Background: an optimization exercise with open tools, aiming at small area and a short achievable clock period. Do not read the settings as production practice. At most, simulation tests tie the RTL to the original design; equivalence was not proved. Not every run is shown, and edits may drop behaviour that the tests do not exercise. Function not checked in runs 6 to 10: the RTL went through the layout flow alone.

**Run 1: the clock tree on the layout**

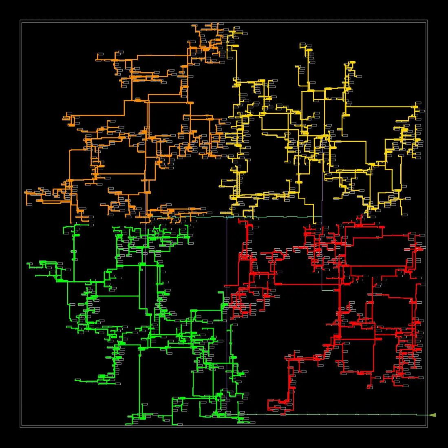
**Run 1: register map, names as in the netlist**

Scale bar: 200 µm.
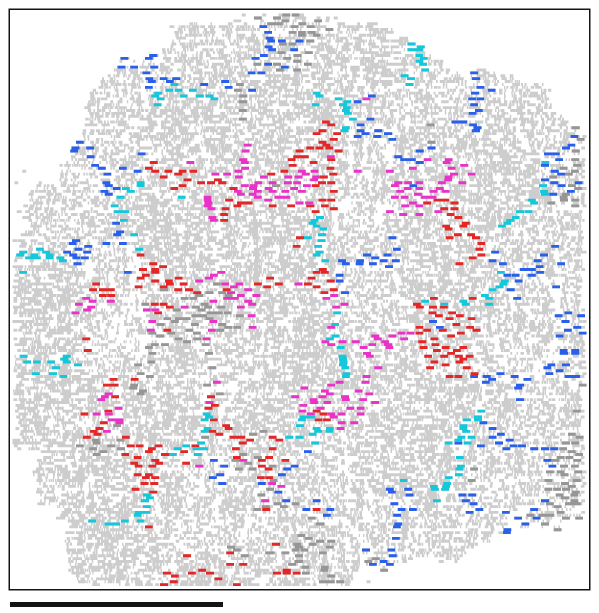
**Run 1: clock wires, drivers and flops**

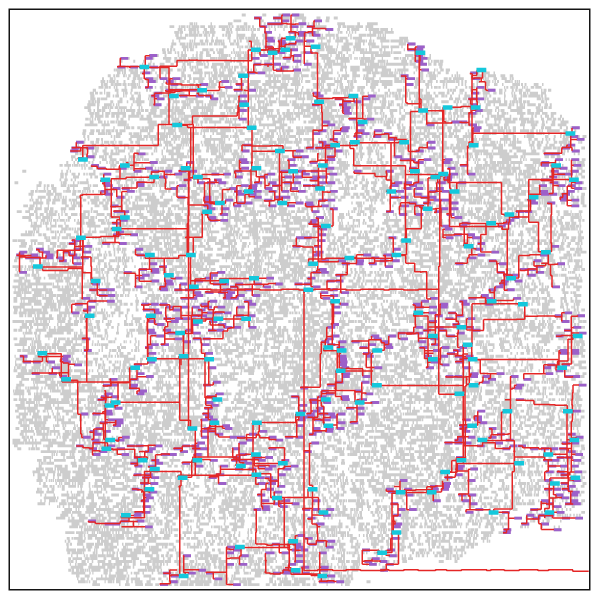
==> design/flow/design.v <==
module add_zero (
  input  [15:0] m,
  output [15:0] f
);
  wire        nz, sg;
  wire [4:0]  e;
  wire [11:0] r;
  wire [9:0]  lowmask;
  zero_mask  u0 (.e(m[14:10]), .lowmask(lowmask));
  zero_front u1 (.m(m), .lowmask(lowmask), .nz(nz), .sg(sg), .e(e), .r(r));
  zero_back  u2 (.nz(nz), .sg(sg), .e(e), .r(r), .f(f));
endmodule
module zero_front (
  input  [15:0] m,
  input  [9:0]  lowmask,   
  output        nz,        
  output        sg,        
  output [4:0]  e,
  output [11:0] r          
);
  assign sg = m[15];
  assign e  = m[14:10];
  assign nz = |m[14:0];
  wire [10:0] M  = {1'b1, m[9:0]};
  wire [10:0] lm = {1'b0, lowmask};
  wire        in_range = (e <= 5'd10);
  wire [11:0] inc = {1'b0, M | lm} + 12'd1;
  wire [11:0] s   = {inc[11], (inc[10:0] & ~lm) | (M & lm)};
  wire [10:0] dec = (M & ~lm) - 11'd1;
  wire [10:0] d   = (dec & ~lm) | (M & lm);
  assign r = !in_range ? {1'b0, M} : sg ? {1'b0, d} : s;
endmodule
module zero_mask (
  input  [4:0] e,
  output [9:0] lowmask
);
  assign lowmask = 10'h3ff >> e;
endmodule
module zero_back (
  input         nz,
  input         sg,
  input  [4:0]  e,
  input  [11:0] r,
  output [15:0] f
);
  wire [15:0] r_add = r[11] ? {sg, e + 5'd1, r[10:1]} : {sg, e, r[9:0]};
  wire [2:0]  lz = r[10] ? 3'd0 : r[9] ? 3'd1 : r[8] ? 3'd2 : r[7] ? 3'd3 :
                   r[6] ? 3'd4 : r[5] ? 3'd5 : r[4] ? 3'd6 : 3'd0;
  wire [9:0]  m_sub = r[9:0] << lz;
  wire [15:0] r_sub = {sg, e - {2'b0, lz}, m_sub};
  assign f = !nz ? (sg ? 16'h0000 : 16'h0400) : sg ? r_sub : r_add;
endmodule
module fp_add (
    input  [15:0] a,
    input  [15:0] b,
    output [15:0] c
    );
    wire        sub, sign;
    wire [4:0]  big_e;
    wire [9:0]  big_m;
    wire [10:0] al;
    fp_align u1 (.a(a), .b(b), .sub(sub), .sign(sign), .big_e(big_e), .big_m(big_m), .al(al));
    fp_sum   u2 (.sub(sub), .sign(sign), .big_e(big_e), .big_m(big_m), .al(al), .c(c));
endmodule
module fp_align (
    input  [15:0] a,
    input  [15:0] b,
    output        sub,
    output        sign,
    output [4:0]  big_e,
    output [9:0]  big_m,
    output [10:0] al
    );
    wire [4:0]  ea = a[14:10], eb = b[14:10];
    wire [9:0]  ma = a[9:0],   mb = b[9:0];
    wire [5:0]  dab  = {1'b0, ea} - {1'b0, eb};    
    wire [4:0]  dba  = eb - ea;
    wire        e_eq = (ea == eb);
    wire        m_gt = ma > mb;
    wire        gt   = (~dab[5] & ~e_eq) | (e_eq & m_gt);
    wire [4:0]  sh    = gt ? dab[4:0] : dba;
    wire [9:0]  sml_m = gt ? mb : ma;
    assign sub   = a[15] ^ b[15];
    assign sign  = gt ? a[15] : b[15];
    assign big_m = gt ? ma : mb;
    assign big_e = gt ? ea : eb;
    assign al    = sh[4] ? 11'd0 : ({1'b1, sml_m} >> sh[3:0]);
endmodule
module fp_sum (
    input         sub,
    input         sign,
    input  [4:0]  big_e,
    input  [9:0]  big_m,
    input  [10:0] al,
    output [15:0] c
    );
    wire [11:0] s  = {1'b0, 1'b1, big_m} + {1'b0, al ^ {11{sub}}} + {11'd0, sub};
    wire [2:0]  lz = s[10] ? 3'd0 : s[9] ? 3'd1 : s[8] ? 3'd2 : s[7] ? 3'd3 :
                     s[6] ? 3'd4 : s[5] ? 3'd5 : s[4] ? 3'd6 : 3'd0;
    wire [9:0]  m_sub = s[9:0] << lz;
    wire [4:0]  e_sub = big_e - {2'b0, lz};
    wire [4:0]  e_add = big_e + {4'd0, s[11]};
    wire [9:0]  m_add = s[11] ? s[10:1] : s[9:0];
    assign c = sub ? {sign, e_sub, m_sub} : {sign, e_add, m_add};
endmodule
module mant_mul (
  input  [9:0]  a,
  input  [9:0]  b,
  output [11:0] ph
);
  wire pp0_0 = a[0] & b[0];
  wire pp0_1 = a[0] & b[1];
  wire pp0_2 = a[0] & b[2];
  wire pp0_3 = a[0] & b[3];
  wire pp0_4 = a[0] & b[4];
  wire pp0_5 = a[0] & b[5];
  wire pp0_6 = a[0] & b[6];
  wire pp0_7 = a[0] & b[7];
  wire pp0_8 = a[0] & b[8];
  wire pp0_9 = a[0] & b[9];
  wire pp1_0 = a[1] & b[0];
  wire pp1_1 = a[1] & b[1];
  wire pp1_2 = a[1] & b[2];
  wire pp1_3 = a[1] & b[3];
  wire pp1_4 = a[1] & b[4];
  wire pp1_5 = a[1] & b[5];
  wire pp1_6 = a[1] & b[6];
  wire pp1_7 = a[1] & b[7];
  wire pp1_8 = a[1] & b[8];
  wire pp1_9 = a[1] & b[9];
  wire pp2_0 = a[2] & b[0];
  wire pp2_1 = a[2] & b[1];
  wire pp2_2 = a[2] & b[2];
  wire pp2_3 = a[2] & b[3];
  wire pp2_4 = a[2] & b[4];
  wire pp2_5 = a[2] & b[5];
  wire pp2_6 = a[2] & b[6];
  wire pp2_7 = a[2] & b[7];
  wire pp2_8 = a[2] & b[8];
  wire pp2_9 = a[2] & b[9];
  wire pp3_0 = a[3] & b[0];
  wire pp3_1 = a[3] & b[1];
  wire pp3_2 = a[3] & b[2];
  wire pp3_3 = a[3] & b[3];
  wire pp3_4 = a[3] & b[4];
  wire pp3_5 = a[3] & b[5];
  wire pp3_6 = a[3] & b[6];
  wire pp3_7 = a[3] & b[7];
  wire pp3_8 = a[3] & b[8];
  wire pp3_9 = a[3] & b[9];
  wire pp4_0 = a[4] & b[0];
  wire pp4_1 = a[4] & b[1];
  wire pp4_2 = a[4] & b[2];
  wire pp4_3 = a[4] & b[3];
  wire pp4_4 = a[4] & b[4];
  wire pp4_5 = a[4] & b[5];
  wire pp4_6 = a[4] & b[6];
  wire pp4_7 = a[4] & b[7];
  wire pp4_8 = a[4] & b[8];
  wire pp4_9 = a[4] & b[9];
  wire pp5_0 = a[5] & b[0];
  wire pp5_1 = a[5] & b[1];
  wire pp5_2 = a[5] & b[2];
  wire pp5_3 = a[5] & b[3];
  wire pp5_4 = a[5] & b[4];
  wire pp5_5 = a[5] & b[5];
  wire pp5_6 = a[5] & b[6];
  wire pp5_7 = a[5] & b[7];
  wire pp5_8 = a[5] & b[8];
  wire pp5_9 = a[5] & b[9];
  wire pp6_0 = a[6] & b[0];
  wire pp6_1 = a[6] & b[1];
  wire pp6_2 = a[6] & b[2];
  wire pp6_3 = a[6] & b[3];
  wire pp6_4 = a[6] & b[4];
  wire pp6_5 = a[6] & b[5];
  wire pp6_6 = a[6] & b[6];
  wire pp6_7 = a[6] & b[7];
  wire pp6_8 = a[6] & b[8];
  wire pp6_9 = a[6] & b[9];
  wire pp7_0 = a[7] & b[0];
  wire pp7_1 = a[7] & b[1];
  wire pp7_2 = a[7] & b[2];
  wire pp7_3 = a[7] & b[3];
  wire pp7_4 = a[7] & b[4];
  wire pp7_5 = a[7] & b[5];
  wire pp7_6 = a[7] & b[6];
  wire pp7_7 = a[7] & b[7];
  wire pp7_8 = a[7] & b[8];
  wire pp7_9 = a[7] & b[9];
  wire pp8_0 = a[8] & b[0];
  wire pp8_1 = a[8] & b[1];
  wire pp8_2 = a[8] & b[2];
  wire pp8_3 = a[8] & b[3];
  wire pp8_4 = a[8] & b[4];
  wire pp8_5 = a[8] & b[5];
  wire pp8_6 = a[8] & b[6];
  wire pp8_7 = a[8] & b[7];
  wire pp8_8 = a[8] & b[8];
  wire pp8_9 = a[8] & b[9];
  wire pp9_0 = a[9] & b[0];
  wire pp9_1 = a[9] & b[1];
  wire pp9_2 = a[9] & b[2];
  wire pp9_3 = a[9] & b[3];
  wire pp9_4 = a[9] & b[4];
  wire pp9_5 = a[9] & b[5];
  wire pp9_6 = a[9] & b[6];
  wire pp9_7 = a[9] & b[7];
  wire pp9_8 = a[9] & b[8];
  wire pp9_9 = a[9] & b[9];
  wire s0 = pp0_9 ^ pp1_8;
  wire c0 = pp0_9 & pp1_8;
  wire s1 = a[0] ^ pp1_9 ^ pp2_8;
  wire c1 = (a[0] & pp1_9) | (a[0] & pp2_8) | (pp1_9 & pp2_8);
  wire s2 = pp3_7 ^ pp4_6;
  wire c2 = pp3_7 & pp4_6;
  wire s3 = a[1] ^ pp2_9 ^ pp3_8;
  wire c3 = (a[1] & pp2_9) | (a[1] & pp3_8) | (pp2_9 & pp3_8);
  wire s4 = pp4_7 ^ pp5_6;
  wire c4 = pp4_7 & pp5_6;
  wire s5 = a[2] ^ pp3_9 ^ pp4_8;
  wire c5 = (a[2] & pp3_9) | (a[2] & pp4_8) | (pp3_9 & pp4_8);
  wire s6 = pp0_6 ^ pp1_5;
  wire c6 = pp0_6 & pp1_5;
  wire s7 = pp0_7 ^ pp1_6 ^ pp2_5;
  wire c7 = (pp0_7 & pp1_6) | (pp0_7 & pp2_5) | (pp1_6 & pp2_5);
  wire s8 = pp3_4 ^ pp4_3;
  wire c8 = pp3_4 & pp4_3;
  wire s9 = pp0_8 ^ pp1_7 ^ pp2_6;
  wire c9 = (pp0_8 & pp1_7) | (pp0_8 & pp2_6) | (pp1_7 & pp2_6);
  wire s10 = pp3_5 ^ pp4_4 ^ pp5_3;
  wire c10 = (pp3_5 & pp4_4) | (pp3_5 & pp5_3) | (pp4_4 & pp5_3);
  wire s11 = pp6_2 ^ pp7_1;
  wire c11 = pp6_2 & pp7_1;
  wire s12 = s0 ^ pp2_7 ^ pp3_6;
  wire c12 = (s0 & pp2_7) | (s0 & pp3_6) | (pp2_7 & pp3_6);
  wire s13 = pp4_5 ^ pp5_4 ^ pp6_3;
  wire c13 = (pp4_5 & pp5_4) | (pp4_5 & pp6_3) | (pp5_4 & pp6_3);
  wire s14 = pp7_2 ^ pp8_1 ^ pp9_0;
  wire c14 = (pp7_2 & pp8_1) | (pp7_2 & pp9_0) | (pp8_1 & pp9_0);
  wire s15 = c0 ^ s1 ^ s2;
  wire c15 = (c0 & s1) | (c0 & s2) | (s1 & s2);
  wire s16 = pp5_5 ^ pp6_4 ^ pp7_3;
  wire c16 = (pp5_5 & pp6_4) | (pp5_5 & pp7_3) | (pp6_4 & pp7_3);
  wire s17 = pp8_2 ^ pp9_1 ^ b[0];
  wire c17 = (pp8_2 & pp9_1) | (pp8_2 & b[0]) | (pp9_1 & b[0]);
  wire s18 = c1 ^ c2 ^ s3;
  wire c18 = (c1 & c2) | (c1 & s3) | (c2 & s3);
  wire s19 = s4 ^ pp6_5 ^ pp7_4;
  wire c19 = (s4 & pp6_5) | (s4 & pp7_4) | (pp6_5 & pp7_4);
  wire s20 = pp8_3 ^ pp9_2 ^ b[1];
  wire c20 = (pp8_3 & pp9_2) | (pp8_3 & b[1]) | (pp9_2 & b[1]);
  wire s21 = c3 ^ c4 ^ s5;
  wire c21 = (c3 & c4) | (c3 & s5) | (c4 & s5);
  wire s22 = pp5_7 ^ pp6_6 ^ pp7_5;
  wire c22 = (pp5_7 & pp6_6) | (pp5_7 & pp7_5) | (pp6_6 & pp7_5);
  wire s23 = pp8_4 ^ pp9_3 ^ b[2];
  wire c23 = (pp8_4 & pp9_3) | (pp8_4 & b[2]) | (pp9_3 & b[2]);
  wire s24 = c5 ^ a[3] ^ pp4_9;
  wire c24 = (c5 & a[3]) | (c5 & pp4_9) | (a[3] & pp4_9);
  wire s25 = pp5_8 ^ pp6_7 ^ pp7_6;
  wire c25 = (pp5_8 & pp6_7) | (pp5_8 & pp7_6) | (pp6_7 & pp7_6);
  wire s26 = pp8_5 ^ pp9_4 ^ b[3];
  wire c26 = (pp8_5 & pp9_4) | (pp8_5 & b[3]) | (pp9_4 & b[3]);
  wire s27 = a[4] ^ pp5_9 ^ pp6_8;
  wire c27 = (a[4] & pp5_9) | (a[4] & pp6_8) | (pp5_9 & pp6_8);
  wire s28 = pp7_7 ^ pp8_6 ^ pp9_5;
  wire c28 = (pp7_7 & pp8_6) | (pp7_7 & pp9_5) | (pp8_6 & pp9_5);
  wire s29 = a[5] ^ pp6_9 ^ pp7_8;
  wire c29 = (a[5] & pp6_9) | (a[5] & pp7_8) | (pp6_9 & pp7_8);
  wire s30 = pp0_4 ^ pp1_3;
  wire c30 = pp0_4 & pp1_3;
  wire s31 = pp0_5 ^ pp1_4 ^ pp2_3;
  wire c31 = (pp0_5 & pp1_4) | (pp0_5 & pp2_3) | (pp1_4 & pp2_3);
  wire s32 = pp3_2 ^ pp4_1;
  wire c32 = pp3_2 & pp4_1;
  wire s33 = s6 ^ pp2_4 ^ pp3_3;
  wire c33 = (s6 & pp2_4) | (s6 & pp3_3) | (pp2_4 & pp3_3);
  wire s34 = pp4_2 ^ pp5_1 ^ pp6_0;
  wire c34 = (pp4_2 & pp5_1) | (pp4_2 & pp6_0) | (pp5_1 & pp6_0);
  wire s35 = c6 ^ s7 ^ s8;
  wire c35 = (c6 & s7) | (c6 & s8) | (s7 & s8);
  wire s36 = pp5_2 ^ pp6_1 ^ pp7_0;
  wire c36 = (pp5_2 & pp6_1) | (pp5_2 & pp7_0) | (pp6_1 & pp7_0);
  wire s37 = c7 ^ c8 ^ s9;
  wire c37 = (c7 & c8) | (c7 & s9) | (c8 & s9);
  wire s38 = s10 ^ s11 ^ pp8_0;
  wire c38 = (s10 & s11) | (s10 & pp8_0) | (s11 & pp8_0);
  wire s39 = c9 ^ c10 ^ c11;
  wire c39 = (c9 & c10) | (c9 & c11) | (c10 & c11);
  wire s40 = s12 ^ s13 ^ s14;
  wire c40 = (s12 & s13) | (s12 & s14) | (s13 & s14);
  wire s41 = c12 ^ c13 ^ c14;
  wire c41 = (c12 & c13) | (c12 & c14) | (c13 & c14);
  wire s42 = s15 ^ s16 ^ s17;
  wire c42 = (s15 & s16) | (s15 & s17) | (s16 & s17);
  wire s43 = c15 ^ c16 ^ c17;
  wire c43 = (c15 & c16) | (c15 & c17) | (c16 & c17);
  wire s44 = s18 ^ s19 ^ s20;
  wire c44 = (s18 & s19) | (s18 & s20) | (s19 & s20);
  wire s45 = c18 ^ c19 ^ c20;
  wire c45 = (c18 & c19) | (c18 & c20) | (c19 & c20);
  wire s46 = s21 ^ s22 ^ s23;
  wire c46 = (s21 & s22) | (s21 & s23) | (s22 & s23);
  wire s47 = c21 ^ c22 ^ c23;
  wire c47 = (c21 & c22) | (c21 & c23) | (c22 & c23);
  wire s48 = s24 ^ s25 ^ s26;
  wire c48 = (s24 & s25) | (s24 & s26) | (s25 & s26);
  wire s49 = c24 ^ c25 ^ c26;
  wire c49 = (c24 & c25) | (c24 & c26) | (c25 & c26);
  wire s50 = s27 ^ s28 ^ b[4];
  wire c50 = (s27 & s28) | (s27 & b[4]) | (s28 & b[4]);
  wire s51 = c27 ^ c28 ^ s29;
  wire c51 = (c27 & c28) | (c27 & s29) | (c28 & s29);
  wire s52 = pp8_7 ^ pp9_6 ^ b[5];
  wire c52 = (pp8_7 & pp9_6) | (pp8_7 & b[5]) | (pp9_6 & b[5]);
  wire s53 = c29 ^ a[6] ^ pp7_9;
  wire c53 = (c29 & a[6]) | (c29 & pp7_9) | (a[6] & pp7_9);
  wire s54 = pp8_8 ^ pp9_7 ^ b[6];
  wire c54 = (pp8_8 & pp9_7) | (pp8_8 & b[6]) | (pp9_7 & b[6]);
  wire s55 = a[7] ^ pp8_9 ^ pp9_8;
  wire c55 = (a[7] & pp8_9) | (a[7] & pp9_8) | (pp8_9 & pp9_8);
  wire s56 = pp0_3 ^ pp1_2;
  wire c56 = pp0_3 & pp1_2;
  wire s57 = s30 ^ pp2_2 ^ pp3_1;
  wire c57 = (s30 & pp2_2) | (s30 & pp3_1) | (pp2_2 & pp3_1);
  wire s58 = c30 ^ s31 ^ s32;
  wire c58 = (c30 & s31) | (c30 & s32) | (s31 & s32);
  wire s59 = c31 ^ c32 ^ s33;
  wire c59 = (c31 & c32) | (c31 & s33) | (c32 & s33);
  wire s60 = c33 ^ c34 ^ s35;
  wire c60 = (c33 & c34) | (c33 & s35) | (c34 & s35);
  wire s61 = c35 ^ c36 ^ s37;
  wire c61 = (c35 & c36) | (c35 & s37) | (c36 & s37);
  wire s62 = c37 ^ c38 ^ s39;
  wire c62 = (c37 & c38) | (c37 & s39) | (c38 & s39);
  wire s63 = c39 ^ c40 ^ s41;
  wire c63 = (c39 & c40) | (c39 & s41) | (c40 & s41);
  wire s64 = c41 ^ c42 ^ s43;
  wire c64 = (c41 & c42) | (c41 & s43) | (c42 & s43);
  wire s65 = c43 ^ c44 ^ s45;
  wire c65 = (c43 & c44) | (c43 & s45) | (c44 & s45);
  wire s66 = c45 ^ c46 ^ s47;
  wire c66 = (c45 & c46) | (c45 & s47) | (c46 & s47);
  wire s67 = c47 ^ c48 ^ s49;
  wire c67 = (c47 & c48) | (c47 & s49) | (c48 & s49);
  wire s68 = c49 ^ c50 ^ s51;
  wire c68 = (c49 & c50) | (c49 & s51) | (c50 & s51);
  wire s69 = c51 ^ c52 ^ s53;
  wire c69 = (c51 & c52) | (c51 & s53) | (c52 & s53);
  wire s70 = c53 ^ c54 ^ s55;
  wire c70 = (c53 & c54) | (c53 & s55) | (c54 & s55);
  wire s71 = c55 ^ a[8] ^ pp9_9;
  wire c71 = (c55 & a[8]) | (c55 & pp9_9) | (a[8] & pp9_9);
  wire s72 = pp0_2 ^ pp1_1;
  wire c72 = pp0_2 & pp1_1;
  wire s73 = s56 ^ pp2_1 ^ pp3_0;
  wire c73 = (s56 & pp2_1) | (s56 & pp3_0) | (pp2_1 & pp3_0);
  wire s74 = c56 ^ s57 ^ pp4_0;
  wire c74 = (c56 & s57) | (c56 & pp4_0) | (s57 & pp4_0);
  wire s75 = c57 ^ s58 ^ pp5_0;
  wire c75 = (c57 & s58) | (c57 & pp5_0) | (s58 & pp5_0);
  wire s76 = c58 ^ s59 ^ s34;
  wire c76 = (c58 & s59) | (c58 & s34) | (s59 & s34);
  wire s77 = c59 ^ s60 ^ s36;
  wire c77 = (c59 & s60) | (c59 & s36) | (s60 & s36);
  wire s78 = c60 ^ s61 ^ s38;
  wire c78 = (c60 & s61) | (c60 & s38) | (s61 & s38);
  wire s79 = c61 ^ s62 ^ s40;
  wire c79 = (c61 & s62) | (c61 & s40) | (s62 & s40);
  wire s80 = c62 ^ s63 ^ s42;
  wire c80 = (c62 & s63) | (c62 & s42) | (s63 & s42);
  wire s81 = c63 ^ s64 ^ s44;
  wire c81 = (c63 & s64) | (c63 & s44) | (s64 & s44);
  wire s82 = c64 ^ s65 ^ s46;
  wire c82 = (c64 & s65) | (c64 & s46) | (s65 & s46);
  wire s83 = c65 ^ s66 ^ s48;
  wire c83 = (c65 & s66) | (c65 & s48) | (s66 & s48);
  wire s84 = c66 ^ s67 ^ s50;
  wire c84 = (c66 & s67) | (c66 & s50) | (s67 & s50);
  wire s85 = c67 ^ s68 ^ s52;
  wire c85 = (c67 & s68) | (c67 & s52) | (s68 & s52);
  wire s86 = c68 ^ s69 ^ s54;
  wire c86 = (c68 & s69) | (c68 & s54) | (s69 & s54);
  wire s87 = c69 ^ s70 ^ b[7];
  wire c87 = (c69 & s70) | (c69 & b[7]) | (s70 & b[7]);
  wire s88 = c70 ^ s71 ^ b[8];
  wire c88 = (c70 & s71) | (c70 & b[8]) | (s71 & b[8]);
  wire s89 = c71 ^ a[9] ^ b[9];
  wire c89 = (c71 & a[9]) | (c71 & b[9]) | (a[9] & b[9]);
  wire [21:0] r0 = {1'b0, c89, c88, c87, c86, c85, c84, c83, c82, c81, c80, c79, c78, c77, c76, c75, c74, c73, c72, s72, pp0_1, pp0_0};
  wire [21:0] r1 = {1'b0, 1'b1, s89, s88, s87, s86, s85, s84, s83, s82, s81, s80, s79, s78, s77, s76, s75, s74, s73, pp2_0, pp1_0, 1'b0};
  wire [9:0] lg = r0[9:0] & r1[9:0];
  wire [9:0] lp = r0[9:0] | r1[9:0];
  wire G90 = lg[9] | (lp[9] & lg[8]);
  wire P90 = lp[9] & lp[8];
  wire G91 = G90 | (P90 & lg[7]);
  wire P91 = P90 & lp[7];
  wire G92 = lg[6] | (lp[6] & lg[5]);
  wire P92 = lp[6] & lp[5];
  wire G93 = G91 | (P91 & G92);
  wire P93 = P91 & P92;
  wire G94 = lg[4] | (lp[4] & lg[3]);
  wire P94 = lp[4] & lp[3];
  wire G95 = G94 | (P94 & lg[2]);
  wire P95 = P94 & lp[2];
  wire G96 = lg[1] | (lp[1] & lg[0]);
  wire P96 = lp[1] & lp[0];
  wire G97 = G95 | (P95 & G96);
  wire P97 = P95 & P96;
  wire G98 = G93 | (P93 & G97);
  wire P98 = P93 & P97;
  wire cin = G98;
  wire [11:0] tg = r0[21:10] & r1[21:10];
  wire [11:0] tp = r0[21:10] ^ r1[21:10];
  wire k0 = tg[0] | (tp[0] & cin);
  wire g1_1 = tg[1] | (tp[1] & k0);
  wire p1_1 = tp[1] & tp[0];
  wire g1_3 = tg[3] | (tp[3] & tg[2]);
  wire p1_3 = tp[3] & tp[2];
  wire g1_5 = tg[5] | (tp[5] & tg[4]);
  wire p1_5 = tp[5] & tp[4];
  wire g1_7 = tg[7] | (tp[7] & tg[6]);
  wire p1_7 = tp[7] & tp[6];
  wire g1_9 = tg[9] | (tp[9] & tg[8]);
  wire p1_9 = tp[9] & tp[8];
  wire g1_11 = tg[11] | (tp[11] & tg[10]);
  wire p1_11 = tp[11] & tp[10];
  wire g2_2 = tg[2] | (tp[2] & g1_1);
  wire p2_2 = tp[2] & p1_1;
  wire g2_3 = g1_3 | (p1_3 & g1_1);
  wire p2_3 = p1_3 & p1_1;
  wire g2_6 = tg[6] | (tp[6] & g1_5);
  wire p2_6 = tp[6] & p1_5;
  wire g2_7 = g1_7 | (p1_7 & g1_5);
  wire p2_7 = p1_7 & p1_5;
  wire g2_10 = tg[10] | (tp[10] & g1_9);
  wire p2_10 = tp[10] & p1_9;
  wire g2_11 = g1_11 | (p1_11 & g1_9);
  wire p2_11 = p1_11 & p1_9;
  wire g3_4 = tg[4] | (tp[4] & g2_3);
  wire p3_4 = tp[4] & p2_3;
  wire g3_5 = g1_5 | (p1_5 & g2_3);
  wire p3_5 = p1_5 & p2_3;
  wire g3_6 = g2_6 | (p2_6 & g2_3);
  wire p3_6 = p2_6 & p2_3;
  wire g3_7 = g2_7 | (p2_7 & g2_3);
  wire p3_7 = p2_7 & p2_3;
  wire g4_8 = tg[8] | (tp[8] & g3_7);
  wire p4_8 = tp[8] & p3_7;
  wire g4_9 = g1_9 | (p1_9 & g3_7);
  wire p4_9 = p1_9 & p3_7;
  wire g4_10 = g2_10 | (p2_10 & g3_7);
  wire p4_10 = p2_10 & p3_7;
  wire g4_11 = g2_11 | (p2_11 & g3_7);
  wire p4_11 = p2_11 & p3_7;
  wire [11:0] tcar = {g4_10, g4_9, g4_8, g3_7, g3_6, g3_5, g3_4, g2_3, g2_2, g1_1, k0, cin};
  assign ph = tp ^ tcar;
endmodule
module mul_normalizer (
  input         zero,    
  input         sign,    
  input  [4:0]  e0,      
  input  [11:0] ph,      
  output [15:0] c
);
  wire [4:0] e = ph[11] ? e0 + 5'd1 : e0;
  wire [9:0] m = ph[11] ? ph[10:1] : ph[9:0];
  assign c = zero ? 16'b0 : {sign, e, m};
endmodule
module mul_operands (
  input  [15:0] a,
  input  [15:0] b,
  output        zero,
  output        sign,
  output [4:0]  e0
);
  assign zero = ~(|a) | ~(|b);
  assign sign = a[15] ^ b[15];
  assign e0   = a[14:10] + b[14:10] + 5'd17;
endmodule
module fp_mul (
    input  [15:0] a,
    input  [15:0] b,
    output [15:0] c
    );
    wire [11:0] ph;
    wire        zero, sign;
    wire [4:0]  e0;
    mant_mul        u1 (.a(a[9:0]), .b(b[9:0]), .ph(ph));
    mul_operands    u2 (.a(a), .b(b), .zero(zero), .sign(sign), .e0(e0));
    mul_normalizer  u3 (.zero(zero), .sign(sign), .e0(e0), .ph(ph), .c(c));
endmodule
module systolic_array_is
#(
  parameter INPUT_WIDTH = 16,
  parameter WEIGHT_WIDTH = 16,
  parameter PSUM_WIDTH = 16,
  parameter ARRAY_HEIGHT = 4,
  parameter ARRAY_WIDTH = 4
)(
  input clk,
  input rst_n,
  input process_en,
  input input_en,
  input [INPUT_WIDTH * ARRAY_HEIGHT - 1 : 0] packed_input_in,
  input [WEIGHT_WIDTH * ARRAY_WIDTH - 1 : 0] packed_weight_in,
  output [PSUM_WIDTH * ARRAY_HEIGHT - 1 : 0] packed_psum_out
);
  genvar x, y, k;
  wire [15:0] wsk_q [0:3][0:3];
  wire [15:0] wsk_m [0:3][0:3];    
  generate
    for (y = 1; y < 4; y = y + 1) begin : wcol
      for (k = 0; k < y; k = k + 1) begin : wst
        reg [15:0] r;
        wire [15:0] src;
        if (k == 0) begin : first
          assign src = packed_weight_in[16*y +: 16];
        end else begin : next
          assign src = wsk_q[y][k-1];
        end
        assign wsk_m[y][k] = process_en ? src : r;
        always @(posedge clk) r <= rst_n ? wsk_m[y][k] : 16'd0;
        assign wsk_q[y][k] = r;
      end
    end
  endgenerate
  wire [15:0] in_q   [0:3][0:3];    
  wire [15:0] in_m   [0:3][0:3];    
  wire [15:0] w_in   [0:3][0:3];    
  wire [15:0] w_m    [0:3][0:3];    
  wire [15:0] wr_q   [0:3][0:3];    
  wire [15:0] wr_m   [0:3][0:3];
  wire [15:0] psum   [0:3][0:3];    
  generate
    for (x = 0; x < 4; x = x + 1) begin : row
      for (y = 0; y < 4; y = y + 1) begin : col
        reg [15:0] input_reg;
        wire [15:0] in_src;
        if (y == 0) begin : inport
          assign in_src = packed_input_in[16*x +: 16];
        end else begin : inleft
          assign in_src = in_q[x][y-1];
        end
        assign in_m[x][y] = input_en ? in_src : input_reg;
        always @(posedge clk) input_reg <= rst_n ? in_m[x][y] : 16'd0;
        assign in_q[x][y] = input_reg;
        if (x == 0) begin : wtop
          if (y == 0) begin : w00
            assign w_in[x][y]   = packed_weight_in[15:0];
            assign w_m[x][y]    = 16'd0;   
          end else begin : wsk
            assign w_in[x][y]   = wsk_q[y][y-1];
            assign w_m[x][y]    = wsk_m[y][y-1];
          end
        end else begin : wbelow
          assign w_in[x][y]   = wr_q[x-1][y];
          assign w_m[x][y]    = wr_m[x-1][y];
        end
        if (x < 3) begin : wreg
          reg [15:0] weight_reg;
          assign wr_m[x][y] = process_en ? w_in[x][y] : weight_reg;
          always @(posedge clk) weight_reg <= rst_n ? wr_m[x][y] : 16'd0;
          assign wr_q[x][y] = weight_reg;
        end
        if (x == 0 && y == 0) begin : pe00
          reg  [15:0] m00;
          reg  [9:0]  lm00;
          wire [15:0] prod;
          wire [9:0]  lm_d;
          fp_mul    mul (.a(input_reg), .b(w_in[x][y]), .c(prod));
          zero_mask zm  (.e(prod[14:10]), .lowmask(lm_d));
          always @(posedge clk)
            if (!rst_n) begin
              m00 <= 16'h8000; lm00 <= 10'h3ff;
            end else if (process_en) begin
              m00 <= prod; lm00 <= lm_d;
            end
          wire        znz, zsg;
          wire [4:0]  ze;
          wire [11:0] zr;
          zero_front zf (.m(m00), .lowmask(lm00), .nz(znz), .sg(zsg), .e(ze), .r(zr));
          zero_back  zb (.nz(znz), .sg(zsg), .e(ze), .r(zr), .f(psum[x][y]));
        end else begin : pe
          reg  [11:0] ph;
          wire [11:0] ph_d;
          wire [15:0] prod;
          wire [15:0] sum;
          reg  [15:0] psum_reg;
          mant_mul mm (.a(in_m[x][y][9:0]), .b(w_m[x][y][9:0]), .ph(ph_d));
          always @(posedge clk) ph <= ph_d;
          wire        zero, sign;
          wire [4:0]  e0;
          mul_operands   mo (.a(input_reg), .b(w_in[x][y]), .zero(zero), .sign(sign), .e0(e0));
          mul_normalizer mn (.zero(zero), .sign(sign), .e0(e0), .ph(ph), .c(prod));
          if (y == 0) begin : c0
            wire        znz, zsg;
            wire [4:0]  ze;
            wire [11:0] zr;
            wire [9:0]  lm;
            zero_mask  zm (.e(prod[14:10]), .lowmask(lm));
            zero_front zf (.m(prod), .lowmask(lm), .nz(znz), .sg(zsg), .e(ze), .r(zr));
            zero_back  zb (.nz(znz), .sg(zsg), .e(ze), .r(zr), .f(sum));
          end else begin : cl
            wire        sub, sign;
            wire [4:0]  big_e;
            wire [9:0]  big_m;
            wire [10:0] al;
            fp_align fa (.a(prod), .b(psum[x][y-1]), .sub(sub), .sign(sign), .big_e(big_e), .big_m(big_m), .al(al));
            fp_sum   fs (.sub(sub), .sign(sign), .big_e(big_e), .big_m(big_m), .al(al), .c(sum));
          end
          always @(posedge clk)
            if (!rst_n) psum_reg <= 16'd0;
            else if (process_en) psum_reg <= sum;
          assign psum[x][y] = psum_reg;
        end
      end
    end
  endgenerate
  generate
    for (x = 0; x < 4; x = x + 1) begin : dsk
      wire [15:0] st [0:3];
      assign st[0] = psum[x][3];
      for (k = 0; k < 3 - x; k = k + 1) begin : dst
        reg [15:0] r;
        always @(posedge clk)
          if (!rst_n) r <= 16'd0;
          else if (process_en) r <= st[k];
        assign st[k+1] = r;
      end
      assign packed_psum_out[16*x +: 16] = st[3-x];
    end
  endgenerate
endmodule
==> design/flow/flow/run.sh <==
#!/bin/bash
# Own flow: the standard layout (standard.sh: ORFS, standard synthesis),
# with repair_timing aiming for extra setup slack so that the critical paths
# get sized and buffered even though the 26 ns clock has slack to spare.
# The SDC (clock period, input/output delays, load) is the standard flow's, unchanged.
set -euo pipefail
MARGIN=${MARGIN:-16}
bash standard.sh SETUP_SLACK_MARGIN=$MARGIN finish > standard.log 2>&1
==> design/flow/standard.sh <==
#!/bin/bash
# synth_recipe.tcl (not shown) runs the flow's synth.tcl, then flattens the netlist and writes it again
# the make line also repeats each setting of config.mk as NAME=value (left out here)
make -C /OpenROAD-flow-scripts/flow DESIGN_CONFIG=/design/flow/config.mk WORK_HOME=/design/flow/orfs CLKGATE_MAP_FILE= SYNTH_SCRIPT=/design/flow/synth_recipe.tcl "${@:-finish}"
==> design/flow/config.mk <==
export PLATFORM = sky130hd
export DESIGN_NAME = systolic_array_is
export DESIGN_NICKNAME = systolic_array_is
export VERILOG_FILES = /design/flow/design.v
export SDC_FILE = /design/flow/constraint.sdc
export NUM_CORES = 4
export LEC_CHECK = 0
export ABC_AREA = 1
export CAP_MARGIN = 20
export CORE_MARGIN = 2
export CORE_UTILIZATION = 45
export SLEW_MARGIN = 20
export SYNTH_HIERARCHICAL = 1
export SYNTH_MINIMUM_KEEP_SIZE = 650
==> design/flow/constraint.sdc <==
create_clock -name core_clock -period 26.0 [get_ports {clk}]
set_input_delay 5.2000 -clock core_clock [delete_from_list [all_inputs] [get_ports {clk}]]
set_output_delay 5.2000 -clock core_clock [all_outputs]
set_load 0.01 [all_outputs]
==> flow_results.xml, run 1 <==
<?xml version="1.0" encoding="UTF-8"?>
<metrics>
  <group name="run_status">
    <metric name="status" unit="">finished clean</metric>
  </group>
  <group name="global_routing">
    <metric name="grtUsageMet3" unit="%">3.33</metric>
    <metric name="grt_remaining_overflow" unit="">0</metric>
    <metric name="grt_use_met2" unit="%">44.7</metric>
    <metric name="global_route.peak_usage_layer" unit="">met2</metric>
  </group>
  <group name="logic_synthesis">
    <metric name="post-synth-top-count-cell" unit="">nand2_1</metric>
    <metric name="synth_fp_nets" unit="">21462</metric>
    <metric name="synth_area_in_adders" unit="%">29.7</metric>
    <metric name="syn_avg_cell_area" unit="µm²">6.90</metric>
    <metric name="syn-instance-count" unit="">19064</metric>
    <metric name="register_bit_total_from_synthesis" unit="">1086</metric>
  </group>
  <group name="detailed_routing">
    <metric name="ant_nets" unit="">0</metric>
    <metric name="drt_pre_antenna_iters" unit="">9</metric>
    <metric name="drt_iter0_markers" unit="">10184</metric>
    <metric name="drc" unit="">0</metric>
  </group>
  <group name="timing">
    <metric name="slew_violations" unit="">0</metric>
    <metric name="worst_slew_pin_slew" unit="ns">1.20</metric>
    <metric name="final-hold-violation-count" unit="">0</metric>
    <metric name="hold_ws" unit="ns">0.455</metric>
  </group>
  <group name="layout">
    <metric name="final_area" unit="µm²">146000</metric>
    <metric name="largest_register_ff_count" unit="">256</metric>
    <metric name="layout.cells.most_common" unit="">nand2_1</metric>
    <metric name="final-clk-cell-share" unit="%">3.50</metric>
    <metric name="layout_area_overhead" unit="%">10.9</metric>
  </group>
  <group name="floorplanning">
    <metric name="num_io_pins" unit="">196</metric>
    <metric name="number_of_tap_cells_added_at_floorplan" unit="">3900</metric>
  </group>
  <group name="critical_path">
    <metric name="r2r.worst_path.cells" unit="">59</metric>
    <metric name="crit_end" unit="">row[0].col[0].pe00.lm00[4]</metric>
    <metric name="worstReg2RegEnd" unit="">row[0].col[1].pe.psum_reg[14]</metric>
    <metric name="worst-r2r-setup-slack" unit="ns">16.40</metric>
    <metric name="crit-reg2reg-launch" unit="">row[0].col[0].pe00.m00[1]</metric>
    <metric name="crit_path_top_delay_cell" unit="">fa_2</metric>
  </group>
  <group name="clocking">
    <metric name="cts_setup_buffers" unit="">24</metric>
  </group>
  <group name="placement">
    <metric name="dpl.cell_count" unit="">22405</metric>
  </group>
</metrics>
## Picture notes: 'the clock tree on the layout'
number of buffers created by CTS: 148
CTS Root Buffer Type: clkbuf_16
maximum level of the CTS H-tree: 4
clock sink count: 1086
count of sequential standard cells: 1086

## Picture notes: 'register map, names as in the netlist'
[magenta] row.col.wreg.weight_reg | placed flops: 192 | where: centre
[blue] row.col.pe.psum_reg | placed flops: 240 | where: all over the die
[cyan] row.col.pe.ph | placed flops: 180 | where: all over the die
[red] row.col.input_reg | placed flops: 256
not coloured: 218
Seq/total area: 14.9%
flip-flop and latch area: 21700 µm²
Util after Layout: 50.2%

## Picture notes: 'clock wires, drivers and flops'
[purple] flip-flops | count: 1086
[cyan] clock-net drivers | count: 148
[red] clock wires | length: 18500 µm
flops lie: all over the die
Worst Skew: 0.0426 ns

**Run 1: I/O nets highlighted**

Scale bar: 200 µm.
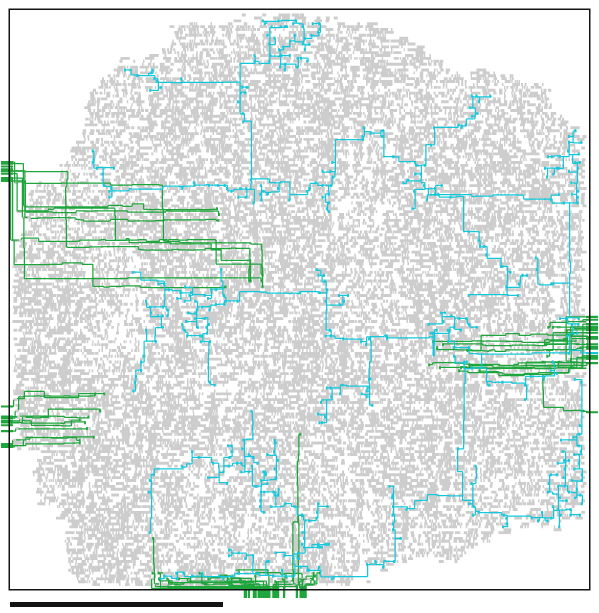

--- run 2 (diff from run 1) ---
--- a/design/flow/config.mk
+++ b/design/flow/config.mk
@@ -6,8 +6,8 @@
 export NUM_CORES = 4
 export LEC_CHECK = 0
-export ABC_AREA = 1
 export CAP_MARGIN = 20
 export CORE_MARGIN = 2
-export CORE_UTILIZATION = 45
+export CORE_UTILIZATION = 55
+export PLACE_DENSITY = 0.65
 export SLEW_MARGIN = 20
 export SYNTH_HIERARCHICAL = 1
**Run 2: I/O nets highlighted**

Scale bar: 100 µm.
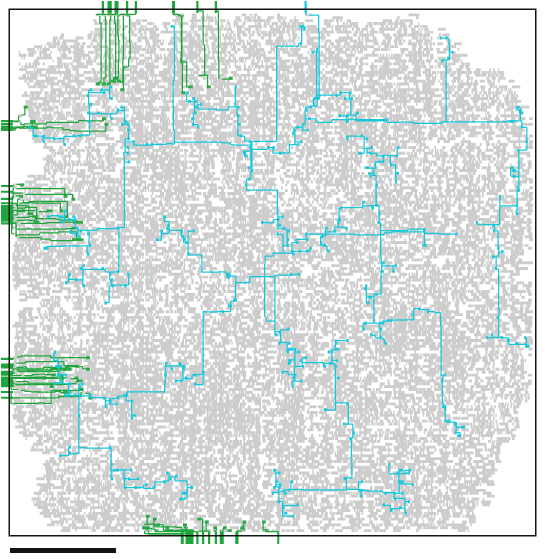
[green] packed_input_in | direction: input | end cells: 64 | buffers: 64 | wire: 3320 µm
[cyan] rst_n | direction: input | end cells: 392 | buffers: 6 | wire: 5690 µm

**Run 2: the clock tree on the layout**

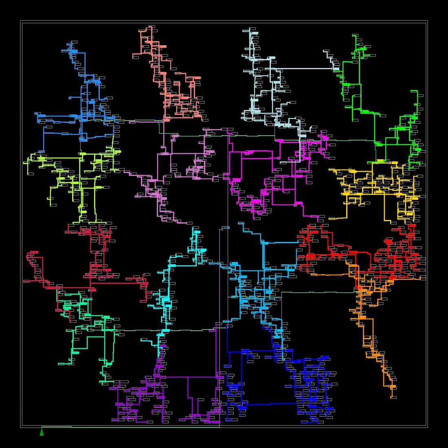
number of buffers created by CTS: 135

==> run 2 against run 1 <==
Compared with the run above:
- still clean on timing, DRC and antenna
- core utilization up 13 points
- clock skew down 0.0093 ns
- die area down 17%
- register-to-register slack worse by 0.57 ns
- synthesized cell count down 19%
- global-route usage up 3.3 points
- largest cell class unchanged
- highest routed layer unchanged
==> flow_results.xml, run 2 <==
<?xml version="1.0" encoding="UTF-8"?>
<metrics>
  <group name="run_status">
    <metric name="status" unit="">finished clean</metric>
  </group>
  <group name="critical_path">
    <metric name="r2r.worst_path.cells" unit="">51</metric>
    <metric name="crit_path_top_delay_cell" unit="">fa_2</metric>
    <metric name="crit_end" unit="">row[3].col[2].pe.ph[8]</metric>
    <metric name="worst-r2r-setup-slack" unit="ns">15.83</metric>
  </group>
  <group name="global_routing">
    <metric name="global_route.peak_usage_layer" unit="">met2</metric>
    <metric name="grtUsageMet3" unit="%">5.27</metric>
    <metric name="grt_use_met2" unit="%">48.4</metric>
  </group>
  <group name="layout">
    <metric name="layout.sequential_cells" unit="">1086</metric>
    <metric name="layout_area_overhead" unit="%">14.1</metric>
    <metric name="final_area" unit="µm²">152000</metric>
    <metric name="seqCellArea" unit="µm²">21800</metric>
    <metric name="largest_register_ff_count" unit="">256</metric>
    <metric name="final_util" unit="%">63.1</metric>
    <metric name="layout.cells.most_common" unit="">inv_1</metric>
  </group>
  <group name="detailed_routing">
    <metric name="ant_nets" unit="">0</metric>
    <metric name="drt_iter0_markers" unit="">9072</metric>
    <metric name="drc" unit="">0</metric>
    <metric name="drt_pre_antenna_iters" unit="">5</metric>
  </group>
  <group name="logic_synthesis">
    <metric name="synth_fp_nets" unit="">17919</metric>
    <metric name="syn_avg_cell_area" unit="µm²">8.56</metric>
    <metric name="post-synth-top-count-cell" unit="">inv_1</metric>
  </group>
  <group name="timing">
    <metric name="worst_skew" unit="ns">0.0333</metric>
    <metric name="final-hold-violation-count" unit="">0</metric>
    <metric name="slew_violations" unit="">0</metric>
  </group>
  <group name="placement">
    <metric name="dpl.cell_count" unit="">18352</metric>
  </group>
  <group name="floorplanning">
    <metric name="number_of_tap_cells_added_at_floorplan" unit="">3185</metric>
    <metric name="num_io_pins" unit="">196</metric>
  </group>
  <group name="clocking">
    <metric name="htree_num_levels" unit="">4</metric>
    <metric name="cts_setup_buffers" unit="">191</metric>
  </group>
</metrics>
**Run 2: register map, names as in the netlist**

Scale bar: 100 µm.
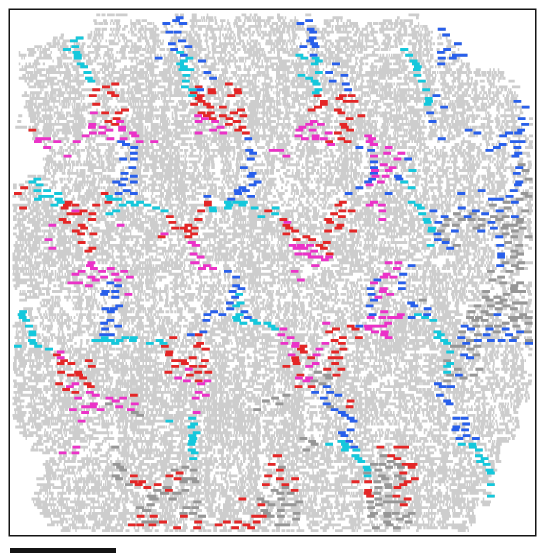

--- run 3 (diff from run 2) ---
==> design/flow/config.mk (replaced) <==
export PLATFORM = sky130hd
export DESIGN_NAME = systolic_array_is
export DESIGN_NICKNAME = systolic_array_is
export VERILOG_FILES = /design/flow/design.v
export SDC_FILE = /design/flow/constraint.sdc
export NUM_CORES = 4
export LEC_CHECK = 0
export ABC_AREA = 1
export CAP_MARGIN = 20
export CORE_MARGIN = 2
export CORE_UTILIZATION = 45
export SLEW_MARGIN = 20
**Run 3: register map, names as in the netlist**

Scale bar: 200 µm.
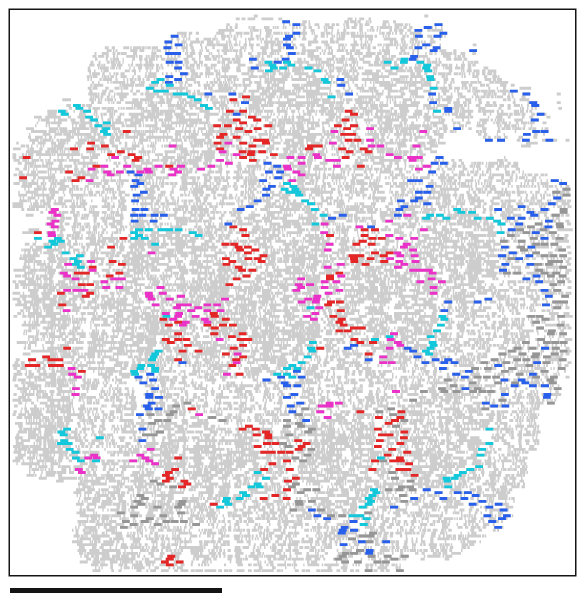
Seq/total area: 15.0%
flip-flop and latch area: 21700 µm²

**Run 3: path with the least slack**

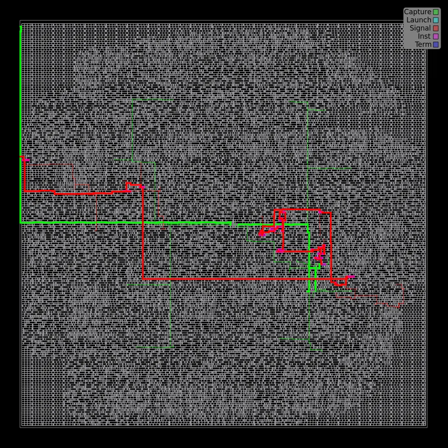
crit path time final: 10.16 ns
final setup margin: 15.84 ns
sum of negative setup slack: 0 ns
post-route insts no fill: 21635

==> run 3 against run 2 <==
Compared with the run above:
- still clean on timing, DRC and antenna
- flip-flop and latch count unchanged
- routed wire length grew 1.8%
- core utilization decreased by 11 points
- critical path depth grew 3
- via count is 3.1% higher
- cell count rose by 13%
- die area grew 15%
- critical endpoint is now row[1].col[3].pe.ph[9]
- highest routed layer unchanged
==> flow_results.xml, run 3 <==
<?xml version="1.0" encoding="UTF-8"?>
<metrics>
  <group name="critical_path">
    <metric name="crit_path_top_delay_cell" unit="">fa_1</metric>
    <metric name="path_common_cell" unit="">fa_2</metric>
    <metric name="worstReg2RegEnd" unit="">row[0].col[1].pe.psum_reg[14]</metric>
    <metric name="crit_path_max_incr_delay" unit="ns">0.51</metric>
    <metric name="worst_path_dominant_cell_family" unit="">adder cells</metric>
    <metric name="worst-r2r-setup-slack" unit="ns">16.43</metric>
    <metric name="worst-setup-path-type" unit="">input port to register</metric>
    <metric name="crit_end" unit="">row[1].col[3].pe.ph[9]</metric>
    <metric name="cp_data_required_time" unit="ns">26.69</metric>
    <metric name="r2r.worst_path.cells" unit="">56</metric>
    <metric name="crit-reg2reg-launch" unit="">row[0].col[0].pe00.m00[15]</metric>
  </group>
  <group name="floorplanning">
    <metric name="number_of_tap_cells_added_at_floorplan" unit="">3705</metric>
    <metric name="die-area" unit="µm²">283000</metric>
    <metric name="num_io_pins" unit="">196</metric>
  </group>
  <group name="detailed_routing">
    <metric name="drt_iter0_markers" unit="">9645</metric>
    <metric name="ant_nets" unit="">0</metric>
    <metric name="routed-wl-met2" unit="µm">175000</metric>
    <metric name="drc" unit="">0</metric>
    <metric name="drt_pre_antenna_iters" unit="">6</metric>
    <metric name="vias" unit="">115462</metric>
  </group>
  <group name="logic_synthesis">
    <metric name="post-synth-top-count-cell" unit="">inv_1</metric>
    <metric name="synth_fp_nets" unit="">19767</metric>
    <metric name="syn_avg_cell_area" unit="µm²">7.22</metric>
    <metric name="synth_area_in_adders" unit="%">31.2</metric>
    <metric name="syn-instance-count" unit="">17369</metric>
    <metric name="synth_xor_xnor_area_share" unit="%">3.63</metric>
    <metric name="register_bit_total_from_synthesis" unit="">1086</metric>
  </group>
  <group name="timing">
    <metric name="period_share" unit="%">39.1</metric>
    <metric name="worst_slew_pin_slew" unit="ns">1.06</metric>
    <metric name="worst_skew" unit="ns">0.0390</metric>
    <metric name="final-hold-violation-count" unit="">0</metric>
    <metric name="slew_violations" unit="">0</metric>
    <metric name="hold_ws" unit="ns">0.458</metric>
  </group>
  <group name="layout">
    <metric name="drive_above_1_share" unit="%">12.0</metric>
    <metric name="layout.sequential_cells" unit="">1086</metric>
    <metric name="layout_area_overhead" unit="%">15.9</metric>
    <metric name="layout.cells.most_common" unit="">nor2_1</metric>
    <metric name="largest_register_ff_count" unit="">256</metric>
    <metric name="final_util" unit="%">52.5</metric>
    <metric name="antennaDiodeCount" unit="">4</metric>
    <metric name="final_area" unit="µm²">145000</metric>
    <metric name="final-clk-cell-share" unit="%">3.36</metric>
  </group>
  <group name="placement">
    <metric name="gp_congestion" unit="">0.930</metric>
    <metric name="dpl.cell_count" unit="">20834</metric>
  </group>
  <group name="run_status">
    <metric name="status" unit="">finished clean</metric>
  </group>
  <group name="clocking">
    <metric name="cts.sink_count" unit="">1086</metric>
    <metric name="htree_num_levels" unit="">4</metric>
    <metric name="clk_pin_slew" unit="ns">0.06</metric>
    <metric name="cts_root_buf" unit="">clkbuf_16</metric>
    <metric name="cts_setup_buffers" unit="">81</metric>
    <metric name="tritoncts.num_buffers" unit="">141</metric>
  </group>
  <group name="global_routing">
    <metric name="groute.usage.overall" unit="%">27.6</metric>
    <metric name="grt_remaining_overflow" unit="">0</metric>
    <metric name="grtUsageMet3" unit="%">4.37</metric>
    <metric name="grt_use_met2" unit="%">43.0</metric>
    <metric name="global_route.peak_usage_layer" unit="">met2</metric>
  </group>
</metrics>
**Run 3: the metal 4 layer**

Scale bar: 200 µm. Supply wires on this layer in grey.
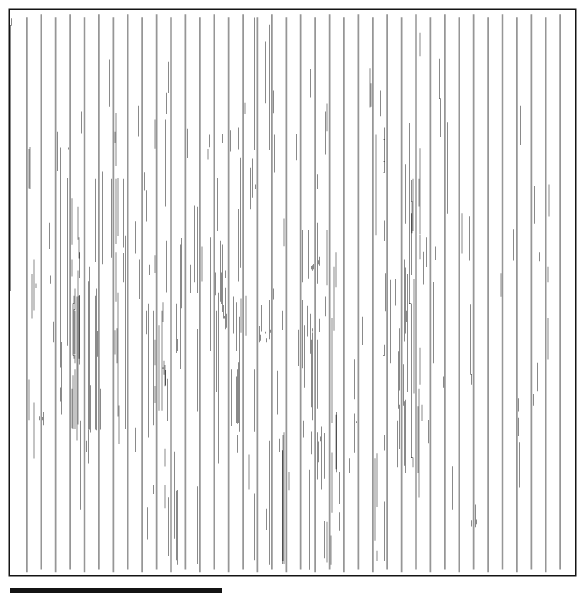

--- run 4 (diff from run 3) ---
--- a/design/flow/design.v
+++ b/design/flow/design.v
@@ -570,6 +570,14 @@
           wire [15:0] prod;
           wire [9:0]  lm_d;
-          fp_mul    mul (.a(input_reg), .b(w_in[x][y]), .c(prod));
-          zero_mask zm  (.e(prod[14:10]), .lowmask(lm_d));
+          wire [11:0] ph00;
+          wire        zero00, sign00;
+          wire [4:0]  e000;
+          wire [9:0]  lm0, lm1;
+          mant_mul       mm (.a(input_reg[9:0]), .b(w_in[x][y][9:0]), .ph(ph00));
+          mul_operands   mo (.a(input_reg), .b(w_in[x][y]), .zero(zero00), .sign(sign00), .e0(e000));
+          mul_normalizer mn (.zero(zero00), .sign(sign00), .e0(e000), .ph(ph00), .c(prod));
+          zero_mask      zm (.e(e000), .lowmask(lm0));
+          assign lm1  = (e000 == 5'd31) ? 10'h3ff : {1'b0, lm0[9:1]};
+          assign lm_d = zero00 ? 10'h3ff : ph00[11] ? lm1 : lm0;
           always @(posedge clk)
             if (!rst_n) begin
--- a/design/flow/config.mk
+++ b/design/flow/config.mk
@@ -11,2 +11,4 @@
 export CORE_UTILIZATION = 45
 export SLEW_MARGIN = 20
+export SYNTH_HIERARCHICAL = 1
+export SYNTH_MINIMUM_KEEP_SIZE = 650
**Run 4: the metal 4 layer**

Scale bar: 200 µm. Supply wires on this layer in grey.
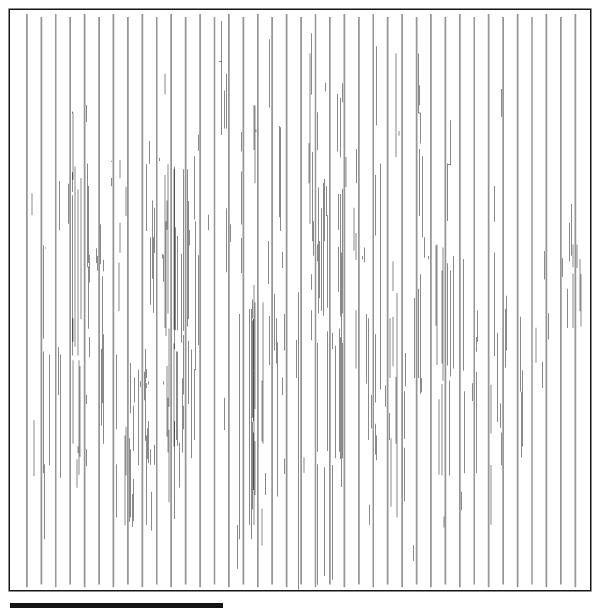
main direction: vertical
share of all routed wire: 4.1%
longest straight run: 280 µm
nets with wire on the layer: 209
total via count after detailed routing: 119425
detailed-route wire length: 417000 µm

**Run 4: clock wires, drivers and flops**

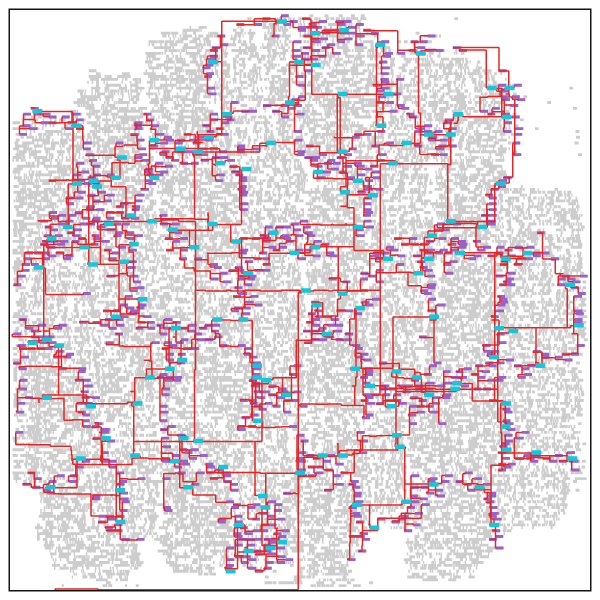
Clock Latency Late Sink: 0.84 ns

==> run 4 against run 3 <==
Compared with the run above:
- setup slack improved by 0.34 ns
- sequential share of layout area about the same
- worst hold slack got worse by 0.0016 ns
- final area increased by 0.19%
- flip-flop and latch count unchanged
- non-clock buffer count decreased by 436
- fmax increased by 3.5%
- via count increased by 3.4%
- core utilization decreased by 2.5 points
- register-to-register slack got worse by 0.04 ns
- largest cell class unchanged
==> flow_results.xml, run 4 <==
<?xml version="1.0" encoding="UTF-8"?>
<metrics>
  <group name="global_routing">
    <metric name="groute.usage.overall" unit="%">26.7</metric>
    <metric name="grt_use_met2" unit="%">44.8</metric>
  </group>
  <group name="run_status">
    <metric name="status" unit="">finished clean</metric>
  </group>
  <group name="layout">
    <metric name="layout_area_overhead" unit="%">10.4</metric>
    <metric name="seqCellArea" unit="µm²">21700</metric>
    <metric name="final-clk-cell-share" unit="%">3.28</metric>
    <metric name="stdcell_count" unit="">22895</metric>
    <metric name="final_area" unit="µm²">146000</metric>
    <metric name="layout.cells.most_common" unit="">nand2_1</metric>
    <metric name="drive_above_1_share" unit="%">7.36</metric>
  </group>
  <group name="clocking">
    <metric name="htree_num_levels" unit="">4</metric>
    <metric name="clk_pin_slew" unit="ns">0.06</metric>
    <metric name="cts.sink_count" unit="">1086</metric>
    <metric name="cts_root_buf" unit="">clkbuf_16</metric>
    <metric name="tritoncts.num_buffers" unit="">143</metric>
    <metric name="cts_setup_buffers" unit="">19</metric>
  </group>
  <group name="detailed_routing">
    <metric name="ant_nets" unit="">0</metric>
    <metric name="drt_iter0_markers" unit="">9038</metric>
    <metric name="drc" unit="">0</metric>
  </group>
  <group name="logic_synthesis">
    <metric name="synth_area_in_adders" unit="%">29.7</metric>
    <metric name="syn_avg_cell_area" unit="µm²">6.90</metric>
    <metric name="syn-instance-count" unit="">19102</metric>
    <metric name="register_bit_total_from_synthesis" unit="">1086</metric>
  </group>
  <group name="critical_path">
    <metric name="crit_end" unit="">row[1].col[0].pe.ph[8]</metric>
    <metric name="cp_data_required_time" unit="ns">26.77</metric>
    <metric name="r2r.worst_path.cells" unit="">58</metric>
    <metric name="crit_path_max_incr_delay" unit="ns">0.53</metric>
    <metric name="worst-setup-path-type" unit="">input port to register</metric>
    <metric name="path_common_cell" unit="">nand2_1</metric>
    <metric name="crit_path_top_delay_cell" unit="">fa_1</metric>
  </group>
  <group name="placement">
    <metric name="dpl.cell_count" unit="">22419</metric>
  </group>
  <group name="timing">
    <metric name="post-route-min-period" unit="ns">9.82</metric>
    <metric name="worst_slew_pin_slew" unit="ns">1.02</metric>
    <metric name="slew_violations" unit="">0</metric>
    <metric name="timing.setup.tns" unit="ns">0</metric>
    <metric name="period_share" unit="%">37.8</metric>
    <metric name="final-hold-violation-count" unit="">0</metric>
    <metric name="final.setup.worst_slack" unit="ns">16.18</metric>
  </group>
  <group name="floorplanning">
    <metric name="number_of_tap_cells_added_at_floorplan" unit="">3900</metric>
  </group>
</metrics>
--- run 5 (diff from run 4) ---
--- a/design/flow/config.mk
+++ b/design/flow/config.mk
@@ -7,8 +7,8 @@
 export LEC_CHECK = 0
 export ABC_AREA = 1
-export CAP_MARGIN = 20
+export CAP_MARGIN = 10
 export CORE_MARGIN = 2
 export CORE_UTILIZATION = 45
-export SLEW_MARGIN = 20
+export SLEW_MARGIN = 10
 export SYNTH_HIERARCHICAL = 1
 export SYNTH_MINIMUM_KEEP_SIZE = 650
**Run 5: I/O nets highlighted**

Scale bar: 200 µm.
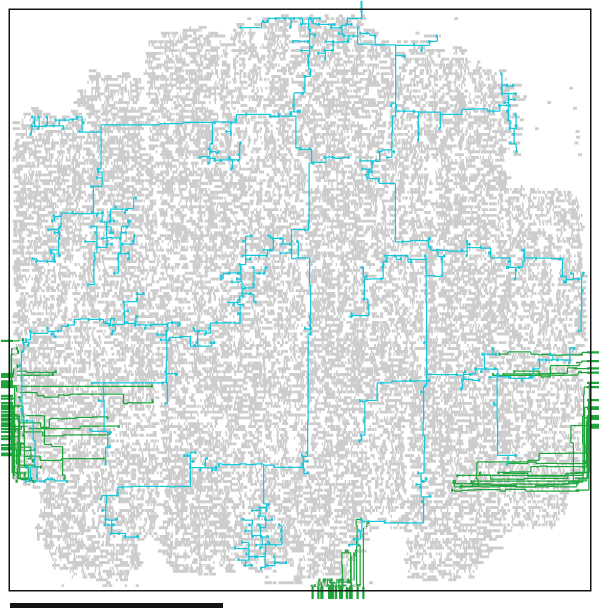
[green] packed_input_in | direction: input | end cells: 64 | buffers: 64 | wire: 4700 µm
[cyan] rst_n | direction: input | end cells: 476 | buffers: 6 | wire: 6190 µm

**Run 5: the clock tree on the layout**

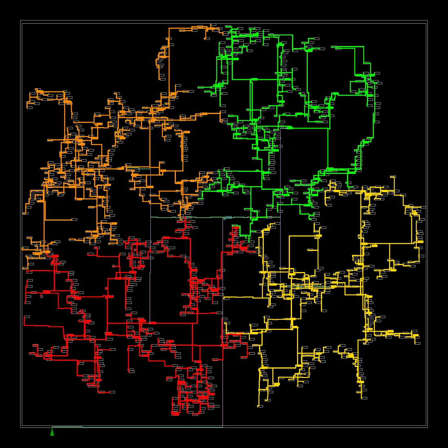
number of buffers created by CTS: 143

==> run 5 against run 4 <==
Compared with the run above:
- routed wire length stayed put
- critical endpoint unchanged
- final area stayed put
- die area stayed put
- critical path depth stayed put
- clock-buffer cell count stayed put
==> flow_results.xml, run 5 <==
<?xml version="1.0" encoding="UTF-8"?>
<metrics>
  <group name="layout">
    <metric name="seqCellArea" unit="µm²">21700</metric>
    <metric name="seq_area_share" unit="%">14.9</metric>
    <metric name="antennaDiodeCount" unit="">1</metric>
    <metric name="drive_above_1_share" unit="%">7.36</metric>
    <metric name="final-clk-cell-share" unit="%">3.28</metric>
    <metric name="stdcell_count" unit="">22895</metric>
  </group>
  <group name="critical_path">
    <metric name="crit_path_max_incr_delay" unit="ns">0.53</metric>
    <metric name="worstReg2RegEnd" unit="">row[0].col[1].pe.psum_reg[14]</metric>
    <metric name="crit_path_top_delay_cell" unit="">fa_1</metric>
    <metric name="worst-r2r-setup-slack" unit="ns">16.39</metric>
  </group>
  <group name="timing">
    <metric name="worst_skew" unit="ns">0.0382</metric>
    <metric name="slew_violations" unit="">0</metric>
    <metric name="post-route-min-period" unit="ns">9.82</metric>
  </group>
  <group name="logic_synthesis">
    <metric name="syn_avg_cell_area" unit="µm²">6.90</metric>
    <metric name="post-synth-top-count-cell" unit="">nand2_1</metric>
    <metric name="synth_xor_xnor_area_share" unit="%">3.27</metric>
  </group>
  <group name="global_routing">
    <metric name="grt_remaining_overflow" unit="">0</metric>
    <metric name="grt_use_met2" unit="%">44.8</metric>
    <metric name="grtUsageMet3" unit="%">2.48</metric>
  </group>
  <group name="detailed_routing">
    <metric name="vias" unit="">119425</metric>
    <metric name="drt_iter0_markers" unit="">9038</metric>
    <metric name="drt_pre_antenna_iters" unit="">8</metric>
  </group>
  <group name="run_status">
    <metric name="status" unit="">finished clean</metric>
  </group>
  <group name="clocking">
    <metric name="clk_pin_slew" unit="ns">0.06</metric>
  </group>
  <group name="floorplanning">
    <metric name="die-area" unit="µm²">297000</metric>
  </group>
  <group name="placement">
    <metric name="gp_congestion" unit="">0.928</metric>
  </group>
</metrics>
**Run 5: path with the least slack**

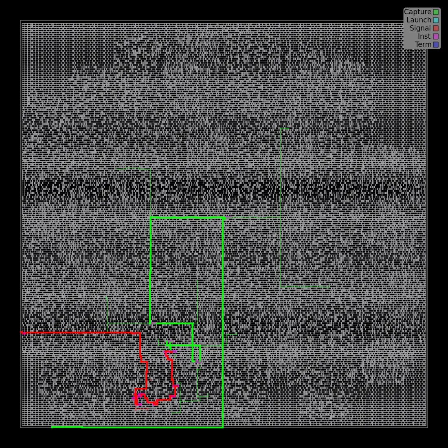

--- run 6 (diff from run 5) ---
--- a/design/flow/design.v
+++ b/design/flow/design.v
@@ -1,54 +1,2 @@
-module add_zero (
-  input  [15:0] m,
-  output [15:0] f
-);
-  wire        nz, sg;
-  wire [4:0]  e;
-  wire [11:0] r;
-  wire [9:0]  lowmask;
-  zero_mask  u0 (.e(m[14:10]), .lowmask(lowmask));
-  zero_front u1 (.m(m), .lowmask(lowmask), .nz(nz), .sg(sg), .e(e), .r(r));
-  zero_back  u2 (.nz(nz), .sg(sg), .e(e), .r(r), .f(f));
-endmodule
-module zero_front (
-  input  [15:0] m,
-  input  [9:0]  lowmask,   
-  output        nz,        
-  output        sg,        
-  output [4:0]  e,
-  output [11:0] r          
-);
-  assign sg = m[15];
-  assign e  = m[14:10];
-  assign nz = |m[14:0];
-  wire [10:0] M  = {1'b1, m[9:0]};
-  wire [10:0] lm = {1'b0, lowmask};
-  wire        in_range = (e <= 5'd10);
-  wire [11:0] inc = {1'b0, M | lm} + 12'd1;
-  wire [11:0] s   = {inc[11], (inc[10:0] & ~lm) | (M & lm)};
-  wire [10:0] dec = (M & ~lm) - 11'd1;
-  wire [10:0] d   = (dec & ~lm) | (M & lm);
-  assign r = !in_range ? {1'b0, M} : sg ? {1'b0, d} : s;
-endmodule
-module zero_mask (
-  input  [4:0] e,
-  output [9:0] lowmask
-);
-  assign lowmask = 10'h3ff >> e;
-endmodule
-module zero_back (
-  input         nz,
-  input         sg,
-  input  [4:0]  e,
-  input  [11:0] r,
-  output [15:0] f
-);
-  wire [15:0] r_add = r[11] ? {sg, e + 5'd1, r[10:1]} : {sg, e, r[9:0]};
-  wire [2:0]  lz = r[10] ? 3'd0 : r[9] ? 3'd1 : r[8] ? 3'd2 : r[7] ? 3'd3 :
-                   r[6] ? 3'd4 : r[5] ? 3'd5 : r[4] ? 3'd6 : 3'd0;
-  wire [9:0]  m_sub = r[9:0] << lz;
-  wire [15:0] r_sub = {sg, e - {2'b0, lz}, m_sub};
-  assign f = !nz ? (sg ? 16'h0000 : 16'h0400) : sg ? r_sub : r_add;
-endmodule
 module fp_add (
     input  [15:0] a,
@@ -56,22 +4,7 @@
     output [15:0] c
     );
-    wire        sub, sign;
-    wire [4:0]  big_e;
-    wire [9:0]  big_m;
-    wire [10:0] al;
-    fp_align u1 (.a(a), .b(b), .sub(sub), .sign(sign), .big_e(big_e), .big_m(big_m), .al(al));
-    fp_sum   u2 (.sub(sub), .sign(sign), .big_e(big_e), .big_m(big_m), .al(al), .c(c));
-endmodule
-module fp_align (
-    input  [15:0] a,
-    input  [15:0] b,
-    output        sub,
-    output        sign,
-    output [4:0]  big_e,
-    output [9:0]  big_m,
-    output [10:0] al
-    );
     wire [4:0]  ea = a[14:10], eb = b[14:10];
     wire [9:0]  ma = a[9:0],   mb = b[9:0];
+    wire        sub  = a[15] ^ b[15];
     wire [5:0]  dab  = {1'b0, ea} - {1'b0, eb};    
     wire [4:0]  dba  = eb - ea;
@@ -80,19 +13,9 @@
     wire        gt   = (~dab[5] & ~e_eq) | (e_eq & m_gt);
     wire [4:0]  sh    = gt ? dab[4:0] : dba;
+    wire [9:0]  big_m = gt ? ma : mb;
     wire [9:0]  sml_m = gt ? mb : ma;
-    assign sub   = a[15] ^ b[15];
-    assign sign  = gt ? a[15] : b[15];
-    assign big_m = gt ? ma : mb;
-    assign big_e = gt ? ea : eb;
-    assign al    = sh[4] ? 11'd0 : ({1'b1, sml_m} >> sh[3:0]);
-endmodule
-module fp_sum (
-    input         sub,
-    input         sign,
-    input  [4:0]  big_e,
-    input  [9:0]  big_m,
-    input  [10:0] al,
-    output [15:0] c
-    );
+    wire [4:0]  big_e = gt ? ea : eb;
+    wire        sign  = gt ? a[15] : b[15];
+    wire [10:0] al = sh[4] ? 11'd0 : ({1'b1, sml_m} >> sh[3:0]);
     wire [11:0] s  = {1'b0, 1'b1, big_m} + {1'b0, al ^ {11{sub}}} + {11'd0, sub};
     wire [2:0]  lz = s[10] ? 3'd0 : s[9] ? 3'd1 : s[8] ? 3'd2 : s[7] ? 3'd3 :
@@ -459,24 +382,14 @@
 endmodule
 module mul_normalizer (
-  input         zero,    
-  input         sign,    
-  input  [4:0]  e0,      
-  input  [11:0] ph,      
-  output [15:0] c
-);
-  wire [4:0] e = ph[11] ? e0 + 5'd1 : e0;
-  wire [9:0] m = ph[11] ? ph[10:1] : ph[9:0];
-  assign c = zero ? 16'b0 : {sign, e, m};
-endmodule
-module mul_operands (
   input  [15:0] a,
   input  [15:0] b,
-  output        zero,
-  output        sign,
-  output [4:0]  e0
+  input  [11:0] ph,
+  output [15:0] c
 );
-  assign zero = ~(|a) | ~(|b);
-  assign sign = a[15] ^ b[15];
-  assign e0   = a[14:10] + b[14:10] + 5'd17;
+  wire       zero = ~(|a) | ~(|b);
+  wire [4:0] e0   = a[14:10] + b[14:10] + 5'd17;
+  wire [4:0] e    = ph[11] ? e0 + 5'd1 : e0;
+  wire [9:0] m    = ph[11] ? ph[10:1] : ph[9:0];
+  assign c = zero ? 16'b0 : {a[15] ^ b[15], e, m};
 endmodule
 module fp_mul (
@@ -486,9 +399,6 @@
     );
     wire [11:0] ph;
-    wire        zero, sign;
-    wire [4:0]  e0;
     mant_mul        u1 (.a(a[9:0]), .b(b[9:0]), .ph(ph));
-    mul_operands    u2 (.a(a), .b(b), .zero(zero), .sign(sign), .e0(e0));
-    mul_normalizer  u3 (.zero(zero), .sign(sign), .e0(e0), .ph(ph), .c(c));
+    mul_normalizer  u2 (.a(a), .b(b), .ph(ph), .c(c));
 endmodule
 module systolic_array_is
@@ -566,29 +476,13 @@
         end
         if (x == 0 && y == 0) begin : pe00
-          reg  [15:0] m00;
-          reg  [9:0]  lm00;
           wire [15:0] prod;
-          wire [9:0]  lm_d;
-          wire [11:0] ph00;
-          wire        zero00, sign00;
-          wire [4:0]  e000;
-          wire [9:0]  lm0, lm1;
-          mant_mul       mm (.a(input_reg[9:0]), .b(w_in[x][y][9:0]), .ph(ph00));
-          mul_operands   mo (.a(input_reg), .b(w_in[x][y]), .zero(zero00), .sign(sign00), .e0(e000));
-          mul_normalizer mn (.zero(zero00), .sign(sign00), .e0(e000), .ph(ph00), .c(prod));
-          zero_mask      zm (.e(e000), .lowmask(lm0));
-          assign lm1  = (e000 == 5'd31) ? 10'h3ff : {1'b0, lm0[9:1]};
-          assign lm_d = zero00 ? 10'h3ff : ph00[11] ? lm1 : lm0;
+          wire [15:0] sum;
+          reg  [15:0] psum_reg;
+          fp_mul mul (.a(input_reg), .b(w_in[x][y]), .c(prod));
+          fp_add add (.a(prod), .b(16'h0000), .c(sum));
           always @(posedge clk)
-            if (!rst_n) begin
-              m00 <= 16'h8000; lm00 <= 10'h3ff;
-            end else if (process_en) begin
-              m00 <= prod; lm00 <= lm_d;
-            end
-          wire        znz, zsg;
-          wire [4:0]  ze;
-          wire [11:0] zr;
-          zero_front zf (.m(m00), .lowmask(lm00), .nz(znz), .sg(zsg), .e(ze), .r(zr));
-          zero_back  zb (.nz(znz), .sg(zsg), .e(ze), .r(zr), .f(psum[x][y]));
+            if (!rst_n) psum_reg <= 16'd0;
+            else if (process_en) psum_reg <= sum;
+          assign psum[x][y] = psum_reg;
         end else begin : pe
           reg  [11:0] ph;
@@ -597,26 +491,14 @@
           wire [15:0] sum;
           reg  [15:0] psum_reg;
+          wire [15:0] psum_in;
           mant_mul mm (.a(in_m[x][y][9:0]), .b(w_m[x][y][9:0]), .ph(ph_d));
           always @(posedge clk) ph <= ph_d;
-          wire        zero, sign;
-          wire [4:0]  e0;
-          mul_operands   mo (.a(input_reg), .b(w_in[x][y]), .zero(zero), .sign(sign), .e0(e0));
-          mul_normalizer mn (.zero(zero), .sign(sign), .e0(e0), .ph(ph), .c(prod));
+          mul_normalizer mn (.a(input_reg), .b(w_in[x][y]), .ph(ph), .c(prod));
           if (y == 0) begin : c0
-            wire        znz, zsg;
-            wire [4:0]  ze;
-            wire [11:0] zr;
-            wire [9:0]  lm;
-            zero_mask  zm (.e(prod[14:10]), .lowmask(lm));
-            zero_front zf (.m(prod), .lowmask(lm), .nz(znz), .sg(zsg), .e(ze), .r(zr));
-            zero_back  zb (.nz(znz), .sg(zsg), .e(ze), .r(zr), .f(sum));
+            assign psum_in = 16'h0000;
           end else begin : cl
-            wire        sub, sign;
-            wire [4:0]  big_e;
-            wire [9:0]  big_m;
-            wire [10:0] al;
-            fp_align fa (.a(prod), .b(psum[x][y-1]), .sub(sub), .sign(sign), .big_e(big_e), .big_m(big_m), .al(al));
-            fp_sum   fs (.sub(sub), .sign(sign), .big_e(big_e), .big_m(big_m), .al(al), .c(sum));
+            assign psum_in = psum[x][y-1];
           end
+          fp_add add (.a(prod), .b(psum_in), .c(sum));
           always @(posedge clk)
             if (!rst_n) psum_reg <= 16'd0;
==> design/flow/run.sh (new file) <==
#!/bin/bash
# synth_recipe.tcl (not shown) runs the flow's synth.tcl, then flattens the netlist and writes it again
# the make line also repeats each setting of config.mk as NAME=value (left out here)
make -C /OpenROAD-flow-scripts/flow DESIGN_CONFIG=/design/flow/config.mk WORK_HOME=/design/flow/orfs CLKGATE_MAP_FILE= SYNTH_SCRIPT=/design/flow/synth_recipe.tcl finish
==> design/flow/config.mk (replaced) <==
export PLATFORM = sky130hd
export DESIGN_NAME = systolic_array_is
export DESIGN_NICKNAME = systolic_array_is
export VERILOG_FILES = /design/flow/design.v
export SDC_FILE = /design/flow/constraint.sdc
export NUM_CORES = 4
export LEC_CHECK = 0
export CAP_MARGIN = 20
export CORE_MARGIN = 2
export CORE_UTILIZATION = 40
export SLEW_MARGIN = 20
removed: design/flow/flow/run.sh
removed: design/flow/standard.sh
**Run 6: path with the least slack**

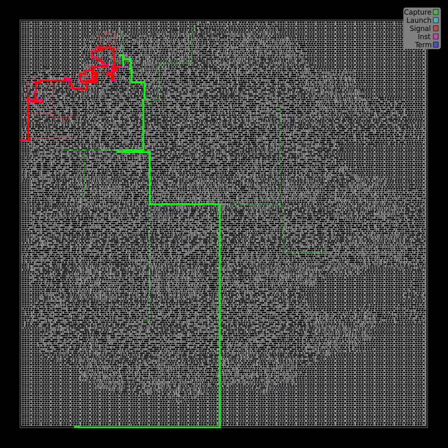
crit path time final: 17.76 ns
post-route insts no fill: 19866
final setup margin: 8.24 ns
Util after Layout: 43.8%

==> run 6 against run 5 <==
Compared with the run above:
- worst hold slack better by 0.019 ns
- synthesized cell count is 19% lower
- setup slack worse by 7.9 ns
- flip-flop and latch count decreased by 10
- critical endpoint is now row[0].col[0].pe00.psum_reg[14]
- register-to-register slack worse by 3.6 ns
- sequential share of layout area rose by 0.27 points
- clock-buffer cell count is 12 lower
- routed wire length is 13% lower
- highest routed layer is now met4
- final area is 2.7% lower
- die area is 10% higher
==> flow_results.xml, run 6 <==
<?xml version="1.0" encoding="UTF-8"?>
<metrics>
  <group name="clocking">
    <metric name="cts.sink_count" unit="">1076</metric>
    <metric name="hold_buffers" unit="">0</metric>
    <metric name="cts_setup_buffers" unit="">0</metric>
    <metric name="htree_num_levels" unit="">4</metric>
    <metric name="cts_root_buf" unit="">clkbuf_16</metric>
    <metric name="tritoncts.num_buffers" unit="">142</metric>
    <metric name="clk_pin_slew" unit="ns">0.05</metric>
  </group>
  <group name="global_routing">
    <metric name="grtUsageMet3" unit="%">2.83</metric>
    <metric name="global_route.peak_usage_layer" unit="">met2</metric>
    <metric name="grt_use_met2" unit="%">32.7</metric>
    <metric name="grt_remaining_overflow" unit="">0</metric>
  </group>
  <group name="logic_synthesis">
    <metric name="synth_area_in_adders" unit="%">31.0</metric>
    <metric name="post-synth-top-count-cell" unit="">nor2_1</metric>
    <metric name="syn_avg_cell_area" unit="µm²">8.37</metric>
    <metric name="synth_fp_nets" unit="">17906</metric>
    <metric name="register_bit_total_from_synthesis" unit="">1076</metric>
    <metric name="synth_warnings" unit="">1</metric>
    <metric name="yosysTopAreaCell" unit="">fa_1</metric>
    <metric name="synth_xor_xnor_area_share" unit="%">4.49</metric>
    <metric name="syn-instance-count" unit="">15486</metric>
  </group>
  <group name="floorplanning">
    <metric name="num_io_pins" unit="">196</metric>
    <metric name="die-area" unit="µm²">329000</metric>
  </group>
  <group name="layout">
    <metric name="largest_register_ff_count" unit="">256</metric>
    <metric name="seq_area_share" unit="%">15.2</metric>
    <metric name="antennaDiodeCount" unit="">3</metric>
    <metric name="seqCellArea" unit="µm²">21500</metric>
    <metric name="layout.sequential_cells" unit="">1076</metric>
    <metric name="layout_area_overhead" unit="%">9.34</metric>
    <metric name="layout.cells.most_common" unit="">nor2_1</metric>
    <metric name="final_area" unit="µm²">142000</metric>
    <metric name="final-clk-cell-share" unit="%">3.44</metric>
  </group>
  <group name="detailed_routing">
    <metric name="ant_nets" unit="">0</metric>
    <metric name="drt_pre_antenna_iters" unit="">7</metric>
    <metric name="drc" unit="">0</metric>
    <metric name="routed-wl-met2" unit="µm">155000</metric>
    <metric name="drt_iter0_markers" unit="">7660</metric>
  </group>
  <group name="timing">
    <metric name="timing.setup.tns" unit="ns">0</metric>
    <metric name="worst_skew" unit="ns">0.0450</metric>
    <metric name="hold_ws" unit="ns">0.476</metric>
    <metric name="period_share" unit="%">68.3</metric>
    <metric name="slew_violations" unit="">0</metric>
  </group>
  <group name="critical_path">
    <metric name="crit_end" unit="">row[0].col[0].pe00.psum_reg[14]</metric>
    <metric name="worst-r2r-setup-slack" unit="ns">12.77</metric>
    <metric name="path_common_cell" unit="">fa_1</metric>
    <metric name="worst_setup_path_end_kind" unit="">register</metric>
    <metric name="worst_path_dominant_cell_family" unit="">compound AO/OA/AOI/OAI gates</metric>
    <metric name="crit_path_top_delay_cell" unit="">clkdlybuf4s50_1</metric>
    <metric name="worstReg2RegEnd" unit="">row[0].col[0].pe00.psum_reg[14]</metric>
    <metric name="worst-setup-path-type" unit="">input port to register</metric>
    <metric name="r2r.worst_path.cells" unit="">54</metric>
    <metric name="cp_data_required_time" unit="ns">26.67</metric>
    <metric name="crit-reg2reg-launch" unit="">row[0].col[0].input_reg[1]</metric>
  </group>
  <group name="run_status">
    <metric name="status" unit="">finished clean</metric>
  </group>
  <group name="placement">
    <metric name="dpl.cell_count" unit="">19611</metric>
  </group>
</metrics>
**Run 6: the metal 4 layer**

Scale bar: 200 µm. Supply wires on this layer in grey.
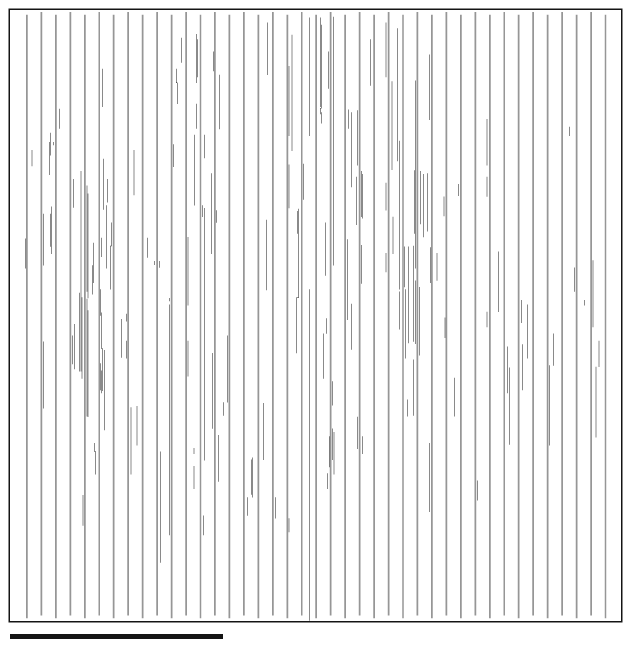
wire length on this layer: 7930 µm
share of all routed wire: 2.2%
total via count after detailed routing: 105457
detailed-route wire length: 362000 µm

**Run 6: clock wires, drivers and flops**

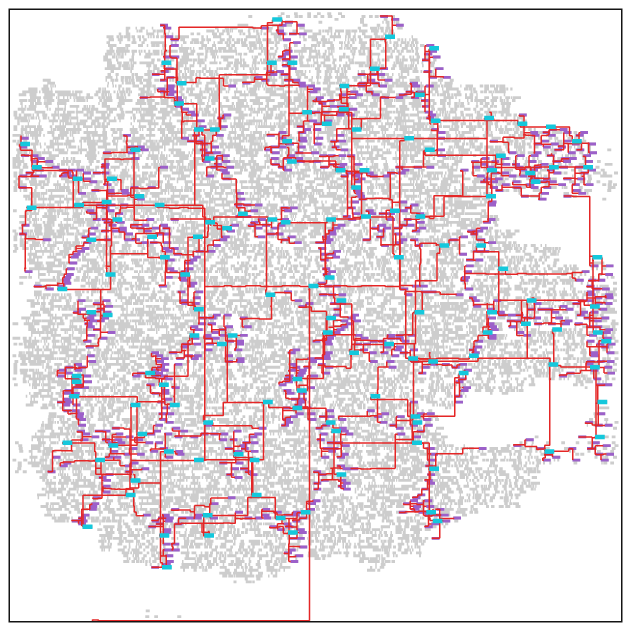

--- run 7 (diff from run 6) ---
--- a/design/flow/design.v
+++ b/design/flow/design.v
@@ -1,2 +1,40 @@
+module add_zero (
+  input  [15:0] m,
+  output [15:0] f
+);
+  wire        sg = m[15];
+  wire [4:0]  e  = m[14:10];
+  wire [10:0] M  = {1'b1, m[9:0]};
+  wire        nz = |m[14:0];
+  reg [10:0] lowmask;
+  always @(*) begin
+    case (e)
+      5'd0:  lowmask = 11'h3ff;
+      5'd1:  lowmask = 11'h1ff;
+      5'd2:  lowmask = 11'h0ff;
+      5'd3:  lowmask = 11'h07f;
+      5'd4:  lowmask = 11'h03f;
+      5'd5:  lowmask = 11'h01f;
+      5'd6:  lowmask = 11'h00f;
+      5'd7:  lowmask = 11'h007;
+      5'd8:  lowmask = 11'h003;
+      5'd9:  lowmask = 11'h001;
+      default: lowmask = 11'h000;
+    endcase
+  end
+  wire        in_range = (e <= 5'd10);
+  wire [11:0] inc  = {1'b0, M | lowmask} + 12'd1;
+  wire [11:0] s    = {inc[11], (inc[10:0] & ~lowmask) | (M & lowmask)};
+  wire [10:0] dec  = (M & ~lowmask) - 11'd1;
+  wire [10:0] d    = (dec & ~lowmask) | (M & lowmask);
+  wire [15:0] r_add = s[11] ? {sg, e + 5'd1, s[10:1]} : {sg, e, s[9:0]};
+  wire [2:0]  lz = d[10] ? 3'd0 : d[9] ? 3'd1 : d[8] ? 3'd2 : d[7] ? 3'd3 :
+                   d[6] ? 3'd4 : d[5] ? 3'd5 : d[4] ? 3'd6 : 3'd0;
+  wire [9:0]  m_sub = d[9:0] << lz;
+  wire [15:0] r_sub = {sg, e - {2'b0, lz}, m_sub};
+  assign f = !nz     ? (sg ? 16'h0000 : 16'h0400) :
+             !in_range ? m :
+             sg      ? r_sub : r_add;
+endmodule
 module fp_add (
     input  [15:0] a,
@@ -480,5 +518,5 @@
           reg  [15:0] psum_reg;
           fp_mul mul (.a(input_reg), .b(w_in[x][y]), .c(prod));
-          fp_add add (.a(prod), .b(16'h0000), .c(sum));
+          add_zero add (.m(prod), .f(sum));
           always @(posedge clk)
             if (!rst_n) psum_reg <= 16'd0;
@@ -491,14 +529,12 @@
           wire [15:0] sum;
           reg  [15:0] psum_reg;
-          wire [15:0] psum_in;
           mant_mul mm (.a(in_m[x][y][9:0]), .b(w_m[x][y][9:0]), .ph(ph_d));
           always @(posedge clk) ph <= ph_d;
           mul_normalizer mn (.a(input_reg), .b(w_in[x][y]), .ph(ph), .c(prod));
           if (y == 0) begin : c0
-            assign psum_in = 16'h0000;
+            add_zero add (.m(prod), .f(sum));
           end else begin : cl
-            assign psum_in = psum[x][y-1];
+            fp_add add (.a(prod), .b(psum[x][y-1]), .c(sum));
           end
-          fp_add add (.a(prod), .b(psum_in), .c(sum));
           always @(posedge clk)
             if (!rst_n) psum_reg <= 16'd0;
==> design/flow/flow/run.sh (new file) <==
#!/bin/bash
# Own flow: the standard layout (standard.sh: ORFS, standard synthesis),
# with repair_timing aiming for extra setup slack so that the critical paths
# get sized and buffered even though the 26 ns clock has slack to spare.
# The SDC (clock period, input/output delays, load) is the standard flow's, unchanged.
set -euo pipefail
MARGIN=${MARGIN:-13}
bash standard.sh SETUP_SLACK_MARGIN=$MARGIN finish > standard.log 2>&1
==> design/flow/standard.sh (new file) <==
#!/bin/bash
# synth_recipe.tcl (not shown) runs the flow's synth.tcl, then flattens the netlist and writes it again
# the make line also repeats each setting of config.mk as NAME=value (left out here)
make -C /OpenROAD-flow-scripts/flow DESIGN_CONFIG=/design/flow/config.mk WORK_HOME=/design/flow/orfs CLKGATE_MAP_FILE= SYNTH_SCRIPT=/design/flow/synth_recipe.tcl "${@:-finish}"
removed: design/flow/run.sh
**Run 7: clock wires, drivers and flops**

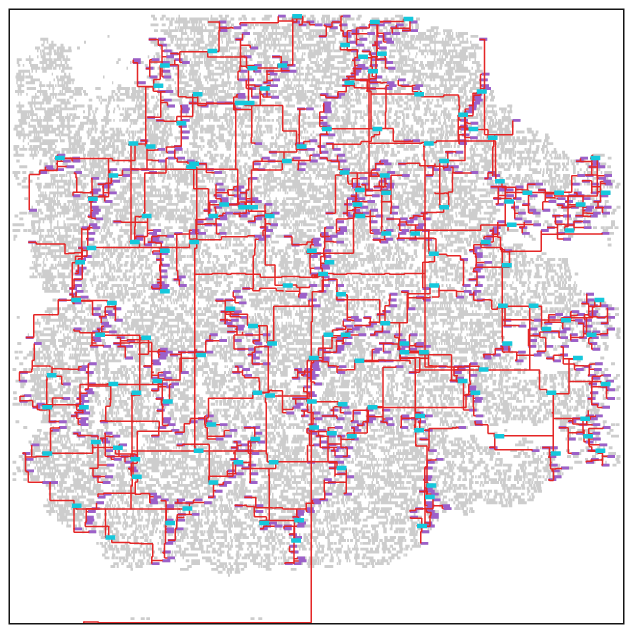
[red] clock wires | length: 19400 µm
[cyan] clock-net drivers | count: 148
[purple] flip-flops | count: 1076
routed clock nets: 149
flops lie: all over the die

==> run 7 against run 6 <==
Compared with the run above:
- critical endpoint is now row[0].col[0].pe00.psum_reg[9]
- synthesized area up 0.85%
- setup slack better by 4.7 ns
- routed wire length up 5.5%
- clock-buffer cell count up 4
- die area up 0.84%
- clock skew up 0.0065 ns
==> flow_results.xml, run 7 <==
<?xml version="1.0" encoding="UTF-8"?>
<metrics>
  <group name="timing">
    <metric name="final.setup.worst_slack" unit="ns">12.91</metric>
    <metric name="slew_violations" unit="">0</metric>
    <metric name="final-hold-violation-count" unit="">0</metric>
    <metric name="hold_ws" unit="ns">0.479</metric>
    <metric name="timing.setup.tns" unit="ns">0</metric>
    <metric name="period_share" unit="%">50.4</metric>
  </group>
  <group name="logic_synthesis">
    <metric name="synth_area_in_adders" unit="%">30.5</metric>
    <metric name="synth_warnings" unit="">2</metric>
    <metric name="syn_avg_cell_area" unit="µm²">8.39</metric>
    <metric name="yosysTopAreaCell" unit="">fa_1</metric>
    <metric name="synth_xor_xnor_area_share" unit="%">4.40</metric>
    <metric name="syn-instance-count" unit="">15585</metric>
    <metric name="post-synth-top-count-cell" unit="">nor2_1</metric>
    <metric name="register_bit_total_from_synthesis" unit="">1076</metric>
  </group>
  <group name="layout">
    <metric name="antennaDiodeCount" unit="">2</metric>
    <metric name="layout.sequential_cells" unit="">1076</metric>
    <metric name="final_area" unit="µm²">144000</metric>
    <metric name="layout.cells.most_common" unit="">nor2_1</metric>
    <metric name="stdcell_count" unit="">20020</metric>
    <metric name="final_util" unit="%">44.4</metric>
    <metric name="largest_register_ff_count" unit="">256</metric>
  </group>
  <group name="run_status">
    <metric name="status" unit="">finished clean</metric>
  </group>
  <group name="critical_path">
    <metric name="worst_path_dominant_cell_family" unit="">adder cells</metric>
    <metric name="worst-r2r-setup-slack" unit="ns">15.00</metric>
    <metric name="worstReg2RegEnd" unit="">row[0].col[1].pe.psum_reg[14]</metric>
    <metric name="crit-reg2reg-launch" unit="">row[0].col[1].input_reg[3]</metric>
    <metric name="cp_data_required_time" unit="ns">26.72</metric>
    <metric name="crit_path_top_delay_cell" unit="">fa_1</metric>
    <metric name="worst_setup_path_end_kind" unit="">register</metric>
    <metric name="worst-setup-path-type" unit="">input port to register</metric>
    <metric name="path_common_cell" unit="">fa_1</metric>
    <metric name="r2r.worst_path.cells" unit="">38</metric>
    <metric name="crit_end" unit="">row[0].col[0].pe00.psum_reg[9]</metric>
    <metric name="crit_path_max_incr_delay" unit="ns">0.55</metric>
  </group>
  <group name="detailed_routing">
    <metric name="vias" unit="">107823</metric>
    <metric name="drt_iter0_markers" unit="">8198</metric>
    <metric name="routed-wl-met2" unit="µm">164000</metric>
    <metric name="ant_nets" unit="">0</metric>
    <metric name="drc" unit="">0</metric>
  </group>
  <group name="placement">
    <metric name="gp_congestion" unit="">0.924</metric>
  </group>
  <group name="clocking">
    <metric name="hold_buffers" unit="">0</metric>
    <metric name="clk_pin_slew" unit="ns">0.06</metric>
    <metric name="cts_root_buf" unit="">clkbuf_16</metric>
    <metric name="worstSkewPairLatency" unit="ns">0.86</metric>
    <metric name="htree_num_levels" unit="">4</metric>
    <metric name="cts.sink_count" unit="">1076</metric>
    <metric name="cts_setup_buffers" unit="">23</metric>
    <metric name="tritoncts.num_buffers" unit="">148</metric>
  </group>
  <group name="global_routing">
    <metric name="grtUsageMet3" unit="%">2.86</metric>
    <metric name="groute.usage.overall" unit="%">22.6</metric>
    <metric name="global_route.peak_usage_layer" unit="">met2</metric>
    <metric name="grt_remaining_overflow" unit="">0</metric>
  </group>
  <group name="floorplanning">
    <metric name="number_of_tap_cells_added_at_floorplan" unit="">4325</metric>
    <metric name="die-area" unit="µm²">331000</metric>
  </group>
</metrics>
**Run 7: register map, names as in the netlist**

Scale bar: 200 µm.
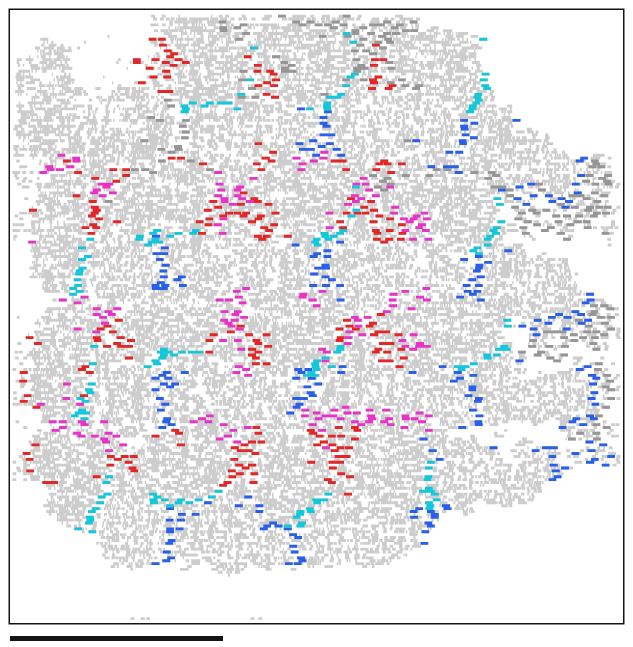
[cyan] row.col.pe.ph | placed flops: 180 | where: all over the die
[red] row.col.input_reg | placed flops: 256
[magenta] row.col.wreg.weight_reg | placed flops: 192
[blue] row.col.pe.psum_reg | placed flops: 240 | where: all over the die
not coloured: 208
Seq/total area: 15.0%
flip-flop and latch area: 21500 µm²

**Run 7: the metal 4 layer**

Scale bar: 200 µm. Supply wires on this layer in grey.
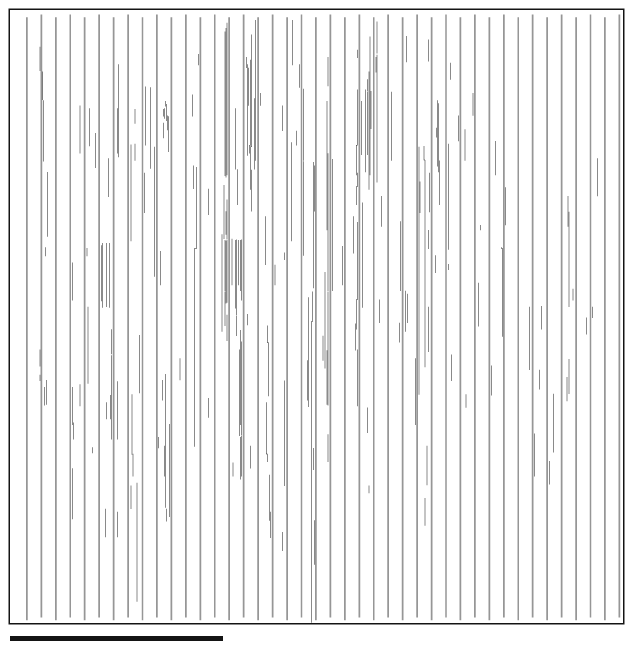

--- run 8 (diff from run 7) ---
--- a/design/flow/design.v
+++ b/design/flow/design.v
@@ -420,14 +420,24 @@
 endmodule
 module mul_normalizer (
+  input         zero,    
+  input         sign,    
+  input  [4:0]  e0,      
+  input  [11:0] ph,      
+  output [15:0] c
+);
+  wire [4:0] e = ph[11] ? e0 + 5'd1 : e0;
+  wire [9:0] m = ph[11] ? ph[10:1] : ph[9:0];
+  assign c = zero ? 16'b0 : {sign, e, m};
+endmodule
+module mul_operands (
   input  [15:0] a,
   input  [15:0] b,
-  input  [11:0] ph,
-  output [15:0] c
+  output        zero,
+  output        sign,
+  output [4:0]  e0
 );
-  wire       zero = ~(|a) | ~(|b);
-  wire [4:0] e0   = a[14:10] + b[14:10] + 5'd17;
-  wire [4:0] e    = ph[11] ? e0 + 5'd1 : e0;
-  wire [9:0] m    = ph[11] ? ph[10:1] : ph[9:0];
-  assign c = zero ? 16'b0 : {a[15] ^ b[15], e, m};
+  assign zero = ~(|a) | ~(|b);
+  assign sign = a[15] ^ b[15];
+  assign e0   = a[14:10] + b[14:10] + 5'd17;
 endmodule
 module fp_mul (
@@ -437,6 +447,9 @@
     );
     wire [11:0] ph;
+    wire        zero, sign;
+    wire [4:0]  e0;
     mant_mul        u1 (.a(a[9:0]), .b(b[9:0]), .ph(ph));
-    mul_normalizer  u2 (.a(a), .b(b), .ph(ph), .c(c));
+    mul_operands    u2 (.a(a), .b(b), .zero(zero), .sign(sign), .e0(e0));
+    mul_normalizer  u3 (.zero(zero), .sign(sign), .e0(e0), .ph(ph), .c(c));
 endmodule
 module systolic_array_is
@@ -514,13 +527,11 @@
         end
         if (x == 0 && y == 0) begin : pe00
+          reg  [15:0] m00;
           wire [15:0] prod;
-          wire [15:0] sum;
-          reg  [15:0] psum_reg;
           fp_mul mul (.a(input_reg), .b(w_in[x][y]), .c(prod));
-          add_zero add (.m(prod), .f(sum));
           always @(posedge clk)
-            if (!rst_n) psum_reg <= 16'd0;
-            else if (process_en) psum_reg <= sum;
-          assign psum[x][y] = psum_reg;
+            if (!rst_n) m00 <= 16'h8000;
+            else if (process_en) m00 <= prod;
+          add_zero add (.m(m00), .f(psum[x][y]));
         end else begin : pe
           reg  [11:0] ph;
@@ -531,5 +542,8 @@
           mant_mul mm (.a(in_m[x][y][9:0]), .b(w_m[x][y][9:0]), .ph(ph_d));
           always @(posedge clk) ph <= ph_d;
-          mul_normalizer mn (.a(input_reg), .b(w_in[x][y]), .ph(ph), .c(prod));
+          wire        zero, sign;
+          wire [4:0]  e0;
+          mul_operands   mo (.a(input_reg), .b(w_in[x][y]), .zero(zero), .sign(sign), .e0(e0));
+          mul_normalizer mn (.zero(zero), .sign(sign), .e0(e0), .ph(ph), .c(prod));
           if (y == 0) begin : c0
             add_zero add (.m(prod), .f(sum));
--- a/design/flow/flow/run.sh
+++ b/design/flow/flow/run.sh
@@ -5,4 +5,4 @@
 # The SDC (clock period, input/output delays, load) is the standard flow's, unchanged.
 set -euo pipefail
-MARGIN=${MARGIN:-13}
+MARGIN=${MARGIN:-16}
 bash standard.sh SETUP_SLACK_MARGIN=$MARGIN finish > standard.log 2>&1
**Run 8: the metal 4 layer**

Scale bar: 200 µm. Supply wires on this layer in grey.
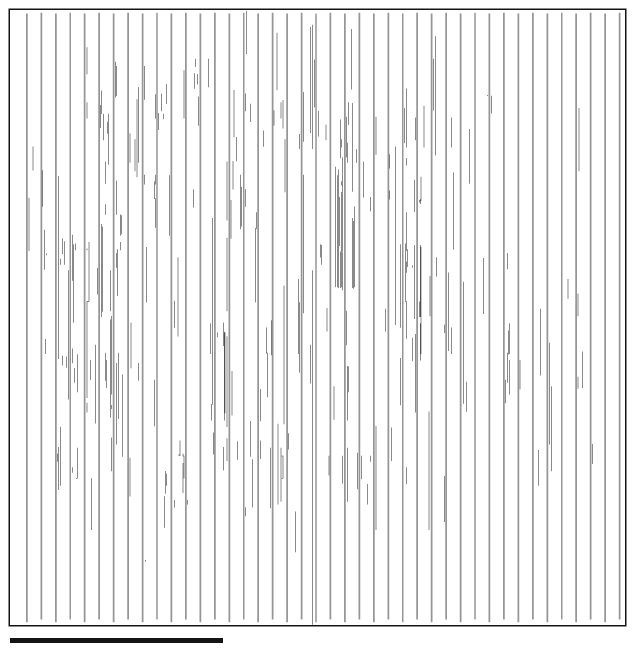
share of all routed wire: 2.6%
nets with wire on the layer: 192
longest straight run: 333 µm
main direction: vertical
wire length on this layer: 10400 µm

==> run 8 against run 7 <==
Compared with the run above:
- critical path depth shrank 5
- worst hold slack lost 0.00095 ns
- setup slack gained 2.3 ns
- die area grew 0.60%
- routed wire length grew 4.1%
- highest routed layer is now met5
==> flow_results.xml, run 8 <==
<?xml version="1.0" encoding="UTF-8"?>
<metrics>
  <group name="clocking">
    <metric name="htree_num_levels" unit="">4</metric>
    <metric name="hold_buffers" unit="">0</metric>
    <metric name="cts_setup_buffers" unit="">428</metric>
    <metric name="cts_root_buf" unit="">clkbuf_16</metric>
    <metric name="cts.sink_count" unit="">1086</metric>
    <metric name="worstSkewPairLatency" unit="ns">0.84</metric>
  </group>
  <group name="layout">
    <metric name="layout.cells.most_common" unit="">inv_1</metric>
    <metric name="drive_above_1_share" unit="%">16.1</metric>
    <metric name="antennaDiodeCount" unit="">4</metric>
    <metric name="stdcell_count" unit="">20518</metric>
    <metric name="final-clk-cell-share" unit="%">3.12</metric>
    <metric name="layout.sequential_cells" unit="">1086</metric>
    <metric name="largest_register_ff_count" unit="">256</metric>
    <metric name="seqCellArea" unit="µm²">21800</metric>
    <metric name="final_util" unit="%">47.4</metric>
  </group>
  <group name="timing">
    <metric name="post-route-min-period" unit="ns">10.76</metric>
    <metric name="hold_ws" unit="ns">0.479</metric>
    <metric name="slew_violations" unit="">0</metric>
    <metric name="final-hold-violation-count" unit="">0</metric>
    <metric name="period_share" unit="%">41.4</metric>
  </group>
  <group name="critical_path">
    <metric name="worst_setup_path_end_kind" unit="">register</metric>
    <metric name="crit-reg2reg-launch" unit="">row[0].col[0].pe00.m00[14]</metric>
    <metric name="cp_data_required_time" unit="ns">26.71</metric>
    <metric name="crit_path_max_incr_delay" unit="ns">0.50</metric>
    <metric name="worstReg2RegEnd" unit="">row[0].col[1].pe.psum_reg[14]</metric>
    <metric name="worst-setup-path-type" unit="">input port to register</metric>
    <metric name="path_common_cell" unit="">maj3_2</metric>
    <metric name="crit_path_top_delay_cell" unit="">fa_1</metric>
    <metric name="worst_path_dominant_cell_family" unit="">adder cells</metric>
  </group>
  <group name="detailed_routing">
    <metric name="routed-wl-met2" unit="µm">172000</metric>
    <metric name="drt_pre_antenna_iters" unit="">6</metric>
    <metric name="ant_nets" unit="">0</metric>
  </group>
  <group name="global_routing">
    <metric name="grt_use_met2" unit="%">35.4</metric>
    <metric name="groute.usage.overall" unit="%">23.2</metric>
  </group>
  <group name="logic_synthesis">
    <metric name="synth_area_in_adders" unit="%">30.4</metric>
    <metric name="synth_xor_xnor_area_share" unit="%">4.37</metric>
    <metric name="syn-instance-count" unit="">15422</metric>
    <metric name="post-synth-top-count-cell" unit="">inv_1</metric>
    <metric name="yosysTopAreaCell" unit="">fa_1</metric>
    <metric name="synth_warnings" unit="">2</metric>
    <metric name="register_bit_total_from_synthesis" unit="">1086</metric>
    <metric name="synth_fp_nets" unit="">17827</metric>
  </group>
  <group name="placement">
    <metric name="dpl.cell_count" unit="">19542</metric>
  </group>
  <group name="floorplanning">
    <metric name="die-area" unit="µm²">333000</metric>
  </group>
  <group name="run_status">
    <metric name="status" unit="">finished clean</metric>
  </group>
</metrics>
**Run 8: the clock tree on the layout**

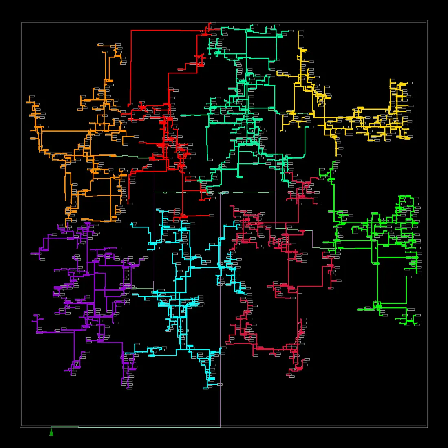
number of buffers created by CTS: 148

**Run 8: register map, names as in the netlist**

Scale bar: 200 µm.
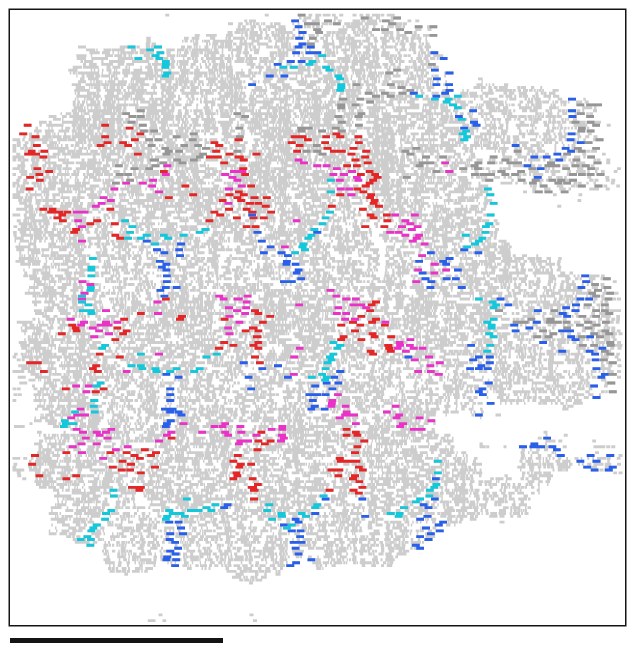

--- run 9 (diff from run 8) ---
--- a/design/flow/design.v
+++ b/design/flow/design.v
@@ -527,11 +527,21 @@
         end
         if (x == 0 && y == 0) begin : pe00
-          reg  [15:0] m00;
+          reg  [11:0] ph;
+          reg  [4:0]  pe0;
+          reg         psign, pzero;
+          wire [11:0] ph_d;
+          wire [4:0]  e0_d;
+          wire        sign_d, zero_d;
           wire [15:0] prod;
-          fp_mul mul (.a(input_reg), .b(w_in[x][y]), .c(prod));
+          mant_mul     mm (.a(input_reg[9:0]), .b(w_in[x][y][9:0]), .ph(ph_d));
+          mul_operands mo (.a(input_reg), .b(w_in[x][y]), .zero(zero_d), .sign(sign_d), .e0(e0_d));
           always @(posedge clk)
-            if (!rst_n) m00 <= 16'h8000;
-            else if (process_en) m00 <= prod;
-          add_zero add (.m(m00), .f(psum[x][y]));
+            if (!rst_n) begin
+              ph <= 12'd0; pe0 <= 5'd0; psign <= 1'b1; pzero <= 1'b0;
+            end else if (process_en) begin
+              ph <= ph_d; pe0 <= e0_d; psign <= sign_d; pzero <= zero_d;
+            end
+          mul_normalizer mn (.zero(pzero), .sign(psign), .e0(pe0), .ph(ph), .c(prod));
+          add_zero add (.m(prod), .f(psum[x][y]));
         end else begin : pe
           reg  [11:0] ph;
**Run 9: register map, names as in the netlist**

Scale bar: 200 µm.
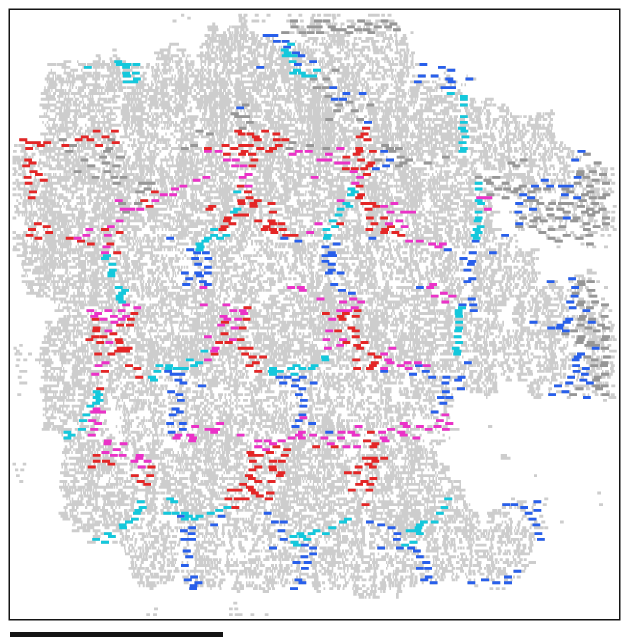
[magenta] row.col.wreg.weight_reg | placed flops: 192
[blue] row.col.pe.psum_reg | placed flops: 240 | where: all over the die
[cyan] row.col.pe.ph | placed flops: 180
[red] row.col.input_reg | placed flops: 256
not coloured: 211
flip-flop and latch area: 21600 µm²
Seq/total area: 14.1%
Util after Layout: 47.8%

**Run 9: I/O nets highlighted**

Scale bar: 200 µm.
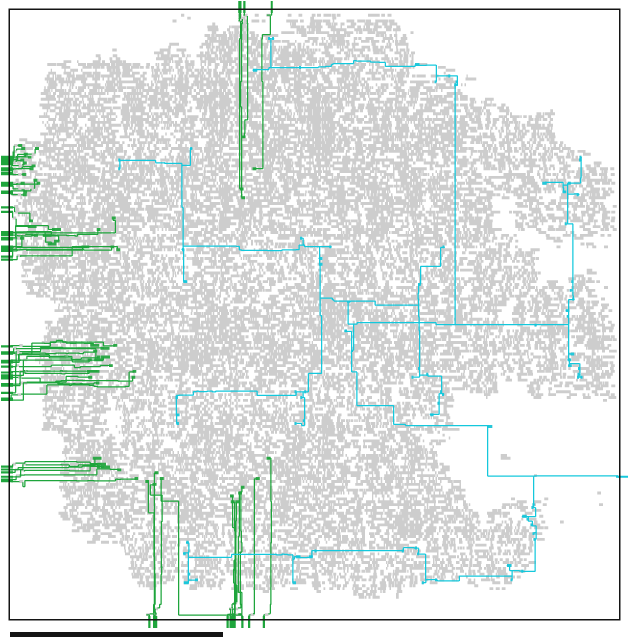
IO Count: 196
number of port buffers: 195

==> run 9 against run 8 <==
Compared with the run above:
- via count up 1.1%
- clock-buffer cell count unchanged
- global-route usage is 0.90 points higher
- synthesized cell count up 0.21%
- die area is 1.8% lower
- synthesized area fell by 1.8%
- non-clock buffer count up 96
- core utilization increased by 0.37 points
- worst hold slack worse by 0.0029 ns
- critical path type is now register to register
- largest cell class unchanged
==> flow_results.xml, run 9 <==
<?xml version="1.0" encoding="UTF-8"?>
<metrics>
  <group name="layout">
    <metric name="largest_register_ff_count" unit="">256</metric>
    <metric name="stdcell_count" unit="">20593</metric>
    <metric name="final_area" unit="µm²">154000</metric>
    <metric name="layout_area_overhead" unit="%">19.0</metric>
    <metric name="final-clk-cell-share" unit="%">3.08</metric>
    <metric name="layout.cells.most_common" unit="">nor2_1</metric>
    <metric name="drive_above_1_share" unit="%">16.4</metric>
    <metric name="antennaDiodeCount" unit="">1</metric>
  </group>
  <group name="clocking">
    <metric name="cts_root_buf" unit="">clkbuf_16</metric>
    <metric name="clk_pin_slew" unit="ns">0.06</metric>
    <metric name="cts_setup_buffers" unit="">530</metric>
    <metric name="cts.sink_count" unit="">1079</metric>
    <metric name="tritoncts.num_buffers" unit="">141</metric>
    <metric name="worstSkewPairLatency" unit="ns">0.84</metric>
  </group>
  <group name="logic_synthesis">
    <metric name="post-synth-top-count-cell" unit="">nor2_1</metric>
    <metric name="syn_avg_cell_area" unit="µm²">8.35</metric>
    <metric name="syn-instance-count" unit="">15455</metric>
    <metric name="synth_fp_nets" unit="">17862</metric>
    <metric name="synth_area_in_adders" unit="%">30.9</metric>
    <metric name="register_bit_total_from_synthesis" unit="">1079</metric>
    <metric name="yosysTopAreaCell" unit="">fa_1</metric>
  </group>
  <group name="detailed_routing">
    <metric name="drt_pre_antenna_iters" unit="">6</metric>
    <metric name="vias" unit="">111269</metric>
    <metric name="drt_iter0_markers" unit="">8621</metric>
    <metric name="drt_wl_total" unit="µm">404000</metric>
    <metric name="drc" unit="">0</metric>
    <metric name="routed-wl-met2" unit="µm">176000</metric>
  </group>
  <group name="global_routing">
    <metric name="grt_use_met2" unit="%">37.0</metric>
    <metric name="grtUsageMet3" unit="%">3.61</metric>
    <metric name="groute.usage.overall" unit="%">24.1</metric>
    <metric name="grt_remaining_overflow" unit="">0</metric>
  </group>
  <group name="timing">
    <metric name="worst_skew" unit="ns">0.0473</metric>
    <metric name="worst_slew_pin_slew" unit="ns">1.00</metric>
    <metric name="slew_violations" unit="">0</metric>
    <metric name="period_share" unit="%">42.0</metric>
    <metric name="final.setup.worst_slack" unit="ns">15.08</metric>
    <metric name="post-route-min-period" unit="ns">10.92</metric>
    <metric name="final-hold-violation-count" unit="">0</metric>
  </group>
  <group name="critical_path">
    <metric name="path_common_cell" unit="">ha_4</metric>
    <metric name="r2r.worst_path.cells" unit="">60</metric>
    <metric name="crit_path_max_incr_delay" unit="ns">0.45</metric>
    <metric name="worst-setup-path-type" unit="">register to register</metric>
    <metric name="worst-r2r-setup-slack" unit="ns">15.08</metric>
    <metric name="cp_data_required_time" unit="ns">26.69</metric>
    <metric name="worst_setup_path_end_kind" unit="">register</metric>
    <metric name="worst_path_dominant_cell_family" unit="">compound AO/OA/AOI/OAI gates</metric>
    <metric name="crit-reg2reg-launch" unit="">row[0].col[0].pe00.pe0[0]</metric>
    <metric name="crit_end" unit="">row[0].col[1].pe.psum_reg[14]</metric>
  </group>
  <group name="run_status">
    <metric name="status" unit="">finished clean</metric>
  </group>
  <group name="floorplanning">
    <metric name="die-area" unit="µm²">327000</metric>
  </group>
  <group name="placement">
    <metric name="gp_congestion" unit="">0.932</metric>
    <metric name="dpl.cell_count" unit="">19559</metric>
  </group>
</metrics>
**Run 9: path with the least slack**

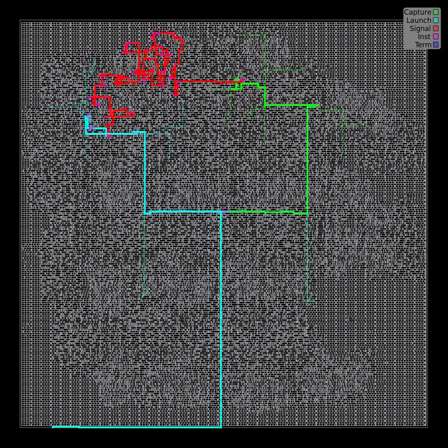

==> run 10: too many edits to list; what changed since run 9 <==
design/flow/design.v: 585 -> 150 lines; modules unchanged: 0
  fp_add: edited, 28 -> 21 lines
  fp_mul: edited, 12 -> 11 lines
  systolic_array_is: edited, 131 -> 118 lines
  removed: add_zero, mant_mul, mul_normalizer, mul_operands
==> module fp_mul as of run 10 <==
module fp_mul (
    input  [15:0] a,
    input  [15:0] b,
    output [15:0] c
    );
    wire        zero = ~(|a) | ~(|b);
    wire [21:0] p    = {1'b1, a[9:0]} * {1'b1, b[9:0]};
    wire [4:0]  e    = a[14:10] + b[14:10] + 5'd17 + p[21];
    wire [9:0]  m    = p[21] ? p[20:11] : p[19:10];
    assign c = zero ? 16'b0 : {a[15] ^ b[15], e, m};
endmodule
==> module fp_add as of run 10 <==
module fp_add (
    input  [15:0] a,
    input  [15:0] b,
    output [15:0] c
    );
    wire        sub   = a[15] ^ b[15];
    wire        a_gt  = a[14:0] > b[14:0];
    wire [14:0] big   = a_gt ? a[14:0] : b[14:0];
    wire [14:0] sml = a_gt ? b[14:0] : a[14:0];
    wire        sign  = a_gt ? a[15] : b[15];
    wire [4:0]  sh    = big[14:10] - sml[14:10];
    wire [10:0] al    = {1'b1, sml[9:0]} >> sh;
    wire [11:0] s     = {1'b0, 1'b1, big[9:0]} + {1'b0, al ^ {11{sub}}} + sub;
    wire [2:0]  lz    = s[10] ? 3'd0 : s[9] ? 3'd1 : s[8] ? 3'd2 : s[7] ? 3'd3 :
                        s[6] ? 3'd4 : s[5] ? 3'd5 : s[4] ? 3'd6 : 3'd0;
    wire [10:0] ns    = s[10:0] << lz;
    wire [4:0]  e_add = big[14:10] + s[11];
    wire [9:0]  m_add = s[11] ? s[10:1] : s[9:0];
    wire [4:0]  e_sub = big[14:10] - lz;
    assign c = sub ? {sign, e_sub, ns[9:0]} : {sign, e_add, m_add};
endmodule
==> design/flow/run.sh (new file) <==
#!/bin/bash
# synth_recipe.tcl (not shown) runs the flow's synth.tcl, then flattens the netlist and writes it again
# the make line also repeats each setting of config.mk as NAME=value (left out here)
make -C /OpenROAD-flow-scripts/flow DESIGN_CONFIG=/design/flow/config.mk WORK_HOME=/design/flow/orfs CLKGATE_MAP_FILE= SYNTH_SCRIPT=/design/flow/synth_recipe.tcl finish
removed: design/flow/flow/run.sh
removed: design/flow/standard.sh
**Run 10: path with the least slack**

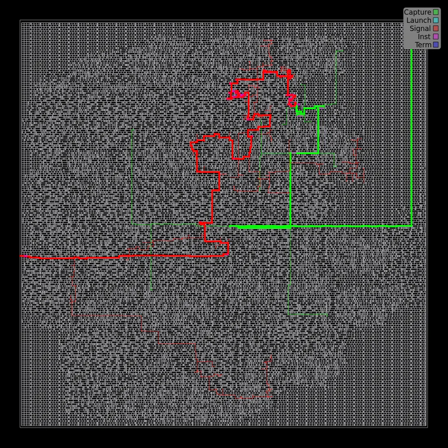
Util after Layout: 43.6%
crit path time final: 16.20 ns
post-route insts no fill: 21069

**Run 10: register map, names as in the netlist**

Scale bar: 200 µm.
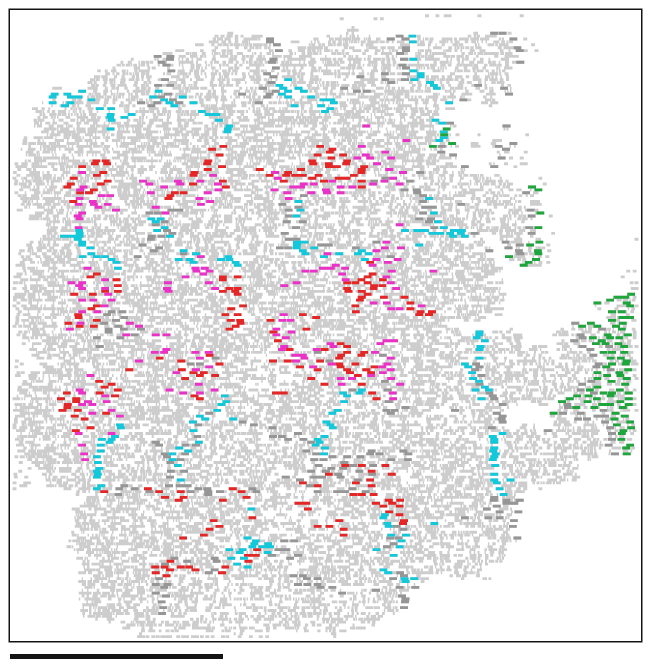
[cyan] row.col.pe.prod | placed flops: 240 | where: all over the die
[green] dsk.dst.r | placed flops: 96 | where: middle right
[red] row.col.input_reg | placed flops: 256
[magenta] row.col.wreg.weight_reg | placed flops: 192
not coloured: 352
flip-flop and latch area: 22700 µm²
Seq/total area: 15.2%

==> run 10 against run 9 <==
Compared with the run above:
- clock-buffer cell count grew 2
- synthesized cell count up 7.0%
- clock skew rose by 0.023 ns
- synthesized area up 7.0%
- critical endpoint is now row[3].col[3].pe.prod[14]
- highest routed layer unchanged
==> flow_results.xml, run 10 <==
<?xml version="1.0" encoding="UTF-8"?>
<metrics>
  <group name="run_status">
    <metric name="status" unit="">finished clean</metric>
  </group>
  <group name="floorplanning">
    <metric name="die-area" unit="µm²">350000</metric>
    <metric name="number_of_tap_cells_added_at_floorplan" unit="">4557</metric>
    <metric name="num_io_pins" unit="">196</metric>
  </group>
  <group name="detailed_routing">
    <metric name="drt_wl_total" unit="µm">405000</metric>
    <metric name="ant_nets" unit="">0</metric>
    <metric name="drt_pre_antenna_iters" unit="">6</metric>
    <metric name="drc" unit="">0</metric>
    <metric name="drt_iter0_markers" unit="">8498</metric>
  </group>
  <group name="clocking">
    <metric name="clk_pin_slew" unit="ns">0.06</metric>
    <metric name="cts_root_buf" unit="">clkbuf_16</metric>
    <metric name="worstSkewPairLatency" unit="ns">0.87</metric>
    <metric name="cts_setup_buffers" unit="">0</metric>
    <metric name="tritoncts.num_buffers" unit="">147</metric>
    <metric name="cts.sink_count" unit="">1136</metric>
    <metric name="hold_buffers" unit="">0</metric>
  </group>
  <group name="timing">
    <metric name="timing.setup.tns" unit="ns">0</metric>
    <metric name="worst_slew_pin_slew" unit="ns">1.12</metric>
    <metric name="slew_violations" unit="">0</metric>
    <metric name="worst_skew" unit="ns">0.0703</metric>
    <metric name="final-hold-violation-count" unit="">0</metric>
    <metric name="final.setup.worst_slack" unit="ns">9.80</metric>
    <metric name="hold_ws" unit="ns">0.462</metric>
  </group>
  <group name="layout">
    <metric name="drive_above_1_share" unit="%">5.89</metric>
    <metric name="layout_area_overhead" unit="%">8.34</metric>
    <metric name="antennaDiodeCount" unit="">11</metric>
    <metric name="final-clk-cell-share" unit="%">3.37</metric>
  </group>
  <group name="critical_path">
    <metric name="cp_data_required_time" unit="ns">26.70</metric>
    <metric name="crit-reg2reg-launch" unit="">row[0].col[0].pe00.m00[10]</metric>
    <metric name="worst-r2r-setup-slack" unit="ns">12.42</metric>
    <metric name="worst_path_dominant_cell_family" unit="">adder cells</metric>
    <metric name="r2r.worst_path.cells" unit="">51</metric>
    <metric name="crit_path_top_delay_cell" unit="">nor2_1</metric>
    <metric name="crit_end" unit="">row[3].col[3].pe.prod[14]</metric>
    <metric name="worstReg2RegEnd" unit="">row[0].col[1].pe.psum_reg[14]</metric>
    <metric name="path_common_cell" unit="">inv_1</metric>
  </group>
  <group name="logic_synthesis">
    <metric name="syn_avg_cell_area" unit="µm²">8.35</metric>
    <metric name="synth_fp_nets" unit="">19411</metric>
    <metric name="register_bit_total_from_synthesis" unit="">1136</metric>
    <metric name="syn-instance-count" unit="">16544</metric>
    <metric name="post-synth-top-count-cell" unit="">inv_1</metric>
    <metric name="synth_xor_xnor_area_share" unit="%">4.47</metric>
  </group>
  <group name="global_routing">
    <metric name="grt_use_met2" unit="%">35.5</metric>
    <metric name="grtUsageMet3" unit="%">2.89</metric>
    <metric name="global_route.peak_usage_layer" unit="">met2</metric>
  </group>
  <group name="placement">
    <metric name="gp_congestion" unit="">0.943</metric>
    <metric name="io_buffers" unit="">195</metric>
    <metric name="dpl.cell_count" unit="">20795</metric>
  </group>
</metrics>

==> notes/layouts.md <==
Pictures saved along the way, in no particular order.

I/O nets highlighted.
Scale bar: 200 µm.
image #1
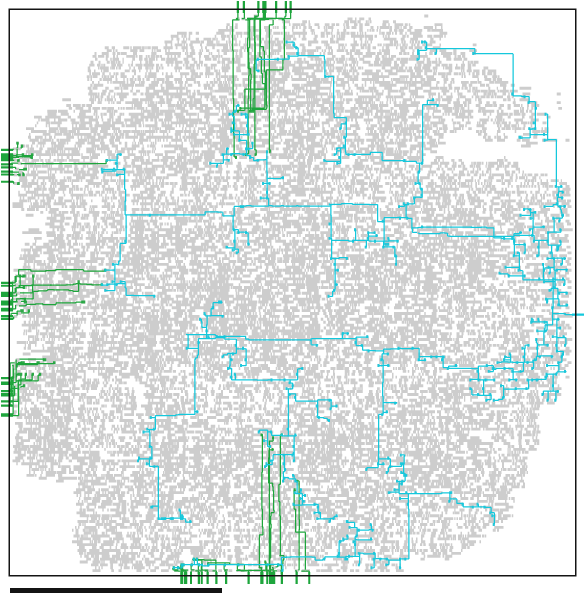
image #2
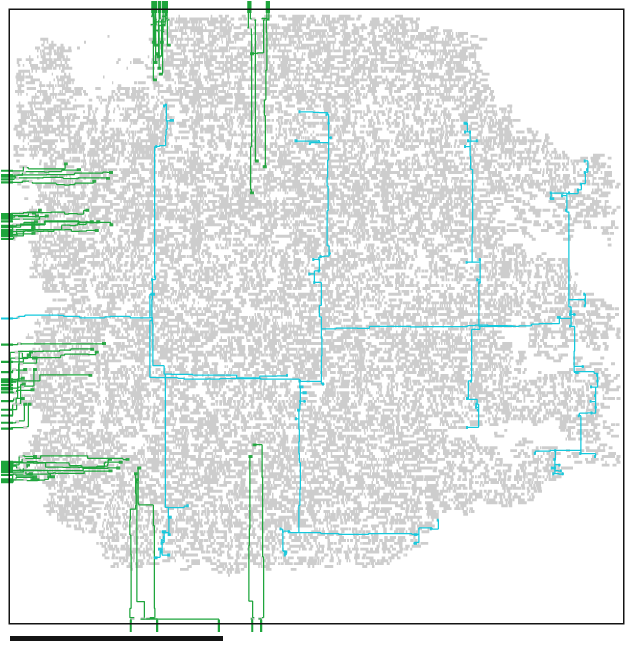
image #3
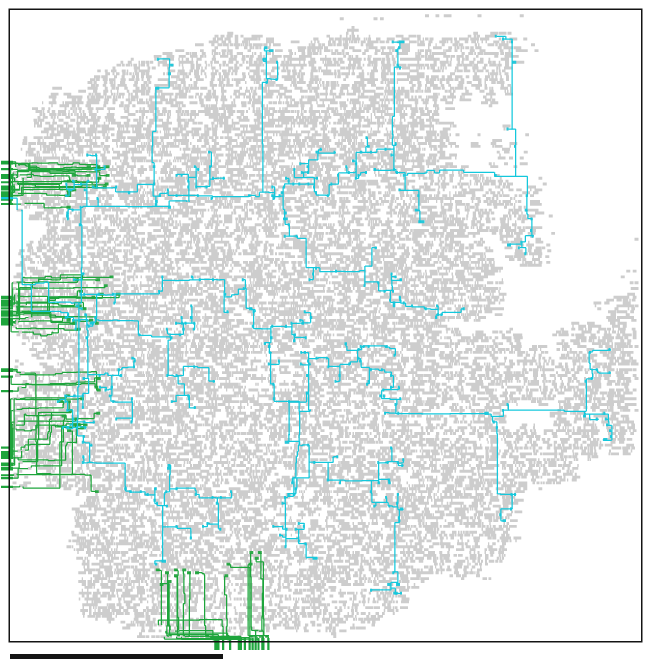
Image #1 comes from run 3.
Image #2 comes from run 7.
Image #3 comes from run 10.
- smallest die: image #1


==> screenshots <==
The clock tree on the layout.
shot_01.png
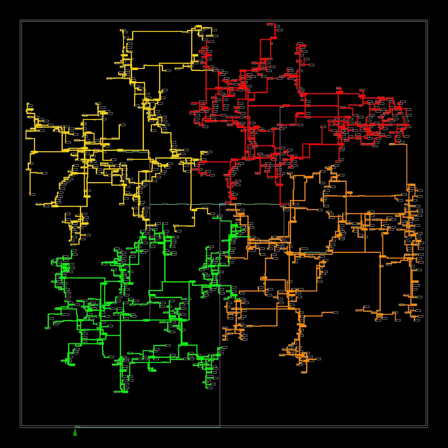
shot_02.png
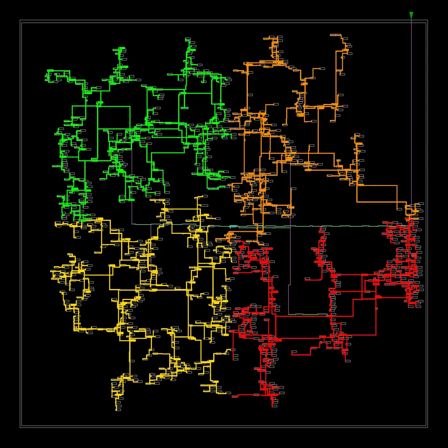
shot_03.png
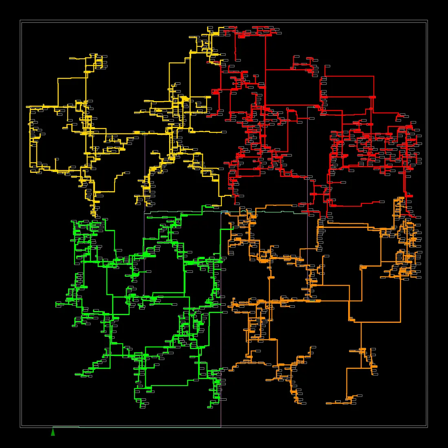
shot_04.png
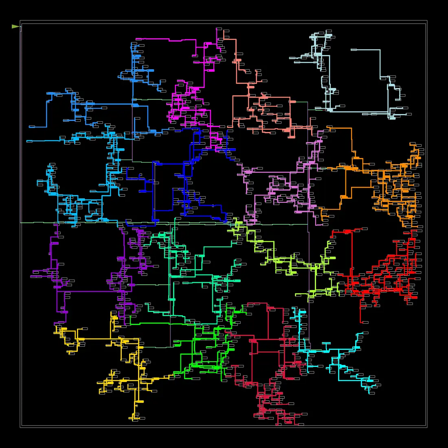
- shot_03.png = run 9
- shot_01.png = run 6
- shot_02.png = run 10
- shot_04.png = run 3

-- afterwards: timing with drivers on the ports --
No port has a modelled driver above. Below, the same layouts with a new extraction and two added sets of constraints.
Step 1 (the two cells are an assumption about what drives the block):
set clk [get_ports {clk}]
set_driving_cell -lib_cell sky130_fd_sc_hd__clkbuf_16 $clk
set_driving_cell -lib_cell sky130_fd_sc_hd__buf_2 [delete_from_list [all_inputs] $clk]
Step 2, shift: input delay + t, output delay - t, t = (earliest + latest rising clock arrival at the registers) / 2. This alone moves slack from input paths to output paths.
a / b / c = ideal / step 1 / step 2; a / b = the first two.
run | t, ns | setup slack, ns | clock arrival spread, ns | worst register clock-pin slew, ns
run 1 | 0.939 | 15.954 / 15.884 / 14.946 | 0.046 / 0.047 | 0.07 / 0.07
run 2 | 0.897 | 15.741 / 15.398 / 14.500 | 0.040 / 0.041 | 0.07 / 0.07
run 3 | 0.923 | 15.838 / 15.671 / 14.748 | 0.045 / 0.045 | 0.08 / 0.08
run 4 | 0.915 | 16.177 / 15.936 / 15.021 | 0.046 / 0.046 | 0.07 / 0.07
run 5 | 0.915 | 16.177 / 15.936 / 15.021 | 0.046 / 0.046 | 0.07 / 0.07
run 6 | 0.917 | 8.236 / 8.311 / 7.393 | 0.051 / 0.051 | 0.07 / 0.07
run 7 | 0.938 | 12.909 / 12.965 / 12.027 | 0.051 / 0.051 | 0.07 / 0.07
run 8 | 0.914 | 15.239 / 15.116 / 14.201 | 0.060 / 0.061 | 0.08 / 0.08
run 9 | 0.925 | 15.081 / 15.023 / 14.098 | 0.060 / 0.060 | 0.08 / 0.08
run 10 | 0.947 | 9.795 / 9.852 / 8.905 | 0.085 / 0.085 | 0.07 / 0.07
After both steps setup and hold are still met in every run listed. For run 2, which loses most, drivers alone change the setup slack by -0.343 ns; drivers and shift together by -1.241 ns.
